What follows belongs to an exercise in optimizing a design on an open flow for small area and a short achievable clock period; a production flow would make more cautious choices.
Where RTL was checked, it was by simulation tests only, not by an equivalence proof against the original.
Some runs may be left out. An edit can pass the tests and still lose a function that they never use.
The RTL of runs 2 and 6 was laid out without a check of its function.

File: flow/design.v
module a_s(op_a, op_m, as, outp);
   parameter        NBITS = 6;
   input [NBITS:0]  op_a;
   input [NBITS:0]  op_m;
   input            as;
   output [NBITS:0] outp;
   reg [NBITS:0]    outp;
   always @(as or op_a or op_m)
   begin: adder_subt
      if (as == 1'b1)
         outp <= op_a + op_m;
      else
         outp <= op_a - op_m;
   end
endmodule
module div_nr_wsticky(A, B, Q, sticky);
   parameter             NBITS = 6;
   parameter             PBITS = 8;
   input [NBITS-1:0]     A;
   input [NBITS-1:0]     B;
   output [PBITS-1:0]    Q;
   output                sticky;
   parameter [NBITS-1:0] ZEROS = 0;
   reg [NBITS:0]         YY_in[0:PBITS];
   reg [PBITS-1:0]       QQ_in[0:PBITS];
   reg [NBITS:0]         m_cablesIn[0:PBITS];
   wire [NBITS:0]        m_cablesOut[0:PBITS];
   wire [PBITS:0]        a_or_s;
   wire [PBITS-1:0]      QQ;
   wire [NBITS-1:0]      YY;
   wire [NBITS-1:0]      XX;
   assign XX = A;
   assign YY = B;
   assign Q = QQ;
   assign a_or_s[0] = 1'b0;
   always @(*) m_cablesIn[0] <= {1'b0, XX};
   always @(*) YY_in[0] <= {1'b0, YY};
   generate
      begin : xhdl0
         genvar                I;
         for (I = 0; I <= PBITS - 1; I = I + 1)
         begin : divisor
            a_s #(NBITS) int_mod(.op_a(m_cablesIn[I]), .op_m(YY_in[I]), .as(a_or_s[I]), .outp(m_cablesOut[I]));
         end
      end
   endgenerate
   generate
      begin : xhdl1
         genvar                I;
         for (I = 0; I <= PBITS - 1; I = I + 1)
         begin : conex
            assign a_or_s[I + 1] = m_cablesOut[I][NBITS];
            always @(*) m_cablesIn[I + 1] <= {m_cablesOut[I][NBITS - 1:0], 1'b0};
            always @(*) YY_in[I + 1] <= YY_in[I];
            always @(*) QQ_in[I + 1][I] <= a_or_s[I + 1];
            if (I > 0)
            begin : rest
               always @(*) QQ_in[I + 1][I - 1:0] <= QQ_in[I][I - 1:0];
            end
         end
      end
   endgenerate
   generate
      begin : xhdl2
         genvar                I;
         for (I = 0; I <= PBITS - 1; I = I + 1)
         begin : quotient
            assign QQ[I] = (~QQ_in[PBITS][PBITS - 1 - I]);
         end
      end
   endgenerate
   assign sticky = (m_cablesOut[PBITS - 1] == ZEROS) ? 1'b0 : 
                   1'b1;
endmodule
module FP_div(FP_A, FP_B, clk, ce, FP_Z);
   parameter         K = 32;
   parameter         P = 24;
   parameter         E = 8;
   input [K-1:0]     FP_A;
   input [K-1:0]     FP_B;
   input             clk;
   input             ce;
   output [K-1:0]    FP_Z;
   reg [K-1:0]       FP_Z;
   parameter [K-1:0] ZEROS = 1'b0;
   parameter [K-1:0] ONES = 32'hffffffff;
   parameter [E-1:0] BIAS = {1'b0, ONES[E - 2:0]};
   parameter         PBITS = P + 3;
   reg [K-1:0]       A_int;
   reg [K-1:0]       B_int;
   reg [K-1:0]       FP_Z_int;
   wire [E-1:0]      exp_A;
   wire [E-1:0]      exp_B;
   wire [P-1:0]      frac_A;
   wire [P-1:0]      frac_B;
   wire              sign_A;
   wire              sign_B;
   wire              expA_FF;
   wire              expB_FF;
   wire              expA_Z;
   wire              expB_Z;
   wire              fracA_Z;
   wire              fracB_Z;
   wire [E:0]        exp_noBIAS;
   wire [E:0]        exp_Biased;
   wire [E:0]        exp_Biased_Norm;
   wire              isNaN_A;
   wire              isNaN_B;
   wire              isInf_A;
   wire              isInf_B;
   wire              isZero_A;
   wire              isZero_B;
   wire              isNaN;
   wire              isInf;
   wire              isZero;
   wire              sign;
   wire [PBITS-1:0]  frac_div;
   wire [PBITS-1:0]  frac_div_shifted;
   wire [PBITS-2:0]  fr_sh;
   wire [P-2:0]      frac_final;
   wire              underflow;
   wire              overflow;
   wire [E-1:0]      exp_final;
   wire              sticky_bit;
   wire              div_by_zero;
   always @(posedge clk)
      begin
         if (ce == 1'b1)
         begin
            A_int <= FP_A;
            B_int <= FP_B;
         end
      end
   assign sign_A = A_int[K - 1];
   assign sign_B = B_int[K - 1];
   assign exp_A = A_int[K - 2:K - E - 1];
   assign exp_B = B_int[K - 2:K - E - 1];
   assign frac_A = {1'b1, A_int[P - 2:0]};
   assign frac_B = {1'b1, B_int[P - 2:0]};
   assign expA_FF = (A_int[K - 2:K - E - 1] == ONES[K - 2:K - E - 1]) ? 1'b1 : 
                    1'b0;
   assign expB_FF = (B_int[K - 2:K - E - 1] == ONES[K - 2:K - E - 1]) ? 1'b1 : 
                    1'b0;
   assign expA_Z = (A_int[K - 2:K - E - 1] == ZEROS[K - 2:K - E - 1]) ? 1'b1 : 
                   1'b0;
   assign expB_Z = (B_int[K - 2:K - E - 1] == ZEROS[K - 2:K - E - 1]) ? 1'b1 : 
                   1'b0;
   assign fracA_Z = (A_int[P - 2:0] == ZEROS[P - 2:0]) ? 1'b1 : 
                    1'b0;
   assign fracB_Z = (B_int[P - 2:0] == ZEROS[P - 2:0]) ? 1'b1 : 
                    1'b0;
   assign isNaN_A = expA_FF & ((~fracA_Z));
   assign isNaN_B = expB_FF & ((~fracB_Z));
   assign isInf_A = expA_FF;
   assign isInf_B = expB_FF;
   assign isZero_A = expA_Z & fracA_Z;
   assign isZero_B = expB_Z & fracB_Z;
   assign div_by_zero = expB_Z;
   assign isNaN = isNaN_A | isNaN_B;
   assign isInf = isInf_A | isInf_B | div_by_zero;
   assign isZero = isZero_A & (~isZero_B);
   assign exp_noBIAS = ({1'b0, exp_A}) - ({1'b0, exp_B});
   assign exp_Biased = exp_noBIAS + ({1'b0, BIAS});
   assign sign = sign_A ^ sign_B;
   div_nr_wsticky #(P,PBITS) a_div(.A(frac_A), .B(frac_B), .Q(frac_div), .sticky(sticky_bit));
   assign frac_div_shifted = (frac_div[PBITS - 1] == 1'b0) ? {frac_div[PBITS - 2:0], 1'b0} : 
                             frac_div;
   assign exp_Biased_Norm = (frac_div[PBITS - 1] == 1'b0) ? exp_Biased - 1 : 
                            exp_Biased;
   assign exp_final = exp_Biased_Norm[E - 1:0];
   assign overflow = (((exp_Biased_Norm[E:E - 1] == 2'b10) | (exp_Biased_Norm[E:0] == {1'b0, ONES[E - 1:0]}))) ? 1'b1 : 
                     1'b0;
   assign underflow = (((exp_Biased_Norm[E:E - 1] == 2'b11) | (exp_Biased_Norm[E - 1:0] == ZEROS[E - 1:0]))) ? 1'b1 : 
                      1'b0;
   assign fr_sh = frac_div_shifted[PBITS - 2:0];
   assign frac_final = ((fr_sh[2] == 1'b1 & (sticky_bit == 1'b1 | fr_sh[0] == 1'b1 | fr_sh[1] == 1'b1))) ? fr_sh[PBITS - 2:PBITS - P] + 1 : 
                       (((sticky_bit == 1'b1) & (fr_sh[2:0] == 3'b100) & (fr_sh[3] == 1'b1))) ? fr_sh[PBITS - 2:PBITS - P] + 1 : 
                       fr_sh[PBITS - 2:PBITS - P];
   always @(sign or isNaN or isInf or isZero or exp_final or frac_final or underflow or overflow)
   begin: packing
      FP_Z_int[K - 1] <= sign;
      if (isNaN == 1'b1)
      begin
         FP_Z_int[K - 2:P - 1] <= ONES[E - 1:0];
         FP_Z_int[P - 2:0] <= {1'b1, ZEROS[P - 3:0]};
      end
      else if ((isInf == 1'b1) | (overflow == 1'b1))
      begin
         FP_Z_int[K - 2:P - 1] <= ONES[E - 1:0];
         FP_Z_int[P - 2:0] <= ZEROS[P - 2:0];
      end
      else if ((isZero == 1'b1) | (underflow == 1'b1))
      begin
         FP_Z_int[K - 2:P - 1] <= ZEROS[E - 1:0];
         FP_Z_int[P - 2:0] <= ZEROS[P - 2:0];
      end
      else
      begin
         FP_Z_int[K - 2:P - 1] <= exp_final;
         FP_Z_int[P - 2:0] <= frac_final;
      end
   end
   always @(posedge clk)
   begin: final_reg
      begin
         if (ce == 1'b1)
            FP_Z <= FP_Z_int;
      end
   end
endmodule
File: flow/run.sh
#!/bin/bash
# synth_recipe.tcl (not shown) runs the flow's synth.tcl, then flattens the netlist and writes it again
# the make line also repeats each setting of config.mk as NAME=value (left out here)
make -C /OpenROAD-flow-scripts/flow DESIGN_CONFIG=/design/flow/config.mk WORK_HOME=/design/flow/orfs CLKGATE_MAP_FILE= SYNTH_SCRIPT=/design/flow/synth_recipe.tcl finish
File: flow/config.mk
export PLATFORM = sky130hd
export DESIGN_NAME = FP_div
export DESIGN_NICKNAME = FP_div
export VERILOG_FILES = /design/flow/design.v
export SDC_FILE = /design/flow/constraint.sdc
export NUM_CORES = 4
export LEC_CHECK = 0
export CAP_MARGIN = 20
export CORE_MARGIN = 2
export CORE_UTILIZATION = 45
export PLACE_DENSITY = 0.6
export SLEW_MARGIN = 20
File: flow/constraint.sdc
create_clock -name core_clock -period 80.0 [get_ports {clk}]
set_input_delay 16.0000 -clock core_clock [delete_from_list [all_inputs] [get_ports {clk}]]
set_output_delay 16.0000 -clock core_clock [all_outputs]
set_load 0.01 [all_outputs]
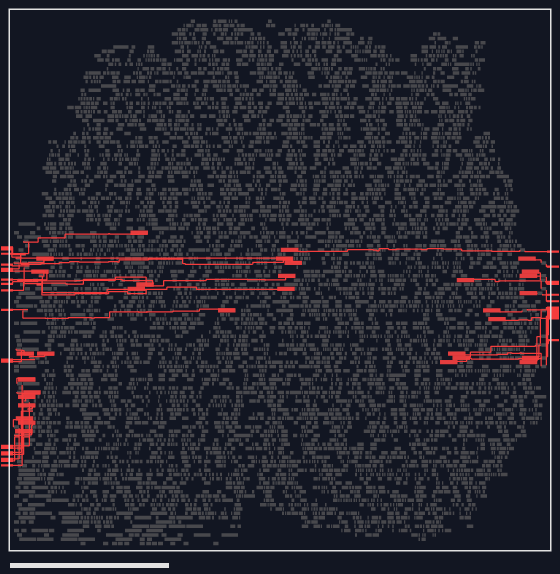
**Above:** run 1 (port wiring).
The bar under the picture is 100 um long.
red -> `FP_Z`  # bits 32, direction output, edge 19 left, 13 right, end cells 32, wire 2350 um

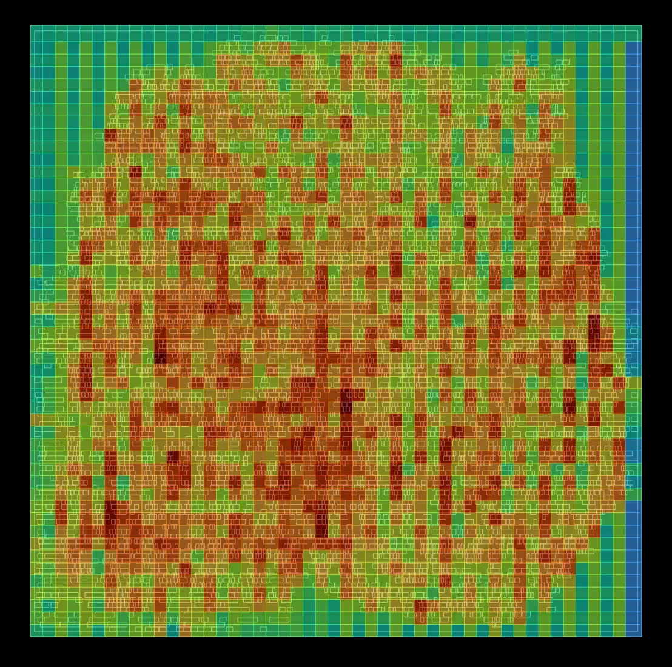
**Above:** run 1 (track usage over the die).
global-route track usage on met1: 0.3647
met3 global-route usage: 0.03027
All-Layer GR Usage: 0.2739

==> summary.md, run 1 <==
| Metric | Value |
|---|---|
| Syn_area_per_cell | 7.366 um2 |
| # fillers | 11378 |
| DR vias/cell | 5.791 |
| DR pass1 iterations | 5 |
| Synth top area share | 0.2705 |
| Routed wire length | 164.0 mm |
| Synth Instances | 6906 |
| Total CTS buffers | 9 |
| Mux cell area share after synthesis | 0.05949 |
| Nets | 8164 |
| GRT Max-Usage Layer | met2 |
| Synth Area in Adders | 0.2808 |
| Place WS | 12.43 ns |
| Setup TNS | 0 ns |
| DIE HEIGHT | 340.2 um |
| Setup ws final | 11.37 ns |
| Synth warn | 9 |
| Final Hold Vio Count | 0 |
| Worst Tran Pin Value | 1.137 ns |
| Routed Antenna Nets | 0 |
| F_max | 14.57 MHz |
| CP required | 80.26 ns |
| RSZ-0062 raised after global routing | false |
| I/O Pins | 98 |
| List of most frequent post-synthesis cells | nor2_1 (1243), ha_1 (1100), a21oi_1 (794) |
| Primary FF master, synth | edfxtp_1 |
| WS Path Type | flip-flop to flip-flop |
| CP dominant cell by count | a21oi_1 |
| GRT overflow | 0 |
| Clk_skew | 0.03171 ns |
| Largest net degree at the start of global routing | 55 |
| Initial antenna violation count | 8 |
| Global Route met2 Usage | 0.4664 |
| Post-CTS Resized | 0 |
| Slew Limit Fails | 0 |
| CP Launch Type | flip-flop |
| Max Root-Sink Buffers | 2 |
| Synth top area cells | ha_1 (27%), xnor2_1 (9.7%), nor2_1 (9.2%) |
| Post-detail-place hpwl | 128.1 mm |
| Slowest cell on crit path | a2111oi_0 |
| Root Buffer | clkbuf_16 |
| Status | timing/DRC/antenna clean |
| Post-route DRC | 0 |
| Iter 0 DRT Violations | 3444 |
| Crit. End Element | flip-flop |
| Compound-Gate Fraction of Synth Area | 0.2548 |
| Total number of vias | 49103 |
| Slew margin rel. | 0.2419 |
| FF/Latch Area | 2883 um2 |
| H-Tree Depth | 3 |
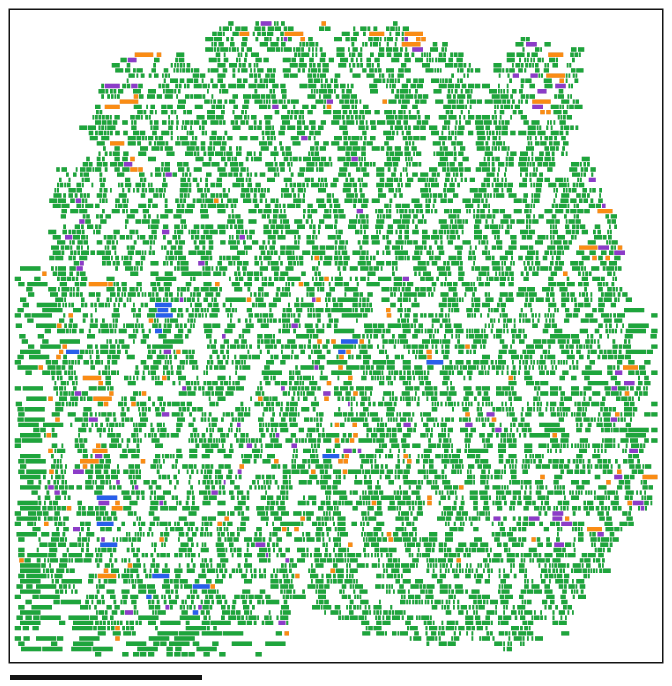
**Above:** run 1 (drive-strength map).
The bar under the picture is 100 um long.
blue -> x6 and larger  # cells 16, share 0.23%
green -> x1 and smaller  # cells 6729, share 96%
purple -> x2  # cells 91, share 1.3%
orange -> x3 and x4  # cells 141, share 2.0%

-- run 1: registers in the layout, indices dropped and copies added (netlist names) --
| signal | count |
|---|---|
| B_int | 32 |
| A_int | 32 |
| FP_Z | 32 |
-- run 1: metrics by stage --
step           hold WS (ns)  utilization  std cells  instance area [um2]
2_1_floorplan        0.5431            -       6906                50870
3_3_place_gp         0.5631       0.4809       8461                54020
3_5_place_dp         0.5568       0.4809       8461                54030
4_1_cts              0.5779       0.4837       8477                54350
5_1_grt              0.5888       0.4837       8477                54350
6_report             0.5743       0.4838       8479                54350
-- run 1: layout make-up --
| type | instances | share of cell area |
|---|---|---|
| Clock inverter | 7 | 0.001750 |
| Tap cell | 1500 | 0.03453 |
| Sequential cell | 96 | 0.05304 |
| Multi-Input combinational cell | 6290 | 0.8474 |
| Clock buffer | 9 | 0.004144 |
| Timing Repair Buffer | 212 | 0.03393 |
| Inverter | 363 | 0.02507 |
| Antenna cell | 2 | 0.00009208 |
-- run 1: worst max-delay path: cells and delay by family, from the launching register on --
| kind | cells | cell delay [ns] |
|---|---|---|
| compound gates | 196 | 36.63 |
| mux | 8 | 2.14 |
| flops | 1 | 0.37 |
| buf+inv | 16 | 5.87 |
| xor+xnor | 21 | 4.84 |
| simple gates | 112 | 13.25 |
| fa+ha+maj | 14 | 4.85 |
-- run 1: routing by layer --
layer | part of all wire | wire length (um)
met1 | 0.46 | 75890
met2 | 0.46 | 74740
met3 | 0.054 | 8837
met4 | 0.028 | 4524
met5 | 0.000079 | 13
-- run 1: cell families after synthesis --
family,count (synthesis)
XOR/XNOR,693
AO/OA/AOI/OAI,2064
AND/OR/NAND/NOR,2119
buffers and inverters,520
adder cells (fa/ha/maj),1126
multiplexers,288
flip-flops,96
-- run 1: placed cells by master, fill, tap and decap left out, drive strengths merged, types with 69 or more instances in the layout --
cell / instances
ha: 1100
clkdlybuf4s50: 96
xnor2: 579
nor2: 1244
a21oi: 794
nor2b: 69
mux2i: 277
nor3: 90
buf: 116
nand2b: 116
o21bai: 312
inv: 365
o21ai: 342
nand2: 320
edfxtp: 96
a21o: 260
xor2: 114
-- run 1: worst paths after layout --
| path | slack (ns) | end | cells after the start | from |
|---|---|---|---|---|
| max | 11.37 | FP_Z[16]$_SDFFCE_PP0P_ | 367 | B_int[10]$_DFFE_PP_ |
| min | 0.57 | FP_Z[31]$_DFFE_PP_ | 1 | A_int[31]$_DFFE_PP_ |
| max reg2reg | 11.37 | FP_Z[16]$_SDFFCE_PP0P_ | 367 | B_int[10]$_DFFE_PP_ |
| min reg2reg | 0.57 | FP_Z[31]$_DFFE_PP_ | 1 | A_int[31]$_DFFE_PP_ |
**Run 1: gate families picked out**

The bar under the picture is 100 um long.
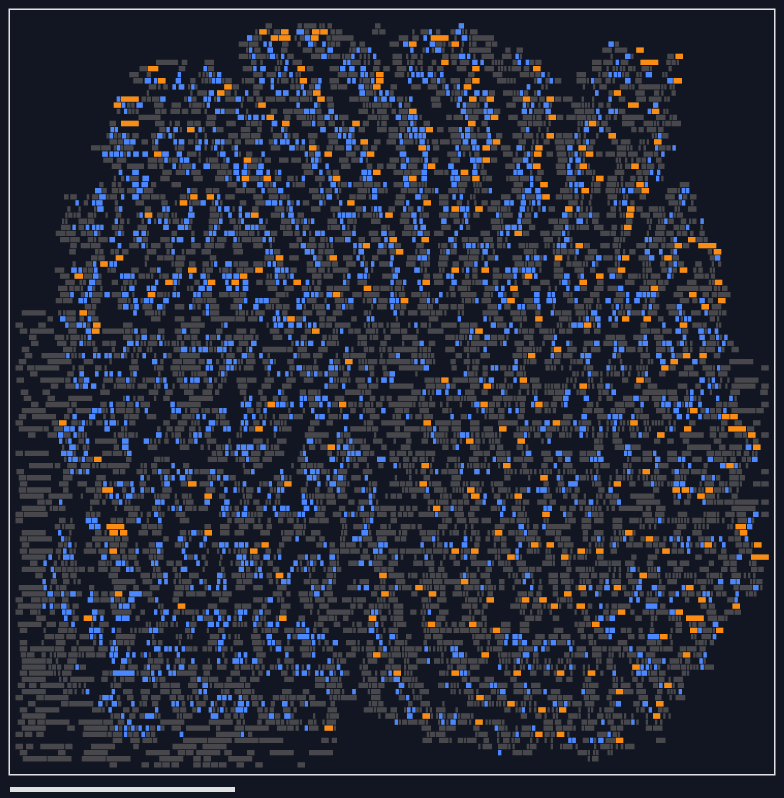

--- run 2 (changed files replaced; the others as in run 1) ---
==> flow/design.v <==
module a_s(s_in, c_in, y, s_out, c_out, qp2, qp1, qn1, qn2);
   input  [26:0] s_in;
   input  [26:0] c_in;
   input  [22:0] y;
   output [26:0] s_out;
   output [26:0] c_out;
   output        qp2, qp1, qn1, qn2;
   wire [6:0] est = s_in[26:20] + c_in[26:20];
   div_nr_wsticky qds(.yt(y[22:20]), .est(est), .q({qp2, qp1, qn1, qn2}));
   wire [28:0] d1 = {3'b000, 1'b1, y, 2'b00};
   wire [28:0] d2 = {2'b00, 1'b1, y, 3'b000};
   wire [28:0] m = ({29{qp1}} & ~d1) | ({29{qp2}} & ~d2) | ({29{qn1}} & d1) | ({29{qn2}} & d2);
   wire [28:0] a = {s_in, 2'b00};
   wire [28:0] b = {c_in, 1'b0, qp1 | qp2};
   wire [28:0] sum = a ^ b ^ m;
   wire [28:0] cy  = (a & b) | (a & m) | (b & m);
   assign s_out = sum[26:0];
   assign c_out = {cy[25:0], 1'b0};
endmodule
module div_nr_wsticky(yt, est, q);
   input  [2:0] yt;
   input  [6:0] est;
   output reg [3:0] q;
   always @(*) begin
      case ({yt, est})
         10'd0: q = 4'b0000;
         10'd1: q = 4'b0000;
         10'd2: q = 4'b0000;
         10'd3: q = 4'b0000;
         10'd4: q = 4'b0100;
         10'd5: q = 4'b0100;
         10'd6: q = 4'b0100;
         10'd7: q = 4'b0100;
         10'd8: q = 4'b0100;
         10'd9: q = 4'b0100;
         10'd10: q = 4'b0100;
         10'd11: q = 4'b0100;
         10'd12: q = 4'b1000;
         10'd13: q = 4'b1000;
         10'd14: q = 4'b1000;
         10'd15: q = 4'b1000;
         10'd16: q = 4'b1000;
         10'd17: q = 4'b1000;
         10'd18: q = 4'b1000;
         10'd19: q = 4'b1000;
         10'd20: q = 4'b1000;
         10'd21: q = 4'b1000;
         10'd22: q = 4'b1000;
         10'd23: q = 4'b1000;
         10'd24: q = 4'b1000;
         10'd25: q = 4'b1000;
         10'd26: q = 4'b1000;
         10'd27: q = 4'b1000;
         10'd28: q = 4'b1000;
         10'd29: q = 4'b1000;
         10'd30: q = 4'b1000;
         10'd31: q = 4'b1000;
         10'd32: q = 4'b1000;
         10'd33: q = 4'b1000;
         10'd34: q = 4'b1000;
         10'd35: q = 4'b1000;
         10'd36: q = 4'b1000;
         10'd37: q = 4'b1000;
         10'd38: q = 4'b1000;
         10'd39: q = 4'b1000;
         10'd40: q = 4'b1000;
         10'd41: q = 4'b1000;
         10'd42: q = 4'b1000;
         10'd43: q = 4'b1000;
         10'd44: q = 4'b1000;
         10'd45: q = 4'b1000;
         10'd46: q = 4'b1000;
         10'd47: q = 4'b1000;
         10'd48: q = 4'b1000;
         10'd49: q = 4'b1000;
         10'd50: q = 4'b1000;
         10'd51: q = 4'b1000;
         10'd52: q = 4'b1000;
         10'd53: q = 4'b1000;
         10'd54: q = 4'b1000;
         10'd55: q = 4'b1000;
         10'd56: q = 4'b1000;
         10'd57: q = 4'b1000;
         10'd58: q = 4'b1000;
         10'd59: q = 4'b1000;
         10'd60: q = 4'b1000;
         10'd61: q = 4'b1000;
         10'd62: q = 4'b1000;
         10'd63: q = 4'b1000;
         10'd64: q = 4'b0001;
         10'd65: q = 4'b0001;
         10'd66: q = 4'b0001;
         10'd67: q = 4'b0001;
         10'd68: q = 4'b0001;
         10'd69: q = 4'b0001;
         10'd70: q = 4'b0001;
         10'd71: q = 4'b0001;
         10'd72: q = 4'b0001;
         10'd73: q = 4'b0001;
         10'd74: q = 4'b0001;
         10'd75: q = 4'b0001;
         10'd76: q = 4'b0001;
         10'd77: q = 4'b0001;
         10'd78: q = 4'b0001;
         10'd79: q = 4'b0001;
         10'd80: q = 4'b0001;
         10'd81: q = 4'b0001;
         10'd82: q = 4'b0001;
         10'd83: q = 4'b0001;
         10'd84: q = 4'b0001;
         10'd85: q = 4'b0001;
         10'd86: q = 4'b0001;
         10'd87: q = 4'b0001;
         10'd88: q = 4'b0001;
         10'd89: q = 4'b0001;
         10'd90: q = 4'b0001;
         10'd91: q = 4'b0001;
         10'd92: q = 4'b0001;
         10'd93: q = 4'b0001;
         10'd94: q = 4'b0001;
         10'd95: q = 4'b0001;
         10'd96: q = 4'b0001;
         10'd97: q = 4'b0001;
         10'd98: q = 4'b0001;
         10'd99: q = 4'b0001;
         10'd100: q = 4'b0001;
         10'd101: q = 4'b0001;
         10'd102: q = 4'b0001;
         10'd103: q = 4'b0001;
         10'd104: q = 4'b0001;
         10'd105: q = 4'b0001;
         10'd106: q = 4'b0001;
         10'd107: q = 4'b0001;
         10'd108: q = 4'b0001;
         10'd109: q = 4'b0001;
         10'd110: q = 4'b0001;
         10'd111: q = 4'b0001;
         10'd112: q = 4'b0001;
         10'd113: q = 4'b0001;
         10'd114: q = 4'b0001;
         10'd115: q = 4'b0010;
         10'd116: q = 4'b0010;
         10'd117: q = 4'b0010;
         10'd118: q = 4'b0010;
         10'd119: q = 4'b0010;
         10'd120: q = 4'b0010;
         10'd121: q = 4'b0010;
         10'd122: q = 4'b0010;
         10'd123: q = 4'b0010;
         10'd124: q = 4'b0000;
         10'd125: q = 4'b0000;
         10'd126: q = 4'b0000;
         10'd127: q = 4'b0000;
         10'd128: q = 4'b0000;
         10'd129: q = 4'b0000;
         10'd130: q = 4'b0000;
         10'd131: q = 4'b0000;
         10'd132: q = 4'b0100;
         10'd133: q = 4'b0100;
         10'd134: q = 4'b0100;
         10'd135: q = 4'b0100;
         10'd136: q = 4'b0100;
         10'd137: q = 4'b0100;
         10'd138: q = 4'b0100;
         10'd139: q = 4'b0100;
         10'd140: q = 4'b0100;
         10'd141: q = 4'b0100;
         10'd142: q = 4'b1000;
         10'd143: q = 4'b1000;
         10'd144: q = 4'b1000;
         10'd145: q = 4'b1000;
         10'd146: q = 4'b1000;
         10'd147: q = 4'b1000;
         10'd148: q = 4'b1000;
         10'd149: q = 4'b1000;
         10'd150: q = 4'b1000;
         10'd151: q = 4'b1000;
         10'd152: q = 4'b1000;
         10'd153: q = 4'b1000;
         10'd154: q = 4'b1000;
         10'd155: q = 4'b1000;
         10'd156: q = 4'b1000;
         10'd157: q = 4'b1000;
         10'd158: q = 4'b1000;
         10'd159: q = 4'b1000;
         10'd160: q = 4'b1000;
         10'd161: q = 4'b1000;
         10'd162: q = 4'b1000;
         10'd163: q = 4'b1000;
         10'd164: q = 4'b1000;
         10'd165: q = 4'b1000;
         10'd166: q = 4'b1000;
         10'd167: q = 4'b1000;
         10'd168: q = 4'b1000;
         10'd169: q = 4'b1000;
         10'd170: q = 4'b1000;
         10'd171: q = 4'b1000;
         10'd172: q = 4'b1000;
         10'd173: q = 4'b1000;
         10'd174: q = 4'b1000;
         10'd175: q = 4'b1000;
         10'd176: q = 4'b1000;
         10'd177: q = 4'b1000;
         10'd178: q = 4'b1000;
         10'd179: q = 4'b1000;
         10'd180: q = 4'b1000;
         10'd181: q = 4'b1000;
         10'd182: q = 4'b1000;
         10'd183: q = 4'b1000;
         10'd184: q = 4'b1000;
         10'd185: q = 4'b1000;
         10'd186: q = 4'b1000;
         10'd187: q = 4'b1000;
         10'd188: q = 4'b1000;
         10'd189: q = 4'b1000;
         10'd190: q = 4'b1000;
         10'd191: q = 4'b1000;
         10'd192: q = 4'b0001;
         10'd193: q = 4'b0001;
         10'd194: q = 4'b0001;
         10'd195: q = 4'b0001;
         10'd196: q = 4'b0001;
         10'd197: q = 4'b0001;
         10'd198: q = 4'b0001;
         10'd199: q = 4'b0001;
         10'd200: q = 4'b0001;
         10'd201: q = 4'b0001;
         10'd202: q = 4'b0001;
         10'd203: q = 4'b0001;
         10'd204: q = 4'b0001;
         10'd205: q = 4'b0001;
         10'd206: q = 4'b0001;
         10'd207: q = 4'b0001;
         10'd208: q = 4'b0001;
         10'd209: q = 4'b0001;
         10'd210: q = 4'b0001;
         10'd211: q = 4'b0001;
         10'd212: q = 4'b0001;
         10'd213: q = 4'b0001;
         10'd214: q = 4'b0001;
         10'd215: q = 4'b0001;
         10'd216: q = 4'b0001;
         10'd217: q = 4'b0001;
         10'd218: q = 4'b0001;
         10'd219: q = 4'b0001;
         10'd220: q = 4'b0001;
         10'd221: q = 4'b0001;
         10'd222: q = 4'b0001;
         10'd223: q = 4'b0001;
         10'd224: q = 4'b0001;
         10'd225: q = 4'b0001;
         10'd226: q = 4'b0001;
         10'd227: q = 4'b0001;
         10'd228: q = 4'b0001;
         10'd229: q = 4'b0001;
         10'd230: q = 4'b0001;
         10'd231: q = 4'b0001;
         10'd232: q = 4'b0001;
         10'd233: q = 4'b0001;
         10'd234: q = 4'b0001;
         10'd235: q = 4'b0001;
         10'd236: q = 4'b0001;
         10'd237: q = 4'b0001;
         10'd238: q = 4'b0001;
         10'd239: q = 4'b0001;
         10'd240: q = 4'b0001;
         10'd241: q = 4'b0010;
         10'd242: q = 4'b0010;
         10'd243: q = 4'b0010;
         10'd244: q = 4'b0010;
         10'd245: q = 4'b0010;
         10'd246: q = 4'b0010;
         10'd247: q = 4'b0010;
         10'd248: q = 4'b0010;
         10'd249: q = 4'b0010;
         10'd250: q = 4'b0000;
         10'd251: q = 4'b0000;
         10'd252: q = 4'b0000;
         10'd253: q = 4'b0000;
         10'd254: q = 4'b0000;
         10'd255: q = 4'b0000;
         10'd256: q = 4'b0000;
         10'd257: q = 4'b0000;
         10'd258: q = 4'b0000;
         10'd259: q = 4'b0000;
         10'd260: q = 4'b0100;
         10'd261: q = 4'b0100;
         10'd262: q = 4'b0100;
         10'd263: q = 4'b0100;
         10'd264: q = 4'b0100;
         10'd265: q = 4'b0100;
         10'd266: q = 4'b0100;
         10'd267: q = 4'b0100;
         10'd268: q = 4'b0100;
         10'd269: q = 4'b0100;
         10'd270: q = 4'b0100;
         10'd271: q = 4'b1000;
         10'd272: q = 4'b1000;
         10'd273: q = 4'b1000;
         10'd274: q = 4'b1000;
         10'd275: q = 4'b1000;
         10'd276: q = 4'b1000;
         10'd277: q = 4'b1000;
         10'd278: q = 4'b1000;
         10'd279: q = 4'b1000;
         10'd280: q = 4'b1000;
         10'd281: q = 4'b1000;
         10'd282: q = 4'b1000;
         10'd283: q = 4'b1000;
         10'd284: q = 4'b1000;
         10'd285: q = 4'b1000;
         10'd286: q = 4'b1000;
         10'd287: q = 4'b1000;
         10'd288: q = 4'b1000;
         10'd289: q = 4'b1000;
         10'd290: q = 4'b1000;
         10'd291: q = 4'b1000;
         10'd292: q = 4'b1000;
         10'd293: q = 4'b1000;
         10'd294: q = 4'b1000;
         10'd295: q = 4'b1000;
         10'd296: q = 4'b1000;
         10'd297: q = 4'b1000;
         10'd298: q = 4'b1000;
         10'd299: q = 4'b1000;
         10'd300: q = 4'b1000;
         10'd301: q = 4'b1000;
         10'd302: q = 4'b1000;
         10'd303: q = 4'b1000;
         10'd304: q = 4'b1000;
         10'd305: q = 4'b1000;
         10'd306: q = 4'b1000;
         10'd307: q = 4'b1000;
         10'd308: q = 4'b1000;
         10'd309: q = 4'b1000;
         10'd310: q = 4'b1000;
         10'd311: q = 4'b1000;
         10'd312: q = 4'b1000;
         10'd313: q = 4'b1000;
         10'd314: q = 4'b1000;
         10'd315: q = 4'b1000;
         10'd316: q = 4'b1000;
         10'd317: q = 4'b1000;
         10'd318: q = 4'b1000;
         10'd319: q = 4'b1000;
         10'd320: q = 4'b0001;
         10'd321: q = 4'b0001;
         10'd322: q = 4'b0001;
         10'd323: q = 4'b0001;
         10'd324: q = 4'b0001;
         10'd325: q = 4'b0001;
         10'd326: q = 4'b0001;
         10'd327: q = 4'b0001;
         10'd328: q = 4'b0001;
         10'd329: q = 4'b0001;
         10'd330: q = 4'b0001;
         10'd331: q = 4'b0001;
         10'd332: q = 4'b0001;
         10'd333: q = 4'b0001;
         10'd334: q = 4'b0001;
         10'd335: q = 4'b0001;
         10'd336: q = 4'b0001;
         10'd337: q = 4'b0001;
         10'd338: q = 4'b0001;
         10'd339: q = 4'b0001;
         10'd340: q = 4'b0001;
         10'd341: q = 4'b0001;
         10'd342: q = 4'b0001;
         10'd343: q = 4'b0001;
         10'd344: q = 4'b0001;
         10'd345: q = 4'b0001;
         10'd346: q = 4'b0001;
         10'd347: q = 4'b0001;
         10'd348: q = 4'b0001;
         10'd349: q = 4'b0001;
         10'd350: q = 4'b0001;
         10'd351: q = 4'b0001;
         10'd352: q = 4'b0001;
         10'd353: q = 4'b0001;
         10'd354: q = 4'b0001;
         10'd355: q = 4'b0001;
         10'd356: q = 4'b0001;
         10'd357: q = 4'b0001;
         10'd358: q = 4'b0001;
         10'd359: q = 4'b0001;
         10'd360: q = 4'b0001;
         10'd361: q = 4'b0001;
         10'd362: q = 4'b0001;
         10'd363: q = 4'b0001;
         10'd364: q = 4'b0001;
         10'd365: q = 4'b0001;
         10'd366: q = 4'b0001;
         10'd367: q = 4'b0001;
         10'd368: q = 4'b0010;
         10'd369: q = 4'b0010;
         10'd370: q = 4'b0010;
         10'd371: q = 4'b0010;
         10'd372: q = 4'b0010;
         10'd373: q = 4'b0010;
         10'd374: q = 4'b0010;
         10'd375: q = 4'b0010;
         10'd376: q = 4'b0010;
         10'd377: q = 4'b0010;
         10'd378: q = 4'b0000;
         10'd379: q = 4'b0000;
         10'd380: q = 4'b0000;
         10'd381: q = 4'b0000;
         10'd382: q = 4'b0000;
         10'd383: q = 4'b0000;
         10'd384: q = 4'b0000;
         10'd385: q = 4'b0000;
         10'd386: q = 4'b0000;
         10'd387: q = 4'b0000;
         10'd388: q = 4'b0100;
         10'd389: q = 4'b0100;
         10'd390: q = 4'b0100;
         10'd391: q = 4'b0100;
         10'd392: q = 4'b0100;
         10'd393: q = 4'b0100;
         10'd394: q = 4'b0100;
         10'd395: q = 4'b0100;
         10'd396: q = 4'b0100;
         10'd397: q = 4'b0100;
         10'd398: q = 4'b0100;
         10'd399: q = 4'b0100;
         10'd400: q = 4'b1000;
         10'd401: q = 4'b1000;
         10'd402: q = 4'b1000;
         10'd403: q = 4'b1000;
         10'd404: q = 4'b1000;
         10'd405: q = 4'b1000;
         10'd406: q = 4'b1000;
         10'd407: q = 4'b1000;
         10'd408: q = 4'b1000;
         10'd409: q = 4'b1000;
         10'd410: q = 4'b1000;
         10'd411: q = 4'b1000;
         10'd412: q = 4'b1000;
         10'd413: q = 4'b1000;
         10'd414: q = 4'b1000;
         10'd415: q = 4'b1000;
         10'd416: q = 4'b1000;
         10'd417: q = 4'b1000;
         10'd418: q = 4'b1000;
         10'd419: q = 4'b1000;
         10'd420: q = 4'b1000;
         10'd421: q = 4'b1000;
         10'd422: q = 4'b1000;
         10'd423: q = 4'b1000;
         10'd424: q = 4'b1000;
         10'd425: q = 4'b1000;
         10'd426: q = 4'b1000;
         10'd427: q = 4'b1000;
         10'd428: q = 4'b1000;
         10'd429: q = 4'b1000;
         10'd430: q = 4'b1000;
         10'd431: q = 4'b1000;
         10'd432: q = 4'b1000;
         10'd433: q = 4'b1000;
         10'd434: q = 4'b1000;
         10'd435: q = 4'b1000;
         10'd436: q = 4'b1000;
         10'd437: q = 4'b1000;
         10'd438: q = 4'b1000;
         10'd439: q = 4'b1000;
         10'd440: q = 4'b1000;
         10'd441: q = 4'b1000;
         10'd442: q = 4'b1000;
         10'd443: q = 4'b1000;
         10'd444: q = 4'b1000;
         10'd445: q = 4'b1000;
         10'd446: q = 4'b1000;
         10'd447: q = 4'b1000;
         10'd448: q = 4'b0001;
         10'd449: q = 4'b0001;
         10'd450: q = 4'b0001;
         10'd451: q = 4'b0001;
         10'd452: q = 4'b0001;
         10'd453: q = 4'b0001;
         10'd454: q = 4'b0001;
         10'd455: q = 4'b0001;
         10'd456: q = 4'b0001;
         10'd457: q = 4'b0001;
         10'd458: q = 4'b0001;
         10'd459: q = 4'b0001;
         10'd460: q = 4'b0001;
         10'd461: q = 4'b0001;
         10'd462: q = 4'b0001;
         10'd463: q = 4'b0001;
         10'd464: q = 4'b0001;
         10'd465: q = 4'b0001;
         10'd466: q = 4'b0001;
         10'd467: q = 4'b0001;
         10'd468: q = 4'b0001;
         10'd469: q = 4'b0001;
         10'd470: q = 4'b0001;
         10'd471: q = 4'b0001;
         10'd472: q = 4'b0001;
         10'd473: q = 4'b0001;
         10'd474: q = 4'b0001;
         10'd475: q = 4'b0001;
         10'd476: q = 4'b0001;
         10'd477: q = 4'b0001;
         10'd478: q = 4'b0001;
         10'd479: q = 4'b0001;
         10'd480: q = 4'b0001;
         10'd481: q = 4'b0001;
         10'd482: q = 4'b0001;
         10'd483: q = 4'b0001;
         10'd484: q = 4'b0001;
         10'd485: q = 4'b0001;
         10'd486: q = 4'b0001;
         10'd487: q = 4'b0001;
         10'd488: q = 4'b0001;
         10'd489: q = 4'b0001;
         10'd490: q = 4'b0001;
         10'd491: q = 4'b0001;
         10'd492: q = 4'b0001;
         10'd493: q = 4'b0001;
         10'd494: q = 4'b0010;
         10'd495: q = 4'b0010;
         10'd496: q = 4'b0010;
         10'd497: q = 4'b0010;
         10'd498: q = 4'b0010;
         10'd499: q = 4'b0010;
         10'd500: q = 4'b0010;
         10'd501: q = 4'b0010;
         10'd502: q = 4'b0010;
         10'd503: q = 4'b0010;
         10'd504: q = 4'b0010;
         10'd505: q = 4'b0010;
         10'd506: q = 4'b0000;
         10'd507: q = 4'b0000;
         10'd508: q = 4'b0000;
         10'd509: q = 4'b0000;
         10'd510: q = 4'b0000;
         10'd511: q = 4'b0000;
         10'd512: q = 4'b0000;
         10'd513: q = 4'b0000;
         10'd514: q = 4'b0000;
         10'd515: q = 4'b0000;
         10'd516: q = 4'b0000;
         10'd517: q = 4'b0000;
         10'd518: q = 4'b0100;
         10'd519: q = 4'b0100;
         10'd520: q = 4'b0100;
         10'd521: q = 4'b0100;
         10'd522: q = 4'b0100;
         10'd523: q = 4'b0100;
         10'd524: q = 4'b0100;
         10'd525: q = 4'b0100;
         10'd526: q = 4'b0100;
         10'd527: q = 4'b0100;
         10'd528: q = 4'b0100;
         10'd529: q = 4'b0100;
         10'd530: q = 4'b1000;
         10'd531: q = 4'b1000;
         10'd532: q = 4'b1000;
         10'd533: q = 4'b1000;
         10'd534: q = 4'b1000;
         10'd535: q = 4'b1000;
         10'd536: q = 4'b1000;
         10'd537: q = 4'b1000;
         10'd538: q = 4'b1000;
         10'd539: q = 4'b1000;
         10'd540: q = 4'b1000;
         10'd541: q = 4'b1000;
         10'd542: q = 4'b1000;
         10'd543: q = 4'b1000;
         10'd544: q = 4'b1000;
         10'd545: q = 4'b1000;
         10'd546: q = 4'b1000;
         10'd547: q = 4'b1000;
         10'd548: q = 4'b1000;
         10'd549: q = 4'b1000;
         10'd550: q = 4'b1000;
         10'd551: q = 4'b1000;
         10'd552: q = 4'b1000;
         10'd553: q = 4'b1000;
         10'd554: q = 4'b1000;
         10'd555: q = 4'b1000;
         10'd556: q = 4'b1000;
         10'd557: q = 4'b1000;
         10'd558: q = 4'b1000;
         10'd559: q = 4'b1000;
         10'd560: q = 4'b1000;
         10'd561: q = 4'b1000;
         10'd562: q = 4'b1000;
         10'd563: q = 4'b1000;
         10'd564: q = 4'b1000;
         10'd565: q = 4'b1000;
         10'd566: q = 4'b1000;
         10'd567: q = 4'b1000;
         10'd568: q = 4'b1000;
         10'd569: q = 4'b1000;
         10'd570: q = 4'b1000;
         10'd571: q = 4'b1000;
         10'd572: q = 4'b1000;
         10'd573: q = 4'b1000;
         10'd574: q = 4'b1000;
         10'd575: q = 4'b1000;
         10'd576: q = 4'b0001;
         10'd577: q = 4'b0001;
         10'd578: q = 4'b0001;
         10'd579: q = 4'b0001;
         10'd580: q = 4'b0001;
         10'd581: q = 4'b0001;
         10'd582: q = 4'b0001;
         10'd583: q = 4'b0001;
         10'd584: q = 4'b0001;
         10'd585: q = 4'b0001;
         10'd586: q = 4'b0001;
         10'd587: q = 4'b0001;
         10'd588: q = 4'b0001;
         10'd589: q = 4'b0001;
         10'd590: q = 4'b0001;
         10'd591: q = 4'b0001;
         10'd592: q = 4'b0001;
         10'd593: q = 4'b0001;
         10'd594: q = 4'b0001;
         10'd595: q = 4'b0001;
         10'd596: q = 4'b0001;
         10'd597: q = 4'b0001;
         10'd598: q = 4'b0001;
         10'd599: q = 4'b0001;
         10'd600: q = 4'b0001;
         10'd601: q = 4'b0001;
         10'd602: q = 4'b0001;
         10'd603: q = 4'b0001;
         10'd604: q = 4'b0001;
         10'd605: q = 4'b0001;
         10'd606: q = 4'b0001;
         10'd607: q = 4'b0001;
         10'd608: q = 4'b0001;
         10'd609: q = 4'b0001;
         10'd610: q = 4'b0001;
         10'd611: q = 4'b0001;
         10'd612: q = 4'b0001;
         10'd613: q = 4'b0001;
         10'd614: q = 4'b0001;
         10'd615: q = 4'b0001;
         10'd616: q = 4'b0001;
         10'd617: q = 4'b0001;
         10'd618: q = 4'b0001;
         10'd619: q = 4'b0001;
         10'd620: q = 4'b0010;
         10'd621: q = 4'b0010;
         10'd622: q = 4'b0010;
         10'd623: q = 4'b0010;
         10'd624: q = 4'b0010;
         10'd625: q = 4'b0010;
         10'd626: q = 4'b0010;
         10'd627: q = 4'b0010;
         10'd628: q = 4'b0010;
         10'd629: q = 4'b0010;
         10'd630: q = 4'b0010;
         10'd631: q = 4'b0010;
         10'd632: q = 4'b0000;
         10'd633: q = 4'b0000;
         10'd634: q = 4'b0000;
         10'd635: q = 4'b0000;
         10'd636: q = 4'b0000;
         10'd637: q = 4'b0000;
         10'd638: q = 4'b0000;
         10'd639: q = 4'b0000;
         10'd640: q = 4'b0000;
         10'd641: q = 4'b0000;
         10'd642: q = 4'b0000;
         10'd643: q = 4'b0000;
         10'd644: q = 4'b0000;
         10'd645: q = 4'b0000;
         10'd646: q = 4'b0100;
         10'd647: q = 4'b0100;
         10'd648: q = 4'b0100;
         10'd649: q = 4'b0100;
         10'd650: q = 4'b0100;
         10'd651: q = 4'b0100;
         10'd652: q = 4'b0100;
         10'd653: q = 4'b0100;
         10'd654: q = 4'b0100;
         10'd655: q = 4'b0100;
         10'd656: q = 4'b0100;
         10'd657: q = 4'b0100;
         10'd658: q = 4'b0100;
         10'd659: q = 4'b0100;
         10'd660: q = 4'b1000;
         10'd661: q = 4'b1000;
         10'd662: q = 4'b1000;
         10'd663: q = 4'b1000;
         10'd664: q = 4'b1000;
         10'd665: q = 4'b1000;
         10'd666: q = 4'b1000;
         10'd667: q = 4'b1000;
         10'd668: q = 4'b1000;
         10'd669: q = 4'b1000;
         10'd670: q = 4'b1000;
         10'd671: q = 4'b1000;
         10'd672: q = 4'b1000;
         10'd673: q = 4'b1000;
         10'd674: q = 4'b1000;
         10'd675: q = 4'b1000;
         10'd676: q = 4'b1000;
         10'd677: q = 4'b1000;
         10'd678: q = 4'b1000;
         10'd679: q = 4'b1000;
         10'd680: q = 4'b1000;
         10'd681: q = 4'b1000;
         10'd682: q = 4'b1000;
         10'd683: q = 4'b1000;
         10'd684: q = 4'b1000;
         10'd685: q = 4'b1000;
         10'd686: q = 4'b1000;
         10'd687: q = 4'b1000;
         10'd688: q = 4'b1000;
         10'd689: q = 4'b1000;
         10'd690: q = 4'b1000;
         10'd691: q = 4'b1000;
         10'd692: q = 4'b1000;
         10'd693: q = 4'b1000;
         10'd694: q = 4'b1000;
         10'd695: q = 4'b1000;
         10'd696: q = 4'b1000;
         10'd697: q = 4'b1000;
         10'd698: q = 4'b1000;
         10'd699: q = 4'b1000;
         10'd700: q = 4'b1000;
         10'd701: q = 4'b1000;
         10'd702: q = 4'b1000;
         10'd703: q = 4'b1000;
         10'd704: q = 4'b0001;
         10'd705: q = 4'b0001;
         10'd706: q = 4'b0001;
         10'd707: q = 4'b0001;
         10'd708: q = 4'b0001;
         10'd709: q = 4'b0001;
         10'd710: q = 4'b0001;
         10'd711: q = 4'b0001;
         10'd712: q = 4'b0001;
         10'd713: q = 4'b0001;
         10'd714: q = 4'b0001;
         10'd715: q = 4'b0001;
         10'd716: q = 4'b0001;
         10'd717: q = 4'b0001;
         10'd718: q = 4'b0001;
         10'd719: q = 4'b0001;
         10'd720: q = 4'b0001;
         10'd721: q = 4'b0001;
         10'd722: q = 4'b0001;
         10'd723: q = 4'b0001;
         10'd724: q = 4'b0001;
         10'd725: q = 4'b0001;
         10'd726: q = 4'b0001;
         10'd727: q = 4'b0001;
         10'd728: q = 4'b0001;
         10'd729: q = 4'b0001;
         10'd730: q = 4'b0001;
         10'd731: q = 4'b0001;
         10'd732: q = 4'b0001;
         10'd733: q = 4'b0001;
         10'd734: q = 4'b0001;
         10'd735: q = 4'b0001;
         10'd736: q = 4'b0001;
         10'd737: q = 4'b0001;
         10'd738: q = 4'b0001;
         10'd739: q = 4'b0001;
         10'd740: q = 4'b0001;
         10'd741: q = 4'b0001;
         10'd742: q = 4'b0001;
         10'd743: q = 4'b0001;
         10'd744: q = 4'b0001;
         10'd745: q = 4'b0001;
         10'd746: q = 4'b0001;
         10'd747: q = 4'b0001;
         10'd748: q = 4'b0010;
         10'd749: q = 4'b0010;
         10'd750: q = 4'b0010;
         10'd751: q = 4'b0010;
         10'd752: q = 4'b0010;
         10'd753: q = 4'b0010;
         10'd754: q = 4'b0010;
         10'd755: q = 4'b0010;
         10'd756: q = 4'b0010;
         10'd757: q = 4'b0010;
         10'd758: q = 4'b0010;
         10'd759: q = 4'b0010;
         10'd760: q = 4'b0000;
         10'd761: q = 4'b0000;
         10'd762: q = 4'b0000;
         10'd763: q = 4'b0000;
         10'd764: q = 4'b0000;
         10'd765: q = 4'b0000;
         10'd766: q = 4'b0000;
         10'd767: q = 4'b0000;
         10'd768: q = 4'b0000;
         10'd769: q = 4'b0000;
         10'd770: q = 4'b0000;
         10'd771: q = 4'b0000;
         10'd772: q = 4'b0000;
         10'd773: q = 4'b0000;
         10'd774: q = 4'b0000;
         10'd775: q = 4'b0000;
         10'd776: q = 4'b0100;
         10'd777: q = 4'b0100;
         10'd778: q = 4'b0100;
         10'd779: q = 4'b0100;
         10'd780: q = 4'b0100;
         10'd781: q = 4'b0100;
         10'd782: q = 4'b0100;
         10'd783: q = 4'b0100;
         10'd784: q = 4'b0100;
         10'd785: q = 4'b0100;
         10'd786: q = 4'b0100;
         10'd787: q = 4'b0100;
         10'd788: q = 4'b1000;
         10'd789: q = 4'b1000;
         10'd790: q = 4'b1000;
         10'd791: q = 4'b1000;
         10'd792: q = 4'b1000;
         10'd793: q = 4'b1000;
         10'd794: q = 4'b1000;
         10'd795: q = 4'b1000;
         10'd796: q = 4'b1000;
         10'd797: q = 4'b1000;
         10'd798: q = 4'b1000;
         10'd799: q = 4'b1000;
         10'd800: q = 4'b1000;
         10'd801: q = 4'b1000;
         10'd802: q = 4'b1000;
         10'd803: q = 4'b1000;
         10'd804: q = 4'b1000;
         10'd805: q = 4'b1000;
         10'd806: q = 4'b1000;
         10'd807: q = 4'b1000;
         10'd808: q = 4'b1000;
         10'd809: q = 4'b1000;
         10'd810: q = 4'b1000;
         10'd811: q = 4'b1000;
         10'd812: q = 4'b1000;
         10'd813: q = 4'b1000;
         10'd814: q = 4'b1000;
         10'd815: q = 4'b1000;
         10'd816: q = 4'b1000;
         10'd817: q = 4'b1000;
         10'd818: q = 4'b1000;
         10'd819: q = 4'b1000;
         10'd820: q = 4'b1000;
         10'd821: q = 4'b1000;
         10'd822: q = 4'b1000;
         10'd823: q = 4'b1000;
         10'd824: q = 4'b1000;
         10'd825: q = 4'b1000;
         10'd826: q = 4'b1000;
         10'd827: q = 4'b1000;
         10'd828: q = 4'b1000;
         10'd829: q = 4'b1000;
         10'd830: q = 4'b1000;
         10'd831: q = 4'b1000;
         10'd832: q = 4'b0001;
         10'd833: q = 4'b0001;
         10'd834: q = 4'b0001;
         10'd835: q = 4'b0001;
         10'd836: q = 4'b0001;
         10'd837: q = 4'b0001;
         10'd838: q = 4'b0001;
         10'd839: q = 4'b0001;
         10'd840: q = 4'b0001;
         10'd841: q = 4'b0001;
         10'd842: q = 4'b0001;
         10'd843: q = 4'b0001;
         10'd844: q = 4'b0001;
         10'd845: q = 4'b0001;
         10'd846: q = 4'b0001;
         10'd847: q = 4'b0001;
         10'd848: q = 4'b0001;
         10'd849: q = 4'b0001;
         10'd850: q = 4'b0001;
         10'd851: q = 4'b0001;
         10'd852: q = 4'b0001;
         10'd853: q = 4'b0001;
         10'd854: q = 4'b0001;
         10'd855: q = 4'b0001;
         10'd856: q = 4'b0001;
         10'd857: q = 4'b0001;
         10'd858: q = 4'b0001;
         10'd859: q = 4'b0001;
         10'd860: q = 4'b0001;
         10'd861: q = 4'b0001;
         10'd862: q = 4'b0001;
         10'd863: q = 4'b0001;
         10'd864: q = 4'b0001;
         10'd865: q = 4'b0001;
         10'd866: q = 4'b0001;
         10'd867: q = 4'b0001;
         10'd868: q = 4'b0001;
         10'd869: q = 4'b0001;
         10'd870: q = 4'b0001;
         10'd871: q = 4'b0001;
         10'd872: q = 4'b0001;
         10'd873: q = 4'b0001;
         10'd874: q = 4'b0010;
         10'd875: q = 4'b0010;
         10'd876: q = 4'b0010;
         10'd877: q = 4'b0010;
         10'd878: q = 4'b0010;
         10'd879: q = 4'b0010;
         10'd880: q = 4'b0010;
         10'd881: q = 4'b0010;
         10'd882: q = 4'b0010;
         10'd883: q = 4'b0010;
         10'd884: q = 4'b0010;
         10'd885: q = 4'b0010;
         10'd886: q = 4'b0010;
         10'd887: q = 4'b0010;
         10'd888: q = 4'b0000;
         10'd889: q = 4'b0000;
         10'd890: q = 4'b0000;
         10'd891: q = 4'b0000;
         10'd892: q = 4'b0000;
         10'd893: q = 4'b0000;
         10'd894: q = 4'b0000;
         10'd895: q = 4'b0000;
         10'd896: q = 4'b0000;
         10'd897: q = 4'b0000;
         10'd898: q = 4'b0000;
         10'd899: q = 4'b0000;
         10'd900: q = 4'b0000;
         10'd901: q = 4'b0000;
         10'd902: q = 4'b0000;
         10'd903: q = 4'b0000;
         10'd904: q = 4'b0100;
         10'd905: q = 4'b0100;
         10'd906: q = 4'b0100;
         10'd907: q = 4'b0100;
         10'd908: q = 4'b0100;
         10'd909: q = 4'b0100;
         10'd910: q = 4'b0100;
         10'd911: q = 4'b0100;
         10'd912: q = 4'b0100;
         10'd913: q = 4'b0100;
         10'd914: q = 4'b0100;
         10'd915: q = 4'b0100;
         10'd916: q = 4'b0100;
         10'd917: q = 4'b0100;
         10'd918: q = 4'b0100;
         10'd919: q = 4'b0100;
         10'd920: q = 4'b1000;
         10'd921: q = 4'b1000;
         10'd922: q = 4'b1000;
         10'd923: q = 4'b1000;
         10'd924: q = 4'b1000;
         10'd925: q = 4'b1000;
         10'd926: q = 4'b1000;
         10'd927: q = 4'b1000;
         10'd928: q = 4'b1000;
         10'd929: q = 4'b1000;
         10'd930: q = 4'b1000;
         10'd931: q = 4'b1000;
         10'd932: q = 4'b1000;
         10'd933: q = 4'b1000;
         10'd934: q = 4'b1000;
         10'd935: q = 4'b1000;
         10'd936: q = 4'b1000;
         10'd937: q = 4'b1000;
         10'd938: q = 4'b1000;
         10'd939: q = 4'b1000;
         10'd940: q = 4'b1000;
         10'd941: q = 4'b1000;
         10'd942: q = 4'b1000;
         10'd943: q = 4'b1000;
         10'd944: q = 4'b1000;
         10'd945: q = 4'b1000;
         10'd946: q = 4'b1000;
         10'd947: q = 4'b1000;
         10'd948: q = 4'b1000;
         10'd949: q = 4'b1000;
         10'd950: q = 4'b1000;
         10'd951: q = 4'b1000;
         10'd952: q = 4'b1000;
         10'd953: q = 4'b1000;
         10'd954: q = 4'b1000;
         10'd955: q = 4'b1000;
         10'd956: q = 4'b1000;
         10'd957: q = 4'b1000;
         10'd958: q = 4'b1000;
         10'd959: q = 4'b1000;
         10'd960: q = 4'b0001;
         10'd961: q = 4'b0001;
         10'd962: q = 4'b0001;
         10'd963: q = 4'b0001;
         10'd964: q = 4'b0001;
         10'd965: q = 4'b0001;
         10'd966: q = 4'b0001;
         10'd967: q = 4'b0001;
         10'd968: q = 4'b0001;
         10'd969: q = 4'b0001;
         10'd970: q = 4'b0001;
         10'd971: q = 4'b0001;
         10'd972: q = 4'b0001;
         10'd973: q = 4'b0001;
         10'd974: q = 4'b0001;
         10'd975: q = 4'b0001;
         10'd976: q = 4'b0001;
         10'd977: q = 4'b0001;
         10'd978: q = 4'b0001;
         10'd979: q = 4'b0001;
         10'd980: q = 4'b0001;
         10'd981: q = 4'b0001;
         10'd982: q = 4'b0001;
         10'd983: q = 4'b0001;
         10'd984: q = 4'b0001;
         10'd985: q = 4'b0001;
         10'd986: q = 4'b0001;
         10'd987: q = 4'b0001;
         10'd988: q = 4'b0001;
         10'd989: q = 4'b0001;
         10'd990: q = 4'b0001;
         10'd991: q = 4'b0001;
         10'd992: q = 4'b0001;
         10'd993: q = 4'b0001;
         10'd994: q = 4'b0001;
         10'd995: q = 4'b0001;
         10'd996: q = 4'b0001;
         10'd997: q = 4'b0001;
         10'd998: q = 4'b0001;
         10'd999: q = 4'b0001;
         10'd1000: q = 4'b0010;
         10'd1001: q = 4'b0010;
         10'd1002: q = 4'b0010;
         10'd1003: q = 4'b0010;
         10'd1004: q = 4'b0010;
         10'd1005: q = 4'b0010;
         10'd1006: q = 4'b0010;
         10'd1007: q = 4'b0010;
         10'd1008: q = 4'b0010;
         10'd1009: q = 4'b0010;
         10'd1010: q = 4'b0010;
         10'd1011: q = 4'b0010;
         10'd1012: q = 4'b0010;
         10'd1013: q = 4'b0010;
         10'd1014: q = 4'b0010;
         10'd1015: q = 4'b0010;
         10'd1016: q = 4'b0000;
         10'd1017: q = 4'b0000;
         10'd1018: q = 4'b0000;
         10'd1019: q = 4'b0000;
         10'd1020: q = 4'b0000;
         10'd1021: q = 4'b0000;
         10'd1022: q = 4'b0000;
         10'd1023: q = 4'b0000;
         default: q = 4'b0000;
      endcase
   end
endmodule
module FP_div(FP_A, FP_B, clk, ce, FP_Z);
   parameter K = 5;
   input  [31:0] FP_A;
   input  [31:0] FP_B;
   input         clk;
   input         ce;
   output [31:0] FP_Z;
   reg    [31:0] FP_Z;
   wire [7:0] ea = FP_A[30:23];
   wire [7:0] eb = FP_B[30:23];
   wire fa_z = (FP_A[22:0] == 23'd0);
   wire fb_z = (FP_B[22:0] == 23'd0);
   wire nan1  = (&ea & ~fa_z) | (&eb & ~fb_z);
   wire inf1  = (&ea) | (&eb) | (eb == 8'd0);
   wire zero1 = (ea == 8'd0) & fa_z;
   wire hi = (FP_A[22:0] >= FP_B[22:0]);
   wire [8:0] en = {1'b0, ea} - {1'b0, eb} + 9'd126 + {8'd0, hi};
   wire ovf = (en[8:7] == 2'b10) | (en == 9'd255);
   wire unf = (en[8:7] == 2'b11) | (en[7:0] == 8'd0);
   wire [1:0] cls1 = nan1 ? 2'd3 : (inf1 | ovf) ? 2'd2 : (zero1 | unf) ? 2'd1 : 2'd0;
   wire [26:0] s1 [0:K];
   wire [26:0] c1 [0:K];
   wire [K-1:0] p2_1, p1_1, n1_1, n2_1;
   assign s1[0] = hi ? {3'b000, 1'b1, FP_A[22:0]} : {2'b00, 1'b1, FP_A[22:0], 1'b0};
   assign c1[0] = 27'd0;
   genvar i;
   generate
      for (i = 0; i < K; i = i + 1) begin : st1
         a_s row(.s_in(s1[i]), .c_in(c1[i]), .y(FP_B[22:0]),
                 .s_out(s1[i+1]), .c_out(c1[i+1]),
                 .qp2(p2_1[K-1-i]), .qp1(p1_1[K-1-i]), .qn1(n1_1[K-1-i]), .qn2(n2_1[K-1-i]));
      end
   endgenerate
   reg [26:0]  s_r, c_r;
   reg [22:0]  y_r;
   reg [K-1:0] p2_r, p1_r, n1_r, n2_r;
   reg [1:0]   cls_r;
   reg         sign_r;
   reg [7:0]   exp_r;
   always @(posedge clk) begin
      if (ce) begin
         s_r <= s1[K];
         c_r <= c1[K];
         y_r <= FP_B[22:0];
         p2_r <= p2_1;
         p1_r <= p1_1;
         n1_r <= n1_1;
         n2_r <= n2_1;
         cls_r <= cls1;
         sign_r <= FP_A[31] ^ FP_B[31];
         exp_r <= en[7:0];
      end
   end
   wire [26:0] s2 [0:13-K];
   wire [26:0] c2 [0:13-K];
   wire [12-K:0] p2_2, p1_2, n1_2, n2_2;
   assign s2[0] = s_r;
   assign c2[0] = c_r;
   generate
      for (i = 0; i < 13 - K; i = i + 1) begin : st2
         a_s row(.s_in(s2[i]), .c_in(c2[i]), .y(y_r),
                 .s_out(s2[i+1]), .c_out(c2[i+1]),
                 .qp2(p2_2[12-K-i]), .qp1(p1_2[12-K-i]), .qn1(n1_2[12-K-i]), .qn2(n2_2[12-K-i]));
      end
   endgenerate
   wire [12:0] p2 = {p2_r, p2_2}, p1 = {p1_r, p1_2}, n1 = {n1_r, n1_2}, n2 = {n2_r, n2_2};
   wire [25:0] qp, qn;
   generate
      for (i = 0; i < 13; i = i + 1) begin : dig
         assign qp[2*i+1:2*i] = {p2[i], p1[i]};
         assign qn[2*i+1:2*i] = {n2[i], n1[i]};
      end
   endgenerate
   wire [26:0] w = s2[13-K] + c2[13-K];
   wire [25:0] f = qp - qn - {25'd0, w[26]};
   wire [22:0] man = f[23:1] + {22'd0, f[0]};
   reg [30:0] z;
   always @(*) begin
      case (cls_r)
         2'd3: z = {8'hff, 23'h400000};
         2'd2: z = {8'hff, 23'd0};
         2'd1: z = 31'd0;
         default: z = {exp_r, man};
      endcase
   end
   always @(posedge clk)
      if (ce)
         FP_Z <= {sign_r, z};
endmodule
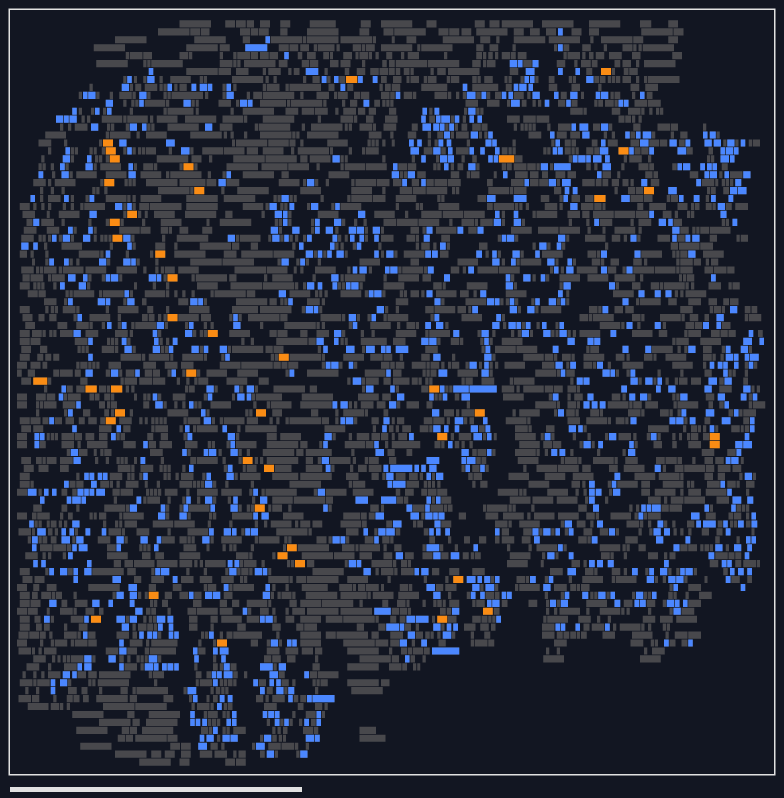
**Above:** run 2 (gate families picked out).
The bar under the picture is 100 um long.
orange -> mux cells  # cells 44, most used mux2i_1
blue -> aoi and oai cells  # cells 953, most used a21oi_1, where widely spread
fraction of area in multi-input gates: 0.7225
fin cells: 4717

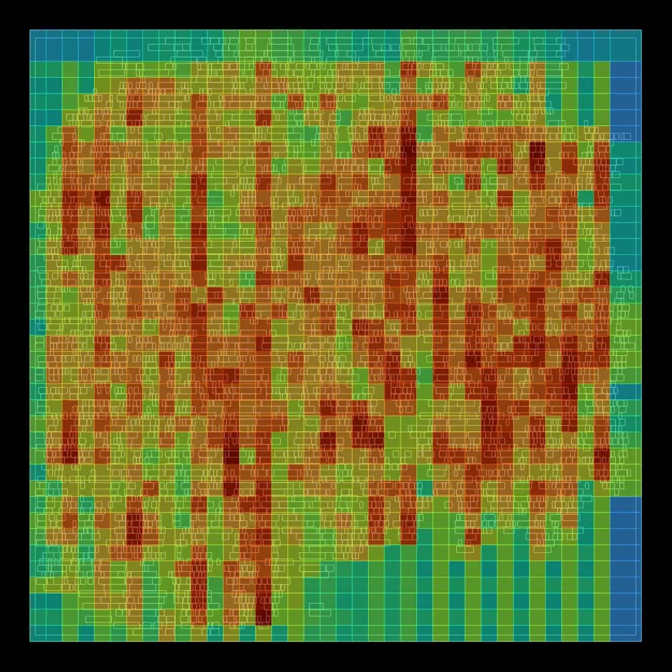
**Above:** run 2 (track usage over the die).
final design utilization: 0.4886
global-route track usage on met1: 0.3708
Global Route met2 Usage: 0.4712

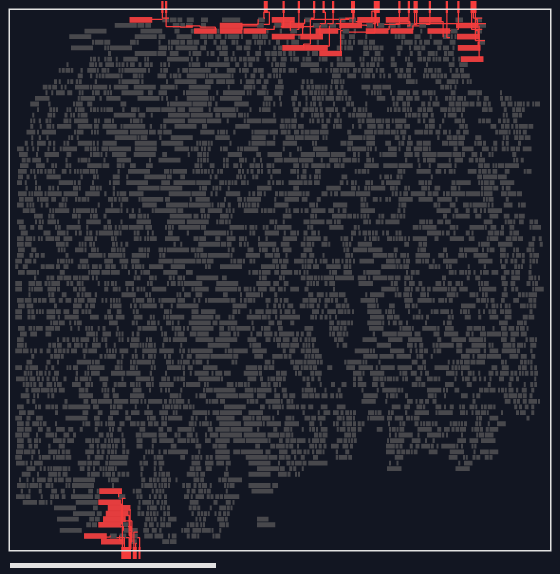
**Above:** run 2 (port wiring).
The bar under the picture is 100 um long.
red -> `FP_Z`  # bits 32, direction output, edge 24 top, 8 bottom, end cells 32, wire 646 um
I/O Pins: 98
port bufs: 97

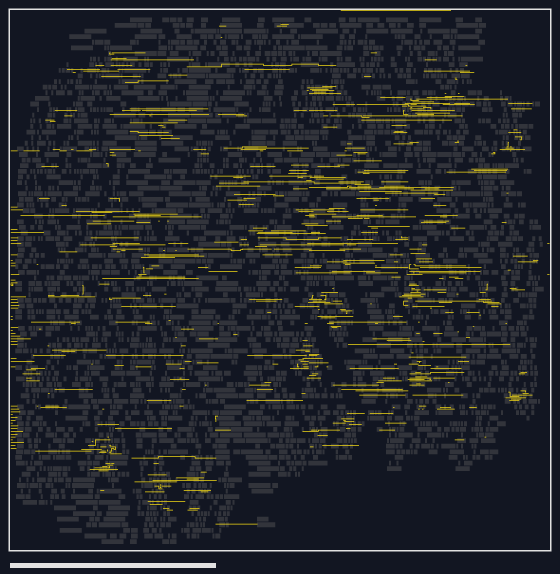
**Above:** run 2 (metal 3).
The bar under the picture is 100 um long.
nets with wire on the layer = 348
wire length on this layer = 5480 um
share of all routed wire = 5.7%
longest straight run = 78.4 um

==> summary.md, run 2 <==
| Metric | Value |
|---|---|
| Primary FF master, synth | edfxtp_1 (unchanged) |
| Setup TNS | 0 ns (unchanged) |
| Status | timing/DRC/antenna clean (unchanged) |
| FF/Latch Area | 3934 um2 (was 2883 um2) |
| F_max | 25.34 MHz (was 14.57 MHz) |
| Most frequent cells in the layout | nor2_1 (469), inv_1 (435), nand2_1 (428) (was nor2_1 (1241), ha_1 (1100), a21oi_1 (793)) |
| Clk_skew | 0.01434 ns (was 0.03171 ns) |
| Initial antenna violation count | 2 (was 8) |
| Max FFs per register | 32 |
| Crit. End Element | flip-flop (unchanged) |
| WS Path Type | flip-flop to flip-flop (unchanged) |
| Synth top area cells | fa_1 (17%), edfxtp_1 (13%), ha_1 (11%) (was ha_1 (27%), xnor2_1 (9.7%), nor2_1 (9.2%)) |
| Synth top area share | 0.1720 (was 0.2705) |
| Root Buffer | clkbuf_16 (unchanged) |
| Post-CTS Resized | 0 (unchanged) |
| CP Launch Type | flip-flop (unchanged) |
| Most common cell after layout, fill and taps aside | nor2_1 (unchanged) |
| Routed Antenna Nets | 0 (unchanged) |
| Slowest cell on crit path | xnor2_1 (was a2111oi_0) |
| Largest net degree at the start of global routing | 68 (was 55) |
| Max Root-Sink Buffers | 2 (unchanged) |
| Post-detail-place hpwl | 74.58 mm (was 128.1 mm) |
| Total CTS buffers | 17 (was 9) |
| Routed wire length | 95.91 mm (was 164.0 mm) |
| Total number of vias | 28069 (was 49103) |
| Iter 0 DRT Violations | 3162 (was 3444) |
| DR pass1 iterations | 6 (was 5) |
| RSZ-0062 raised after global routing | false (unchanged) |
| Largest registers | FP_Z x32, s_r x26 (was A_int x32, B_int x32, FP_Z x32) |
| Nets | 4423 (was 8164) |
## run 2: stage by stage
stage	worst slack (ns)	cell area [um2]	hold slack, ns
floorplan	45.08	29910	0.4003
global placement	41.89	31520	0.4042
detailed placement	41.05	31520	0.4220
CTS	40.98	32120	0.4271
global route	37.15	32120	0.4389
finish	40.54	32120	0.4280
## run 2: final cells by class
class,count,share of cell area
Inverter,449,0.05247
Sequential cell,131,0.1225
Clock buffer,17,0.01324
Multi-Input combinational cell,3059,0.7225
Timing Repair Buffer,182,0.04997
Clock inverter,15,0.005648
Tap cell,864,0.03365
## run 2: kinds of logic (layout without fill, tap and decap cells)
family          after synthesis  after routing  share of synthesized area
buf+inv                     745            663                    0.09458
simple gates               1180           1180                     0.1693
fa+ha+maj                   520            520                     0.2818
other cells                   2              2                  0.0002511
xor+xnor                    133            133                    0.04058
flops                       131            131                     0.1315
mux                          44             44                    0.01518
compound gates             1180           1180                     0.2668
## run 2: final timing paths
check               startpoint            endpoint  slack, ns  cells past startpoint
max          s_r[20]$_DFFE_PP_  FP_Z[22]$_DFFE_PP_      40.54                    158
min           sign_r$_DFFE_PP_  FP_Z[31]$_DFFE_PP_       0.43                      0
max reg2reg  s_r[20]$_DFFE_PP_  FP_Z[22]$_DFFE_PP_      40.54                    158
min reg2reg   sign_r$_DFFE_PP_  FP_Z[31]$_DFFE_PP_       0.43                      0
## run 2: routing by layer
| layer | share of wire | GRT usage |
|---|---|---|
| met1 | 0.43 | 0.3708 |
| met2 | 0.47 | 0.4712 |
| met3 | 0.057 | 0.02990 |
| met4 | 0.036 | 0.1020 |
| met5 | 0 | 0 |
## run 2: critical path: cells and delay by family, from the launching register on
| family | cells | cell delay, ns |
|---|---|---|
| flops | 1 | 0.38 |
| compound gates | 60 | 12.84 |
| buf+inv | 15 | 2.51 |
| fa+ha+maj | 32 | 12.30 |
| simple gates | 42 | 8.31 |
| xor+xnor | 9 | 2.80 |
**Run 2: drive-strength map**

The bar under the picture is 100 um long.
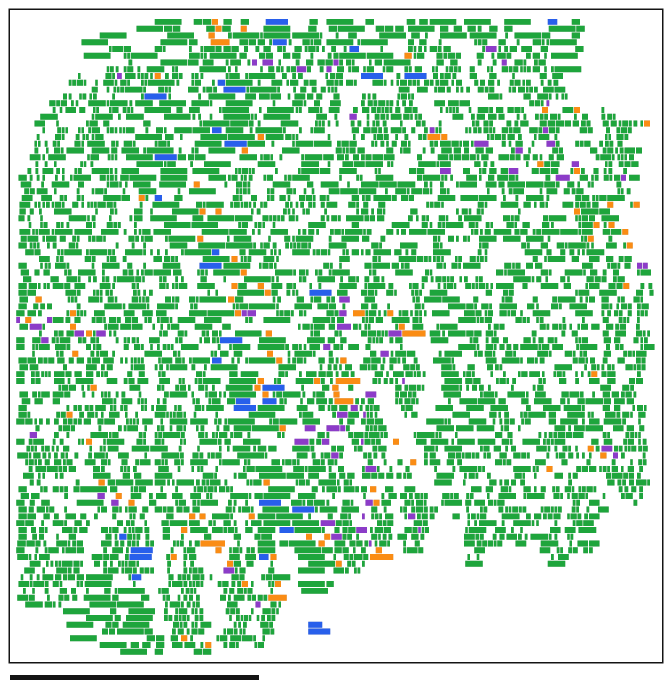

==> inputs of run 3 (changes only) <==
--- a/flow/design.v
+++ b/flow/design.v
@@ -1125,8 +1125,9 @@
       end
    endgenerate
    wire [26:0] w = s2[13-K] + c2[13-K];
-   wire [25:0] f = qp - qn - {25'd0, w[26]};
-   wire [22:0] man = f[23:1] + {22'd0, f[0]};
+   wire [25:0] q0 = qp - qn;
+   wire [25:0] q1 = qp - qn + 26'd1;
+   wire [22:0] man = w[26] ? q0[23:1] : q1[23:1];
    reg [30:0] z;
    always @(*) begin
       case (cls_r)
--- a/flow/config.mk
+++ b/flow/config.mk
@@ -5,6 +5,7 @@
 export SDC_FILE = /design/flow/constraint.sdc
 export NUM_CORES = 4
 export LEC_CHECK = 0
+export ABC_AREA = 1
 export CAP_MARGIN = 20
 export CORE_MARGIN = 2
 export CORE_UTILIZATION = 45
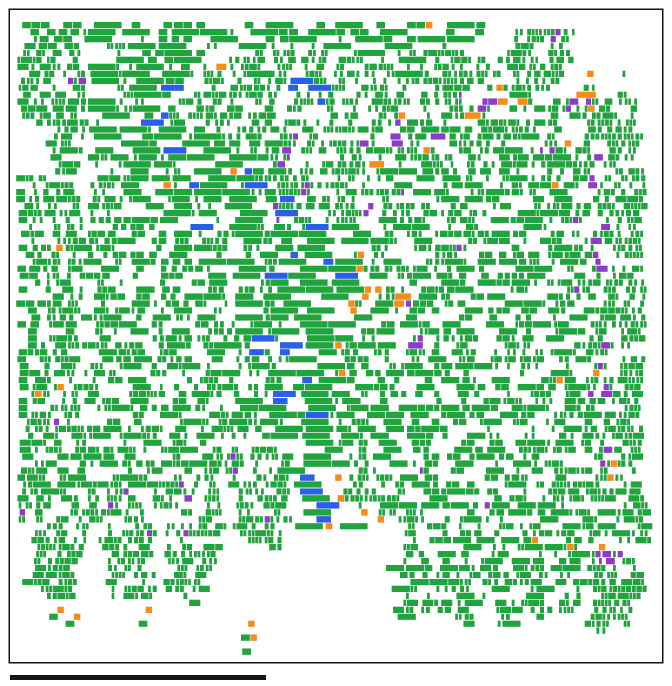
**Above:** run 3 (drive-strength map).
The bar under the picture is 100 um long.
orange -> x3 and x4  # cells 47, share 1.2%
purple -> x2  # cells 68, share 1.8%
green -> x1 and smaller  # cells 3636, share 96%
blue -> x6 and larger  # cells 31, share 0.82%
Layout area overhead: 7.108%
Non-clk bufs: 134
setup ws final: 42.12 ns
Finished Cell Area: 30320 um2

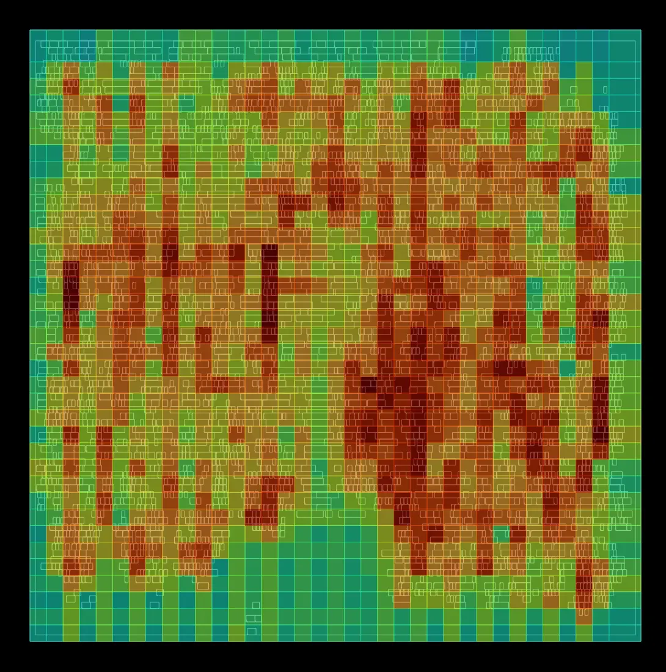
**Above:** run 3 (track usage over the die).
met3 global-route usage: 0.03388
global-route track usage on met1: 0.3849
final design utilization: 0.4895
Global Route met2 Usage: 0.4883
All-Layer GR Usage: 0.2960

==> summary.md, run 3 <==
| Metric | Value |
|---|---|
| R2R setup slack | 43.76 ns (was 40.54 ns) |
| Post-route DRC | 0 (unchanged) |
| Slew Limit Fails | 0 (unchanged) |
| Max Root-Sink Buffers | 2 (unchanged) |
| Crit path capture | s_r[8]$_DFFE_PP_ (was FP_Z[22]$_DFFE_PP_) |
| Clk_skew | 0.02133 ns (was 0.01434 ns) |
| Max FFs per register | 32 (unchanged) |
| Worst r2r path cells | 148 (was 158) |
| Total CTS buffers | 17 (unchanged) |
| Total number of vias | 28175 (was 28069) |
| Reg with most FFs | FP_Z (unchanged) |
| Synth Instances | 3846 (was 3935) |
| WS Path Type | primary input to flip-flop (was flip-flop to flip-flop) |
| Worst Tran Pin Value | 1.205 ns (was 1.129 ns) |
| Worst R2R Start | y_r[21]$_DFFE_PP_ (was s_r[20]$_DFFE_PP_) |
| Most frequent cells in the layout | nand2_1 (657), inv_1 (586), o21ai_0 (275) (was nor2_1 (469), inv_1 (435), nand2_1 (428)) |
| Status | timing/DRC/antenna clean (unchanged) |
| Final hold slack | 0.4194 ns (was 0.4280 ns) |
| Syn_area_per_cell | 7.360 um2 (was 7.601 um2) |
| Buf/Inv on CP | 18 (was 15) |
| Iter 0 DRT Violations | 3303 (was 3162) |
| Largest registers | FP_Z x32, s_r x26 (unchanged) |
| Initial antenna violation count | 1 (was 2) |
| CP delay by family, top | compound AO/OA/AOI/OAI gates (unchanged) |
| Routed wire length | 96.85 mm (was 95.91 mm) |
| Routed Antenna Nets | 0 (unchanged) |
| Final Hold Vio Count | 0 (unchanged) |
| Nets | 4331 (was 4423) |
| GRT overflow | 0 (unchanged) |
| Largest net degree at the start of global routing | 81 (was 68) |
| Port bufs | 97 (unchanged) |
| Critical Path Source | FP_B[16] (was s_r[20]$_DFFE_PP_) |
| Synth top area cells | fa_1 (18%), edfxtp_1 (14%), ha_1 (11%) (was fa_1 (17%), edfxtp_1 (13%), ha_1 (11%)) |
| CP required | 80.30 ns (was 80.20 ns) |
| Reg-to-Reg End | FP_Z[20]$_DFFE_PP_ (was FP_Z[22]$_DFFE_PP_) |
| CP Launch Type | primary input (was flip-flop) |
| H-Tree Depth | 4 (unchanged) |
| DR pass1 iterations | 6 (unchanged) |
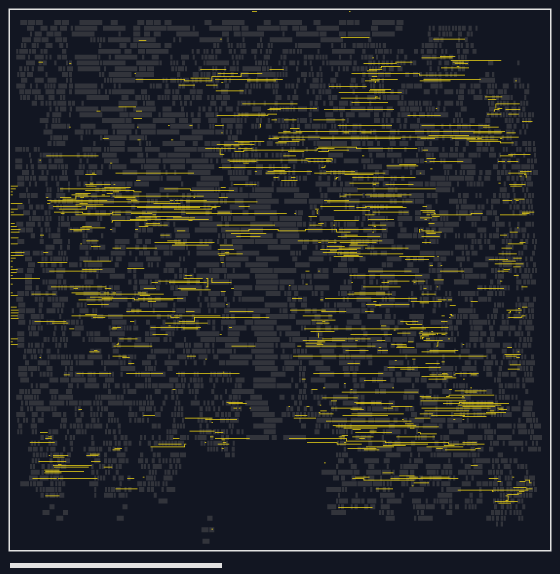
**Above:** run 3 (metal 3).
The bar under the picture is 100 um long.
main direction = horizontal
nets with wire on the layer = 398
wire length on this layer = 7020 um

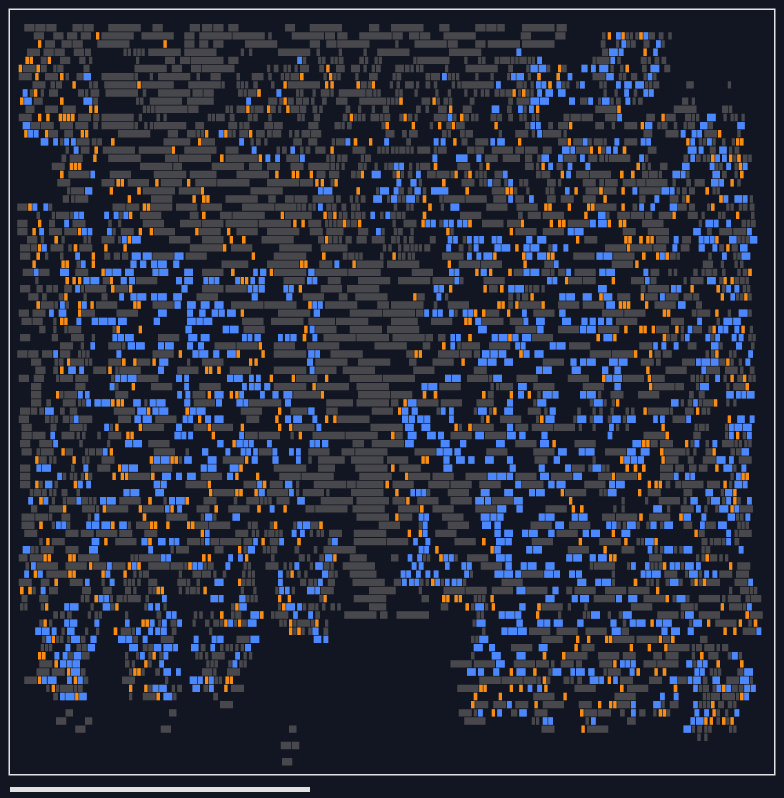
**Above:** run 3 (gate families picked out).
The bar under the picture is 100 um long.
blue -> aoi and oai cells  # cells 1055, most used o21ai_0, where widely spread
orange -> inv cells  # cells 630, most used inv_1, where widely spread
fin cells: 4620
most common cell after layout, fill and taps aside: nand2_1
fraction of area in multi-input gates: 0.6965

-- run 3: cell count changes in the layout (fill, tap and decap cells not counted), sizes merged, moves of 67 or more --
| cell | previous run | this run |
|---|---|---|
| a221oi | 17 | 169 |
| nor2 | 470 | 195 |
| a21oi | 283 | 212 |
| o22ai | 89 | 198 |
| inv | 452 | 603 |
| a22o | 77 | 1 |
| o21ai | 203 | 284 |
| nand2 | 428 | 682 |
| a211oi | 114 | 14 |
| o211ai | 108 | 41 |
| nand3 | 46 | 162 |
-- run 3: per-layer routing --
metal / vias to the layer above / part of all wire / global-route usage / wire (um)
met1: 13380 / 0.41 / 0.3849 / 39930
met2: 1324 / 0.46 / 0.4883 / 44810
met5: - / 0 / 0 / 0
met3: 244 / 0.072 / 0.03388 / 7018
li1: 13227 / - / - / -
met4: 0 / 0.053 / 0.1467 / 5090
-- run 3: area by class of cell --
class,instances,area (um2),share of cell area
clock buffers,17,425.4,0.01403
repair buffers,134,1246,0.04111
multi-input cells,2855,21120,0.6965
well taps,837,1047,0.03454
inverters,630,2365,0.07800
flip-flops and latches,131,3934,0.1298
clock inverters,15,181.4,0.005984
diodes,1,2.502,0.00008254
-- run 3: worst register-to-register path: cells and delay by family (launching register included) --
kind	cells	cell delay, ns
AND/OR/NAND/NOR	42	6.50
flip-flops	1	0.36
AO/OA/AOI/OAI	48	8.84
XOR/XNOR	8	3.39
buffers and inverters	26	7.72
adder cells (fa/ha/maj)	24	9.19
-- run 3: stage by stage --
stage                     instance area [um2]  setup WS, ns    util  std cells
after floorplan                         28300         46.94       -       3846
after global placement                  29700         41.66  0.4796       4587
after detailed placement                29700         41.73  0.4796       4587
after CTS                               30310         42.15  0.4894       4619
after global routing                    30320         40.14  0.4895       4620
final                                   30320         42.12  0.4895       4620
-- run 3: worst min path at each step --
stage / start / endpoint / slack, ns / depth (start not counted)
after floorplan: sign_r$_DFFE_PP_ / FP_Z[31]$_DFFE_PP_ / 0.40 / 0
after global placement: sign_r$_DFFE_PP_ / FP_Z[31]$_DFFE_PP_ / 0.40 / 0
after detailed placement: sign_r$_DFFE_PP_ / FP_Z[31]$_DFFE_PP_ / 0.40 / 0
after CTS: sign_r$_DFFE_PP_ / FP_Z[31]$_DFFE_PP_ / 0.42 / 0
after global routing: sign_r$_DFFE_PP_ / FP_Z[31]$_DFFE_PP_ / 0.44 / 0
final: sign_r$_DFFE_PP_ / FP_Z[31]$_DFFE_PP_ / 0.42 / 0
-- run 3: cells by family (layout without fill, tap and decap cells) --
family	Yosys count	after routing	synth area share
buf+inv	860	796	0.1152
compound gates	1072	1072	0.2433
xor+xnor	105	105	0.03302
flops	131	131	0.1390
other cells	2	3	0.0002653
fa+ha+maj	496	496	0.2872
simple gates	1180	1180	0.1821
**Run 3: port wiring**

The bar under the picture is 100 um long.
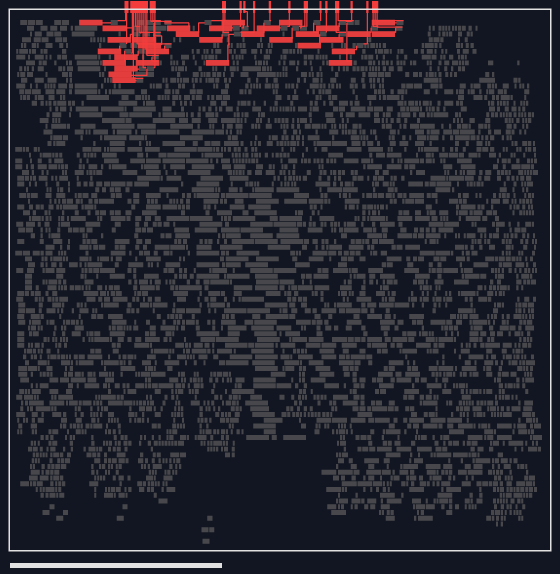

==> inputs of run 4 (changes only) <==
--- a/flow/config.mk
+++ b/flow/config.mk
@@ -8,6 +8,6 @@
 export ABC_AREA = 1
 export CAP_MARGIN = 20
 export CORE_MARGIN = 2
-export CORE_UTILIZATION = 45
-export PLACE_DENSITY = 0.6
+export CORE_UTILIZATION = 60
+export PLACE_DENSITY = 0.75
 export SLEW_MARGIN = 20
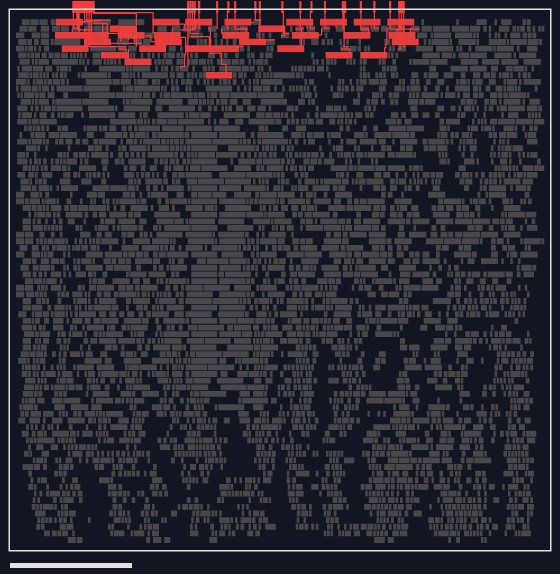
**Above:** run 4 (port wiring).
The bar under the picture is 50 um long.

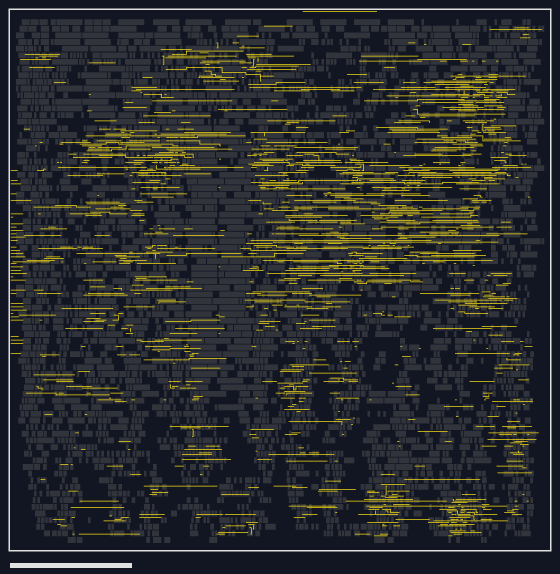
**Above:** run 4 (metal 3).
The bar under the picture is 50 um long.
nets with wire on the layer = 596
main direction = horizontal
longest straight run = 93.8 um

==> summary.md, run 4 <==
| Metric | Value |
|---|---|
| End of the worst hold path | FP_Z[31]$_DFFE_PP_ (unchanged) |
| Max Root-Sink Buffers | 2 (unchanged) |
| Post-detail-place hpwl | 73.66 mm (was 76.00 mm) |
| Reg-to-Reg End | FP_Z[21]$_DFFE_PP_ (was FP_Z[20]$_DFFE_PP_) |
| Largest registers | FP_Z x32, s_r x26 (unchanged) |
| H-Tree Depth | 4 (unchanged) |
| Port bufs | 97 (unchanged) |
| I/O Pins | 98 (unchanged) |
| List of most frequent post-synthesis cells | nand2_1 (658), inv_1 (588), o21ai_0 (275) (unchanged) |
| Worst r2r path cells | 154 (was 148) |
| Post-CTS Resized | 0 (unchanged) |
| Worst Tran Pin Value | 1.088 ns (was 1.205 ns) |
| Most frequent cells in the layout | nand2_1 (658), inv_1 (586), o21ai_0 (275) (was nand2_1 (657), inv_1 (586), o21ai_0 (275)) |
| R2R setup slack | 42.93 ns (was 43.76 ns) |
| # fillers | 4101 (was 6357) |
| Syn_area_per_cell | 7.360 um2 (unchanged) |
| Place WS | 41.20 ns (was 41.73 ns) |
| Worst R2R Start | s_r[20]$_DFFE_PP_ (was y_r[21]$_DFFE_PP_) |
| Final Hold Vio Count | 0 (unchanged) |
| Clk_skew | 0.02202 ns (was 0.02133 ns) |
| DIE HEIGHT | 221.2 um (was 254.8 um) |
| ANT cells | 0 (was 1) |
| DR pass1 iterations | 7 (was 6) |
| RSZ-0062 raised after global routing | false (unchanged) |
| CP Launch Type | primary input (unchanged) |
| Status | timing/DRC/antenna clean (unchanged) |
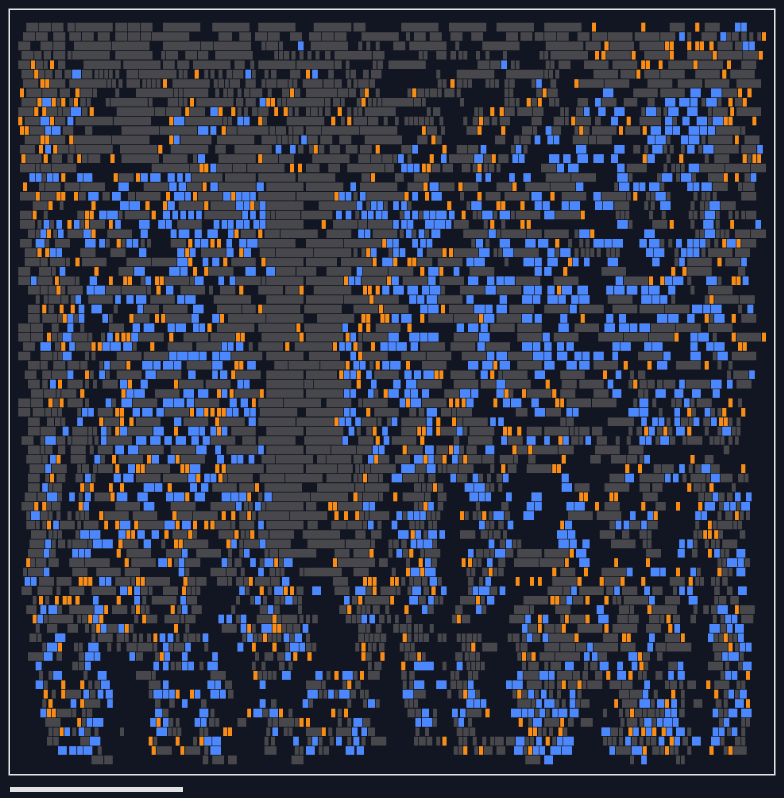
**Above:** run 4 (gate families picked out).
The bar under the picture is 50 um long.
blue -> aoi and oai cells  # cells 1055, most used o21ai_0, where widely spread
orange -> inv cells  # cells 630, most used inv_1, where widely spread
fin cells: 4385
fraction of area in multi-input gates: 0.7040

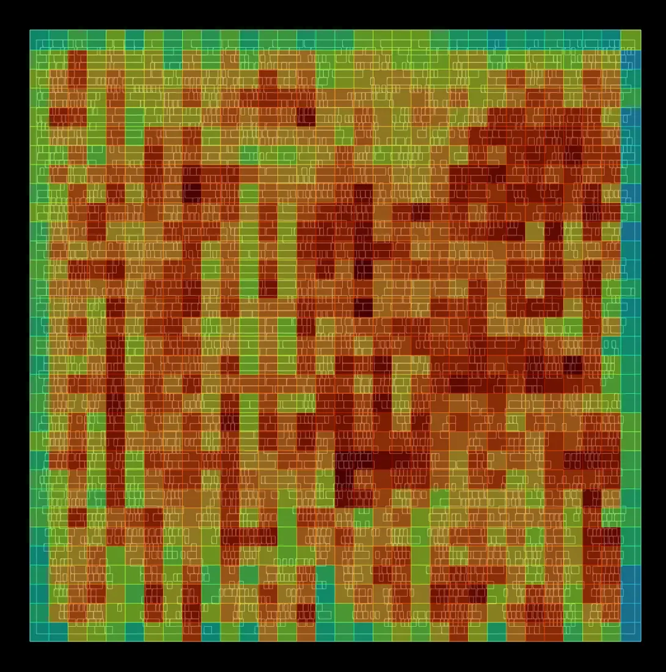
**Above:** run 4 (track usage over the die).
met3 global-route usage: 0.05033
All-Layer GR Usage: 0.3792
global-route track usage on met1: 0.4775

==> run 4: cell counts after synthesis <==
Identical to the previous run, type by type.
==> run 4: metal layers <==
metal  share of wire  global-route usage  up-vias  wire (um)
li1                -                   -    13202          -
met1            0.38              0.4775    13817      36200
met2            0.46              0.6223     1941      43590
met3           0.094             0.05033      397       8985
met4           0.069              0.2301        0       6567
met5               0                   0        -          0
==> run 4: worst max path at each step <==
stage / startpoint / to / slack, ns
2_1_floorplan: FP_B[20] / s_r[23]$_DFFE_PP_ / 46.94
3_3_place_gp: FP_B[19] / s_r[7]$_DFFE_PP_ / 41.58
3_5_place_dp: FP_B[19] / s_r[8]$_DFFE_PP_ / 41.20
4_1_cts: FP_B[19] / s_r[8]$_DFFE_PP_ / 41.57
5_1_grt: FP_B[19] / s_r[8]$_DFFE_PP_ / 39.45
6_report: FP_B[19] / s_r[7]$_DFFE_PP_ / 40.92
==> run 4: cell families (layout without fill, tap and decap cells) <==
family | Yosys count | after routing | synth area share
and+or+nand+nor | 1180 | 1180 | 0.1821
adders and majority gates | 496 | 496 | 0.2872
AOI/OAI and AO/OA | 1072 | 1072 | 0.2433
other | 2 | 2 | 0.0002653
xor gates and xnor gates | 105 | 105 | 0.03302
DFF | 131 | 131 | 0.1390
buffers and inverters | 860 | 792 | 0.1152
==> run 4: final cells by class <==
| cell class | instances | area, um2 | share of cell area |
|---|---|---|---|
| well taps | 607 | 759.5 | 0.02533 |
| inverters | 630 | 2365 | 0.07887 |
| clock buffers | 17 | 425.4 | 0.01419 |
| clock inverters | 15 | 172.7 | 0.005758 |
| multi-input cells | 2855 | 21110 | 0.7040 |
| repair buffers | 130 | 1220 | 0.04068 |
| flip-flops and latches | 131 | 3934 | 0.1312 |
==> run 4: worst register-to-register path: cells and delay by family, from the launching register on <==
family | cells | cell delay, ns
compound gates | 45 | 9.30
xor+xnor | 9 | 4.00
flops | 1 | 0.38
simple gates | 52 | 7.65
fa+ha+maj | 25 | 9.68
buf+inv | 23 | 5.82
==> run 4: per-stage QoR <==
stage / instance area (um2) / cells / hold WS (ns) / utilization
floorplan: 28300 / 3846 / 0.4003 / -
global placement: 29380 / 4353 / 0.4018 / 0.6311
detailed placement: 29380 / 4353 / 0.4267 / 0.6311
CTS: 29980 / 4385 / 0.4477 / 0.6440
global route: 29990 / 4385 / 0.4639 / 0.6441
finish: 29990 / 4385 / 0.4447 / 0.6441
**Run 4: drive-strength map**

The bar under the picture is 50 um long.
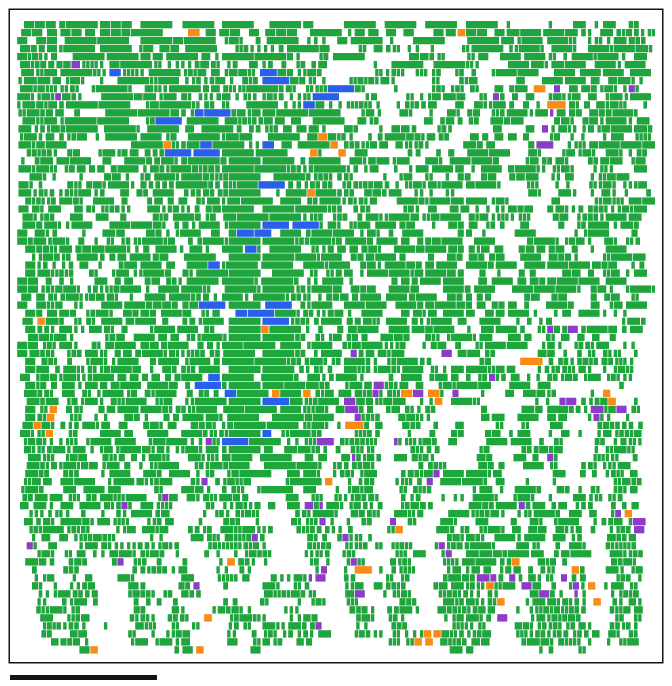

==> inputs of run 5 (changes only) <==
--- a/flow/config.mk
+++ b/flow/config.mk
@@ -6,8 +6,8 @@
 export NUM_CORES = 4
 export LEC_CHECK = 0
 export ABC_AREA = 1
-export CAP_MARGIN = 20
+export CAP_MARGIN = 60
 export CORE_MARGIN = 2
-export CORE_UTILIZATION = 60
-export PLACE_DENSITY = 0.75
-export SLEW_MARGIN = 20
+export CORE_UTILIZATION = 45
+export PLACE_DENSITY = 0.6
+export SLEW_MARGIN = 60
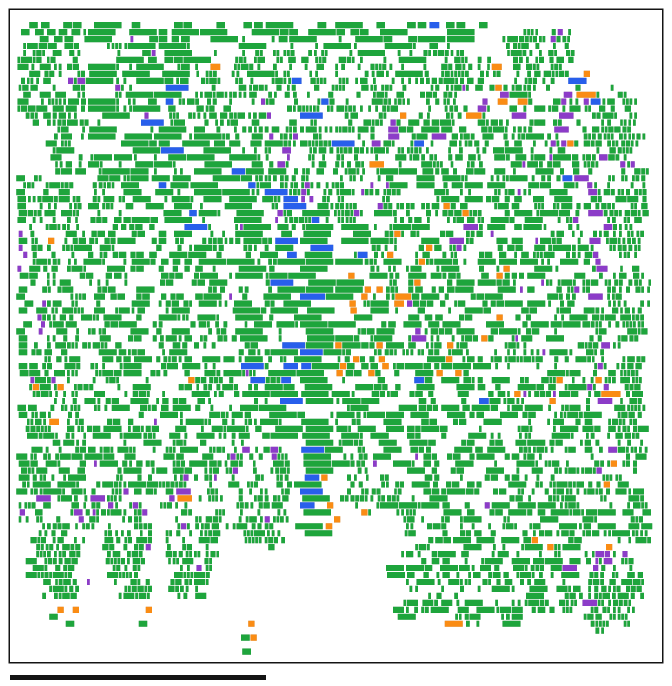
**Above:** run 5 (drive-strength map).
The bar under the picture is 100 um long.
Finished Cell Area: 30690 um2
Non-clk bufs: 162

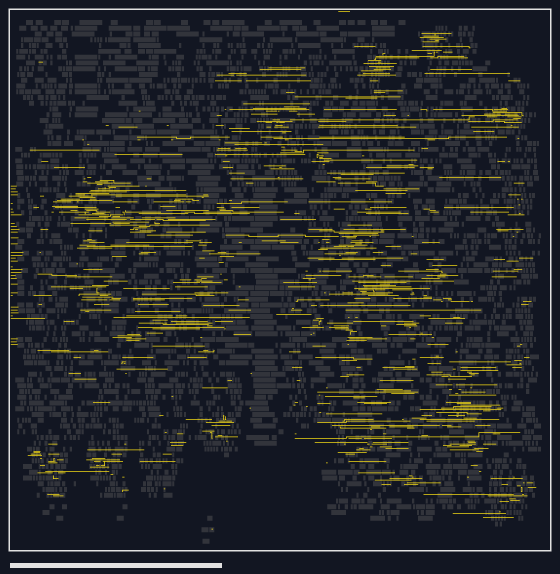
**Above:** run 5 (metal 3).
The bar under the picture is 100 um long.
wire length on this layer = 7460 um
share of all routed wire = 7.7%
nets with wire on the layer = 411
longest straight run = 84.4 um

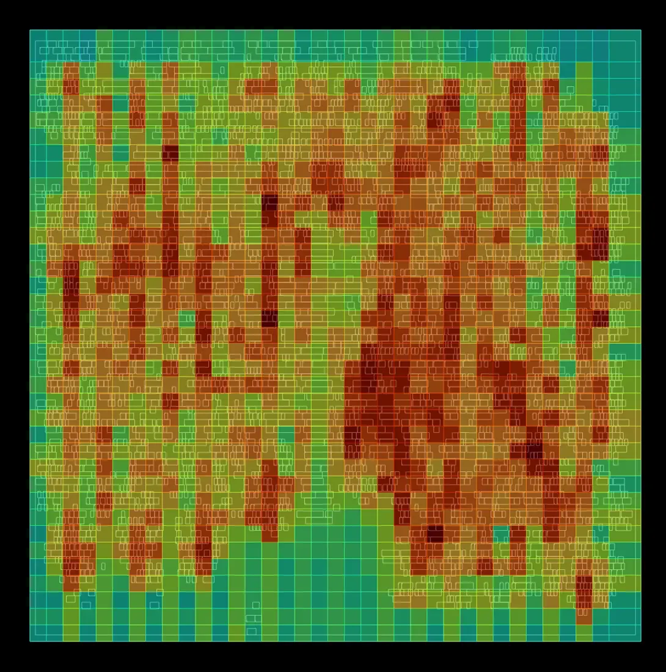
**Above:** run 5 (track usage over the die).
met3 global-route usage: 0.03092
All-Layer GR Usage: 0.2952
wire per inst: 20.93 um
final design utilization: 0.4954

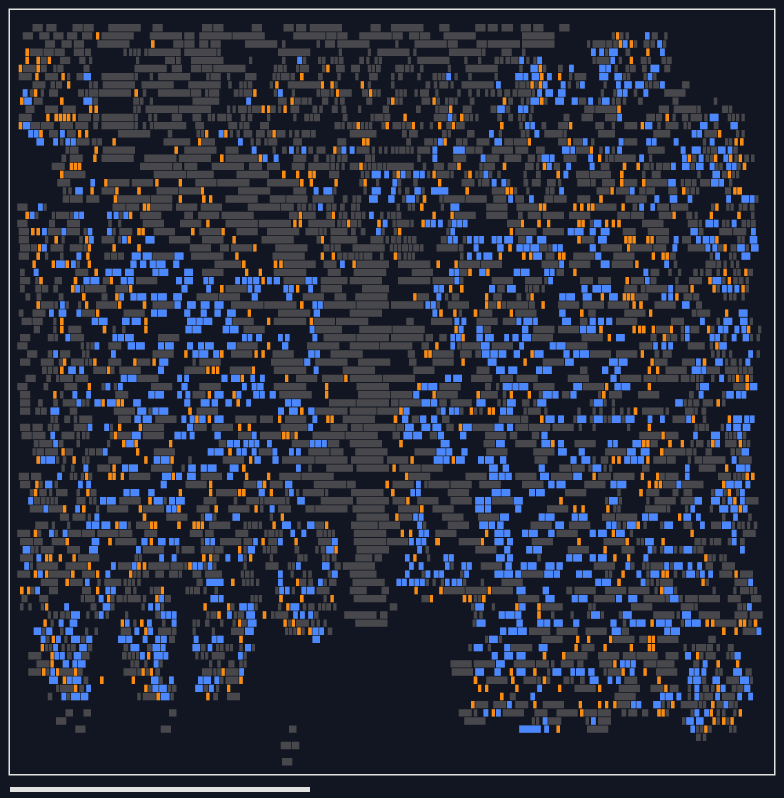
**Above:** run 5 (gate families picked out).
The bar under the picture is 100 um long.
orange -> inv cells  # cells 630, most used inv_1, where widely spread
blue -> aoi and oai cells  # cells 1055, most used o21ai_0, where widely spread
fin cells: 4647
fraction of area in multi-input gates: 0.6940

==> summary.md, run 5 <==
| Metric | Value |
|---|---|
| Status | timing/DRC/antenna clean (unchanged) |
| ANT cells | 0 (unchanged) |
| Total number of vias | 28071 (was 29357) |
| CP dominant cell by count | nand2_1 (unchanged) |
| Most common cell after layout, fill and taps aside | nand2_1 (unchanged) |
| Setup TNS | 0 ns (unchanged) |
| List of most frequent post-synthesis cells | nand2_1 (658), inv_1 (588), o21ai_0 (275) (unchanged) |
| DR vias/cell | 6.041 (was 6.695) |
| Layout area overhead | 8.416% (was 5.937%) |
| Max FFs per register | 32 (unchanged) |
| Clk_skew | 0.01795 ns (was 0.02202 ns) |
| CP delay by family, top | compound AO/OA/AOI/OAI gates (unchanged) |
| Post-detail-place hpwl | 76.88 mm (was 73.66 mm) |
| Slew Limit Fails | 0 (unchanged) |
| CP required | 80.30 ns (was 80.29 ns) |
| RSZ-0062 raised after global routing | false (unchanged) |
| Crit. End Element | flip-flop (unchanged) |
| F_max | 27.71 MHz (was 25.59 MHz) |
| Place WS | 43.45 ns (was 41.20 ns) |
| R2R setup slack | 46.17 ns (was 42.93 ns) |
| Synth top area share | 0.1811 (unchanged) |
| Primary FF master, synth | edfxtp_1 (unchanged) |
| I/O Pins | 98 (unchanged) |
| Post-route DRC | 0 (unchanged) |
| Routed wire length | 97.26 mm (was 95.35 mm) |
| Root Buffer | clkbuf_16 (unchanged) |
| Routed Antenna Nets | 0 (unchanged) |
| Synth top area cells | fa_1 (18%), edfxtp_1 (14%), ha_1 (11%) (unchanged) |
| Slowest cell on crit path | fa_1 (was clkdlybuf4s50_1) |
-- run 5: cell types whose count changed in the layout (fill, tap and decap cells not counted), sizes merged --
cell           before  now
buf                34   83
clkdlybuf4s50      96   79
clkinv             42   39
clkinvlp            1    0
inv               602  606
-- run 5: cell families after synthesis --
group / count (synthesis) / share of synthesized area
xor gates and xnor gates: 105 / 0.03302
buffers and inverters: 860 / 0.1152
DFF: 131 / 0.1390
adders and majority gates: 496 / 0.2872
AOI/OAI and AO/OA: 1072 / 0.2433
and+or+nand+nor: 1180 / 0.1821
other: 2 / 0.0002653
-- run 5: layout make-up --
type,count,area [um2],share of cell area
multi-input combinational,2855,21300,0.6940
sequential,131,3934,0.1282
inverter,630,2367,0.07714
timing repair buffer,162,1438,0.04685
tap,837,1047,0.03413
clock buffer,17,425.4,0.01386
clock inverter,15,178.9,0.005831
-- run 5: worst paths after layout --
check / startpoint / to / cells after the start
worst max-delay path: FP_B[20] / s_r[8]$_DFFE_PP_ / 93
worst min-delay path: sign_r$_DFFE_PP_ / FP_Z[31]$_DFFE_PP_ / 0
worst max register to register: s_r[21]$_DFFE_PP_ / FP_Z[19]$_DFFE_PP_ / 163
worst min register to register: sign_r$_DFFE_PP_ / FP_Z[31]$_DFFE_PP_ / 0
-- run 5: layer usage --
layer / wire [um] / global-route usage / vias to the layer above
li1: - / - / 13261
met1: 39820 / 0.3840 / 13225
met2: 45450 / 0.4946 / 1360
met3: 7460 / 0.03092 / 225
met4: 4523 / 0.1345 / 0
met5: 0 / 0 / -
-- run 5: stage by stage --
stage	utilization	instances	hold slack (ns)
finish	0.4954	4647	0.4202
global route	0.4954	4647	0.4404
CTS	0.4932	4640	0.4208
detailed placement	0.4835	4608	0.4045
global placement	0.4796	4587	0.4022
floorplan	-	3846	0.4003
**Run 5: port wiring**

The bar under the picture is 100 um long.
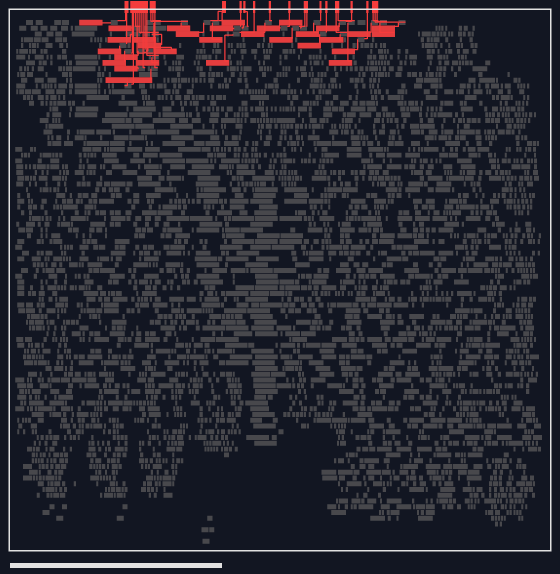

==> inputs of run 6 (changes only) <==
--- a/flow/design.v
+++ b/flow/design.v
@@ -1052,38 +1052,21 @@
    end
 endmodule
 module FP_div(FP_A, FP_B, clk, ce, FP_Z);
-   parameter K = 5;
+   parameter K = 1;
    input  [31:0] FP_A;
    input  [31:0] FP_B;
    input         clk;
    input         ce;
    output [31:0] FP_Z;
    reg    [31:0] FP_Z;
-   wire [7:0] ea = FP_A[30:23];
-   wire [7:0] eb = FP_B[30:23];
-   wire fa_z = (FP_A[22:0] == 23'd0);
-   wire fb_z = (FP_B[22:0] == 23'd0);
-   wire nan1  = (&ea & ~fa_z) | (&eb & ~fb_z);
-   wire inf1  = (&ea) | (&eb) | (eb == 8'd0);
-   wire zero1 = (ea == 8'd0) & fa_z;
-   wire hi = (FP_A[22:0] >= FP_B[22:0]);
-   wire [8:0] en = {1'b0, ea} - {1'b0, eb} + 9'd126 + {8'd0, hi};
-   wire ovf = (en[8:7] == 2'b10) | (en == 9'd255);
-   wire unf = (en[8:7] == 2'b11) | (en[7:0] == 8'd0);
-   wire [1:0] cls1 = nan1 ? 2'd3 : (inf1 | ovf) ? 2'd2 : (zero1 | unf) ? 2'd1 : 2'd0;
-   wire [26:0] s1 [0:K];
-   wire [26:0] c1 [0:K];
+   wire [26:0]  s1, c1;
    wire [K-1:0] p2_1, p1_1, n1_1, n2_1;
-   assign s1[0] = hi ? {3'b000, 1'b1, FP_A[22:0]} : {2'b00, 1'b1, FP_A[22:0], 1'b0};
-   assign c1[0] = 27'd0;
-   genvar i;
-   generate
-      for (i = 0; i < K; i = i + 1) begin : st1
-         a_s row(.s_in(s1[i]), .c_in(c1[i]), .y(FP_B[22:0]),
-                 .s_out(s1[i+1]), .c_out(c1[i+1]),
-                 .qp2(p2_1[K-1-i]), .qp1(p1_1[K-1-i]), .qn1(n1_1[K-1-i]), .qn2(n2_1[K-1-i]));
-      end
-   endgenerate
+   wire [1:0]   cls1;
+   wire         sign1;
+   wire [7:0]   exp1;
+   fp_div_s1 #(K) st1(.FP_A(FP_A), .FP_B(FP_B), .s(s1), .c(c1),
+                      .p2(p2_1), .p1(p1_1), .n1(n1_1), .n2(n2_1),
+                      .cls(cls1), .sign(sign1), .expo(exp1));
    reg [26:0]  s_r, c_r;
    reg [22:0]  y_r;
    reg [K-1:0] p2_r, p1_r, n1_r, n2_r;
@@ -1092,52 +1075,105 @@
    reg [7:0]   exp_r;
    always @(posedge clk) begin
       if (ce) begin
-         s_r <= s1[K];
-         c_r <= c1[K];
+         s_r <= s1;
+         c_r <= c1;
          y_r <= FP_B[22:0];
          p2_r <= p2_1;
          p1_r <= p1_1;
          n1_r <= n1_1;
          n2_r <= n2_1;
          cls_r <= cls1;
-         sign_r <= FP_A[31] ^ FP_B[31];
-         exp_r <= en[7:0];
+         sign_r <= sign1;
+         exp_r <= exp1;
       end
    end
-   wire [26:0] s2 [0:13-K];
-   wire [26:0] c2 [0:13-K];
+   wire [31:0] z;
+   fp_div_s2 #(K) st2(.s(s_r), .c(c_r), .y(y_r), .p2(p2_r), .p1(p1_r), .n1(n1_r), .n2(n2_r),
+                      .cls(cls_r), .sign(sign_r), .expo(exp_r), .z(z));
+   always @(posedge clk)
+      if (ce)
+         FP_Z <= z;
+endmodule
+module fp_div_s1(FP_A, FP_B, s, c, p2, p1, n1, n2, cls, sign, expo);
+   parameter K = 1;
+   input  [31:0]  FP_A;
+   input  [31:0]  FP_B;
+   output [26:0]  s, c;
+   output [K-1:0] p2, p1, n1, n2;
+   output [1:0]   cls;
+   output         sign;
+   output [7:0]   expo;
+   wire [7:0] ea = FP_A[30:23];
+   wire [7:0] eb = FP_B[30:23];
+   wire fa_z = (FP_A[22:0] == 23'd0);
+   wire fb_z = (FP_B[22:0] == 23'd0);
+   wire nan1  = (&ea & ~fa_z) | (&eb & ~fb_z);
+   wire inf1  = (&ea) | (&eb) | (eb == 8'd0);
+   wire zero1 = (ea == 8'd0) & fa_z;
+   wire hi = (FP_A[22:0] >= FP_B[22:0]);
+   wire [8:0] en = {1'b0, ea} - {1'b0, eb} + 9'd126 + {8'd0, hi};
+   wire ovf = (en[8:7] == 2'b10) | (en == 9'd255);
+   wire unf = (en[8:7] == 2'b11) | (en[7:0] == 8'd0);
+   assign cls = nan1 ? 2'd3 : (inf1 | ovf) ? 2'd2 : (zero1 | unf) ? 2'd1 : 2'd0;
+   assign sign = FP_A[31] ^ FP_B[31];
+   assign expo = en[7:0];
+   wire [26:0] sr [0:K];
+   wire [26:0] cr [0:K];
+   assign sr[0] = hi ? {3'b000, 1'b1, FP_A[22:0]} : {2'b00, 1'b1, FP_A[22:0], 1'b0};
+   assign cr[0] = 27'd0;
+   genvar i;
+   generate
+      for (i = 0; i < K; i = i + 1) begin : row
+         a_s r(.s_in(sr[i]), .c_in(cr[i]), .y(FP_B[22:0]),
+               .s_out(sr[i+1]), .c_out(cr[i+1]),
+               .qp2(p2[K-1-i]), .qp1(p1[K-1-i]), .qn1(n1[K-1-i]), .qn2(n2[K-1-i]));
+      end
+   endgenerate
+   assign s = sr[K];
+   assign c = cr[K];
+endmodule
+module fp_div_s2(s, c, y, p2, p1, n1, n2, cls, sign, expo, z);
+   parameter K = 1;
+   input  [26:0]  s, c;
+   input  [22:0]  y;
+   input  [K-1:0] p2, p1, n1, n2;
+   input  [1:0]   cls;
+   input          sign;
+   input  [7:0]   expo;
+   output [31:0]  z;
+   wire [26:0] sr [0:13-K];
+   wire [26:0] cr [0:13-K];
    wire [12-K:0] p2_2, p1_2, n1_2, n2_2;
-   assign s2[0] = s_r;
-   assign c2[0] = c_r;
+   assign sr[0] = s;
+   assign cr[0] = c;
+   genvar i;
    generate
-      for (i = 0; i < 13 - K; i = i + 1) begin : st2
-         a_s row(.s_in(s2[i]), .c_in(c2[i]), .y(y_r),
-                 .s_out(s2[i+1]), .c_out(c2[i+1]),
-                 .qp2(p2_2[12-K-i]), .qp1(p1_2[12-K-i]), .qn1(n1_2[12-K-i]), .qn2(n2_2[12-K-i]));
+      for (i = 0; i < 13 - K; i = i + 1) begin : row
+         a_s r(.s_in(sr[i]), .c_in(cr[i]), .y(y),
+               .s_out(sr[i+1]), .c_out(cr[i+1]),
+               .qp2(p2_2[12-K-i]), .qp1(p1_2[12-K-i]), .qn1(n1_2[12-K-i]), .qn2(n2_2[12-K-i]));
       end
    endgenerate
-   wire [12:0] p2 = {p2_r, p2_2}, p1 = {p1_r, p1_2}, n1 = {n1_r, n1_2}, n2 = {n2_r, n2_2};
+   wire [12:0] a2 = {p2, p2_2}, a1 = {p1, p1_2}, b1 = {n1, n1_2}, b2 = {n2, n2_2};
    wire [25:0] qp, qn;
    generate
       for (i = 0; i < 13; i = i + 1) begin : dig
-         assign qp[2*i+1:2*i] = {p2[i], p1[i]};
-         assign qn[2*i+1:2*i] = {n2[i], n1[i]};
+         assign qp[2*i+1:2*i] = {a2[i], a1[i]};
+         assign qn[2*i+1:2*i] = {b2[i], b1[i]};
       end
    endgenerate
-   wire [26:0] w = s2[13-K] + c2[13-K];
+   wire [26:0] w = sr[13-K] + cr[13-K];
    wire [25:0] q0 = qp - qn;
    wire [25:0] q1 = qp - qn + 26'd1;
    wire [22:0] man = w[26] ? q0[23:1] : q1[23:1];
-   reg [30:0] z;
+   reg [30:0] zz;
    always @(*) begin
-      case (cls_r)
-         2'd3: z = {8'hff, 23'h400000};
-         2'd2: z = {8'hff, 23'd0};
-         2'd1: z = 31'd0;
-         default: z = {exp_r, man};
+      case (cls)
+         2'd3: zz = {8'hff, 23'h400000};
+         2'd2: zz = {8'hff, 23'd0};
+         2'd1: zz = 31'd0;
+         default: zz = {expo, man};
       endcase
    end
-   always @(posedge clk)
-      if (ce)
-         FP_Z <= {sign_r, z};
+   assign z = {sign, zz};
 endmodule
==> flow/flow/run.sh (new file) <==
#!/bin/bash
# The standard layout, except that synthesis does not extract full and half
# adders into the library's adder cells (ADDER_MAP_FILE empty): the adder
# cells are slow, and they cut the logic into pieces that ABC maps one by one,
# so ABC can not see the real critical paths.  Everything else, including the
# synthesis script, is the standard flow's own.  make's output goes to standard.log; the
# ORFS tools keep their own logs under orfs/logs.
set -euo pipefail
bash standard.sh ADDER_MAP_FILE= finish > standard.log 2>&1
==> flow/standard.sh (new file) <==
#!/bin/bash
# synth_recipe.tcl (not shown) runs the flow's synth.tcl, then flattens the netlist and writes it again
# the make line also repeats each setting of config.mk as NAME=value (left out here)
make -C /OpenROAD-flow-scripts/flow DESIGN_CONFIG=/design/flow/config.mk WORK_HOME=/design/flow/orfs CLKGATE_MAP_FILE= SYNTH_SCRIPT=/design/flow/synth_recipe.tcl "${@:-finish}"
removed: flow/run.sh
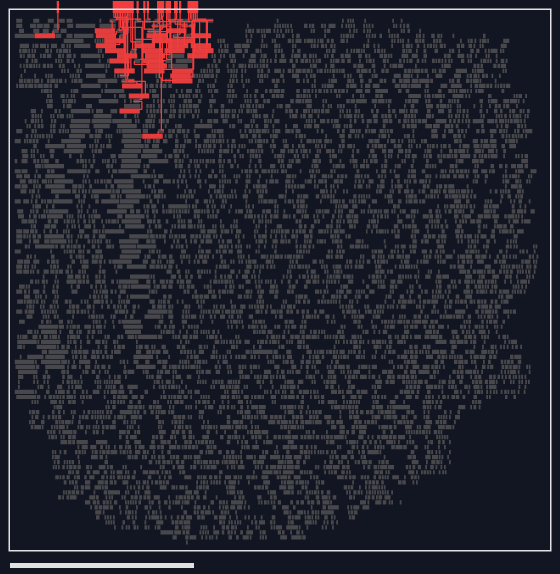
**Above:** run 6 (port wiring).
The bar under the picture is 100 um long.
red -> `FP_Z`  # bits 32, direction output, edge top, end cells 32, wire 1140 um

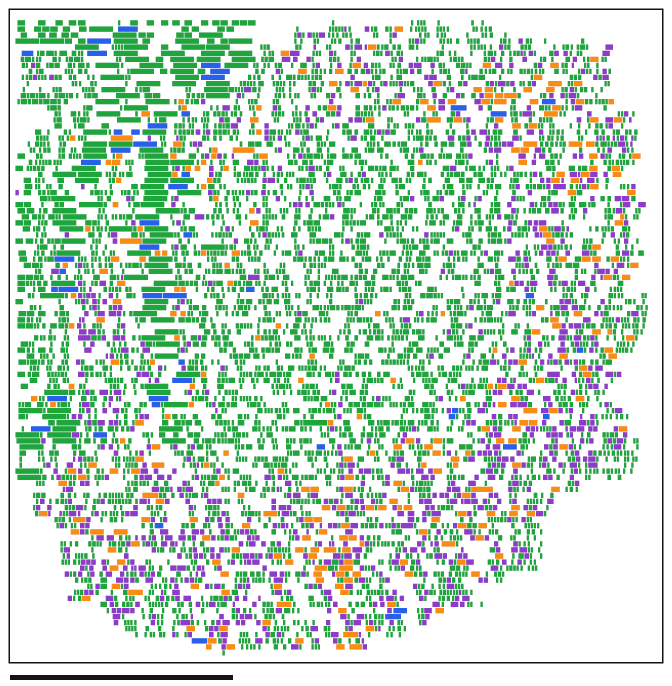
**Above:** run 6 (drive-strength map).
The bar under the picture is 100 um long.
purple -> x2  # cells 981, share 16%
orange -> x3 and x4  # cells 306, share 4.9%
green -> x1 and smaller  # cells 4935, share 79%
blue -> x6 and larger  # cells 47, share 0.75%

==> summary.md, run 6 <==
| Metric | Value |
|---|---|
| Status | timing/DRC/antenna clean (unchanged) |
| I/O Pins | 98 (unchanged) |
| Worst Tran Pin Value | 0.6223 ns (was 0.6208 ns) |
| Buf/Inv on CP | 10 (was 23) |
| Reg with most FFs | FP_Z (unchanged) |
| Critical Path Source | s_r[22]$_DFFE_PP_ (was FP_B[20]) |
| Reg-to-Reg End | FP_Z[21]$_DFFE_PP_ (was FP_Z[19]$_DFFE_PP_) |
| Port bufs | 97 (unchanged) |
| # fillers | 8731 (was 6290) |
| Iter 0 DRT Violations | 2991 (was 3281) |
| List of most frequent post-synthesis cells | nand2_1 (1694), nor2_1 (649), inv_1 (637) (was nand2_1 (658), inv_1 (588), o21ai_0 (275)) |
| CP required | 80.19 ns (was 80.30 ns) |
| Crit path capture | FP_Z[21]$_DFFE_PP_ (was s_r[8]$_DFFE_PP_) |
| Worst R2R Start | s_r[22]$_DFFE_PP_ (was s_r[21]$_DFFE_PP_) |
| Hold wc startpoint | sign_r$_DFFE_PP_ (unchanged) |
| Post-detail-place hpwl | 99.99 mm (was 76.88 mm) |
| DR pass1 iterations | 6 (was 7) |
| R2R setup slack | 52.03 ns (was 46.17 ns) |
| Initial antenna violation count | 0 (unchanged) |
| Slowest cell on crit path | nand3_2 (was fa_1) |
| Clk_skew | 0.007517 ns (was 0.01795 ns) |
| Place WS | 52.19 ns (was 43.45 ns) |
| Slew margin rel. | 0.5851 (was 0.5830) |
| Synth top area cells | nand2_1 (17%), edfxtp_1 (9.3%), nand2_2 (7.5%) (was fa_1 (18%), edfxtp_1 (14%), ha_1 (11%)) |
| Routed Antenna Nets | 0 (unchanged) |
| Slew Limit Fails | 0 (unchanged) |
| Largest registers | FP_Z x32, c_r x25, s_r x25 (was FP_Z x32, s_r x26) |
| Post-route DRC | 0 (unchanged) |
| Most frequent cells in the layout | nand2_1 (1693), nor2_1 (647), inv_1 (634) (was nand2_1 (650), inv_1 (568), o21ai_0 (275)) |
| Primary FF master, synth | edfxtp_1 (unchanged) |
| Layout area overhead | 2.977% (was 8.416%) |
| Final Hold Vio Count | 0 (unchanged) |
| Crit. End Element | flip-flop (unchanged) |
| All-Layer GR Usage | 0.2883 (was 0.2952) |
| Worst hold stages | 0 (unchanged) |
| F_max | 35.76 MHz (was 27.71 MHz) |
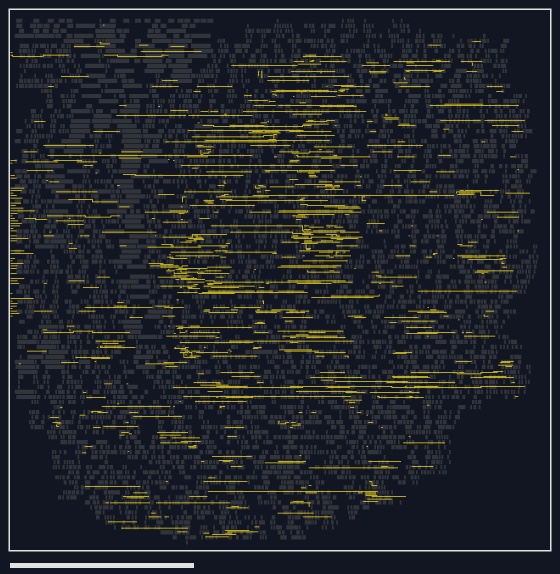
**Above:** run 6 (metal 3).
The bar under the picture is 100 um long.
longest straight run = 111 um
wire length on this layer = 7980 um
share of all routed wire = 6.3%
routed wire length: 127.5 mm
total number of vias: 40157
met3 global-route usage: 0.02990

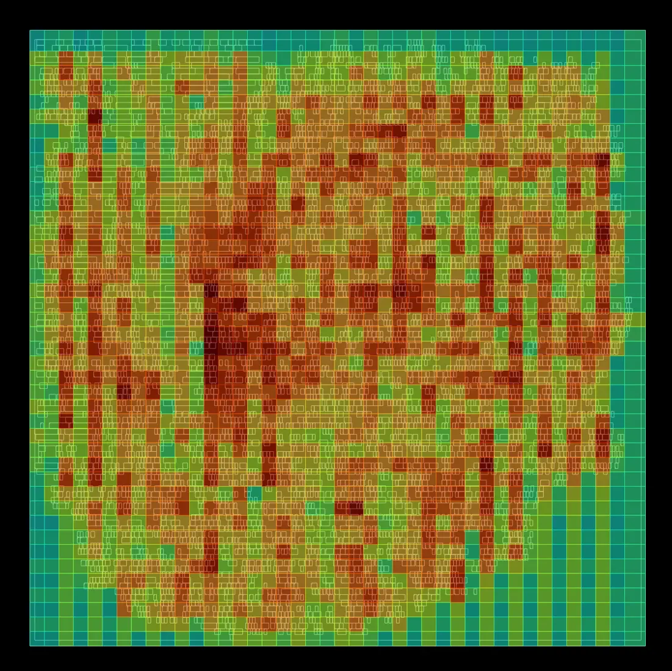
**Above:** run 6 (track usage over the die).
wire per inst: 17.37 um
final design utilization: 0.4692
Global Route met2 Usage: 0.4912

[run 6: cell types whose count changed in the layout (fill, tap and decap cells not counted), sizes merged, moves of 141 or more]
| cell | previous run | this run |
|---|---|---|
| nand2 | 682 | 2307 |
| nor2 | 195 | 800 |
| nand3 | 162 | 641 |
| fa | 256 | 0 |
| ha | 240 | 0 |
| o22ai | 198 | 57 |
[run 6: cell families (layout without fill, tap and decap cells)]
family / count (synthesis) / count (layout) / synth area share
flip-flops: 116 / 116 / 0.09282
other: 1 / 3 / 0.00009992
XOR/XNOR: 244 / 244 / 0.05944
AND/OR/NAND/NOR: 4088 / 4088 / 0.5558
adder cells (fa/ha/maj): 2 / 2 / 0.0005334
buffers and inverters: 998 / 960 / 0.1453
AO/OA/AOI/OAI: 858 / 858 / 0.1460
[run 6: metrics by stage]
stage / instances / hold WS (ns) / utilization / instance area [um2]
2_1_floorplan: 6307 / 0.4003 / - / 37530
3_3_place_gp: 7293 / 0.4015 / 0.4590 / 37810
3_5_place_dp: 7305 / 0.4045 / 0.4614 / 38010
4_1_cts: 7337 / 0.4183 / 0.4687 / 38610
5_1_grt: 7339 / 0.4412 / 0.4691 / 38640
6_report: 7341 / 0.4212 / 0.4692 / 38650
[run 6: worst min path at each step]
| stage | to | slack, ns |
|---|---|---|
| 2_1_floorplan | FP_Z[31]$_DFFE_PP_ | 0.40 |
| 3_3_place_gp | FP_Z[31]$_DFFE_PP_ | 0.40 |
| 3_5_place_dp | FP_Z[31]$_DFFE_PP_ | 0.40 |
| 4_1_cts | FP_Z[31]$_DFFE_PP_ | 0.42 |
| 5_1_grt | FP_Z[31]$_DFFE_PP_ | 0.44 |
| 6_report | FP_Z[31]$_DFFE_PP_ | 0.42 |
[run 6: area by class of cell]
cell class                 count  area (um2)  share of cell area
clock buffer                  17       425.4             0.01101
multi-input combinational   5193       28670              0.7417
clock inverter                15       178.9            0.004630
tap                         1070        1339             0.03464
sequential                   116        3483             0.09013
antenna                        2       5.005           0.0001295
inverter                     762        3012             0.07793
timing repair buffer         166        1539             0.03982
[run 6: per-layer routing]
metal,vias to the layer above,share of wire,GRT usage
met5,-,0,0
met4,0,0.032,0.09443
met3,212,0.063,0.02990
met2,1358,0.47,0.4912
met1,18213,0.44,0.3795
li1,20374,-,-

==> static timing again, ports no longer ideal <==
No port has a modelled driver above. Below, the same layouts with a new extraction and two added sets of constraints. Step 1 assumes that a clkbuf_16 drives the clock port and a buf_2 every other input. Step 2 adds t to the input delays and takes it off the output delays; t is the mean of the earliest and latest rising clock arrival at the registers after step 1. Input paths then give back, and output paths get back, about the clock's delay inside the block. a / b / c = ideal ports / drivers / drivers and shift; a / b = the first two.
run	t (ns)	setup WS [ns]	cell pins on the clock port's net
run 1	0.468	11.368 / 11.368 / 11.368	1
run 2	0.518	40.543 / 40.543 / 40.543	1
run 3	0.489	42.119 / 42.151 / 41.662	1
run 4	0.477	40.917 / 40.946 / 40.469	1
run 5	0.479	43.917 / 43.940 / 43.461	1
run 6	0.478	52.034 / 52.034 / 52.034	1
After both steps setup and hold are still met in every run listed. The setup slack of run 3, which loses most, moves by +0.032 ns with the drivers and by -0.457 ns with both steps.
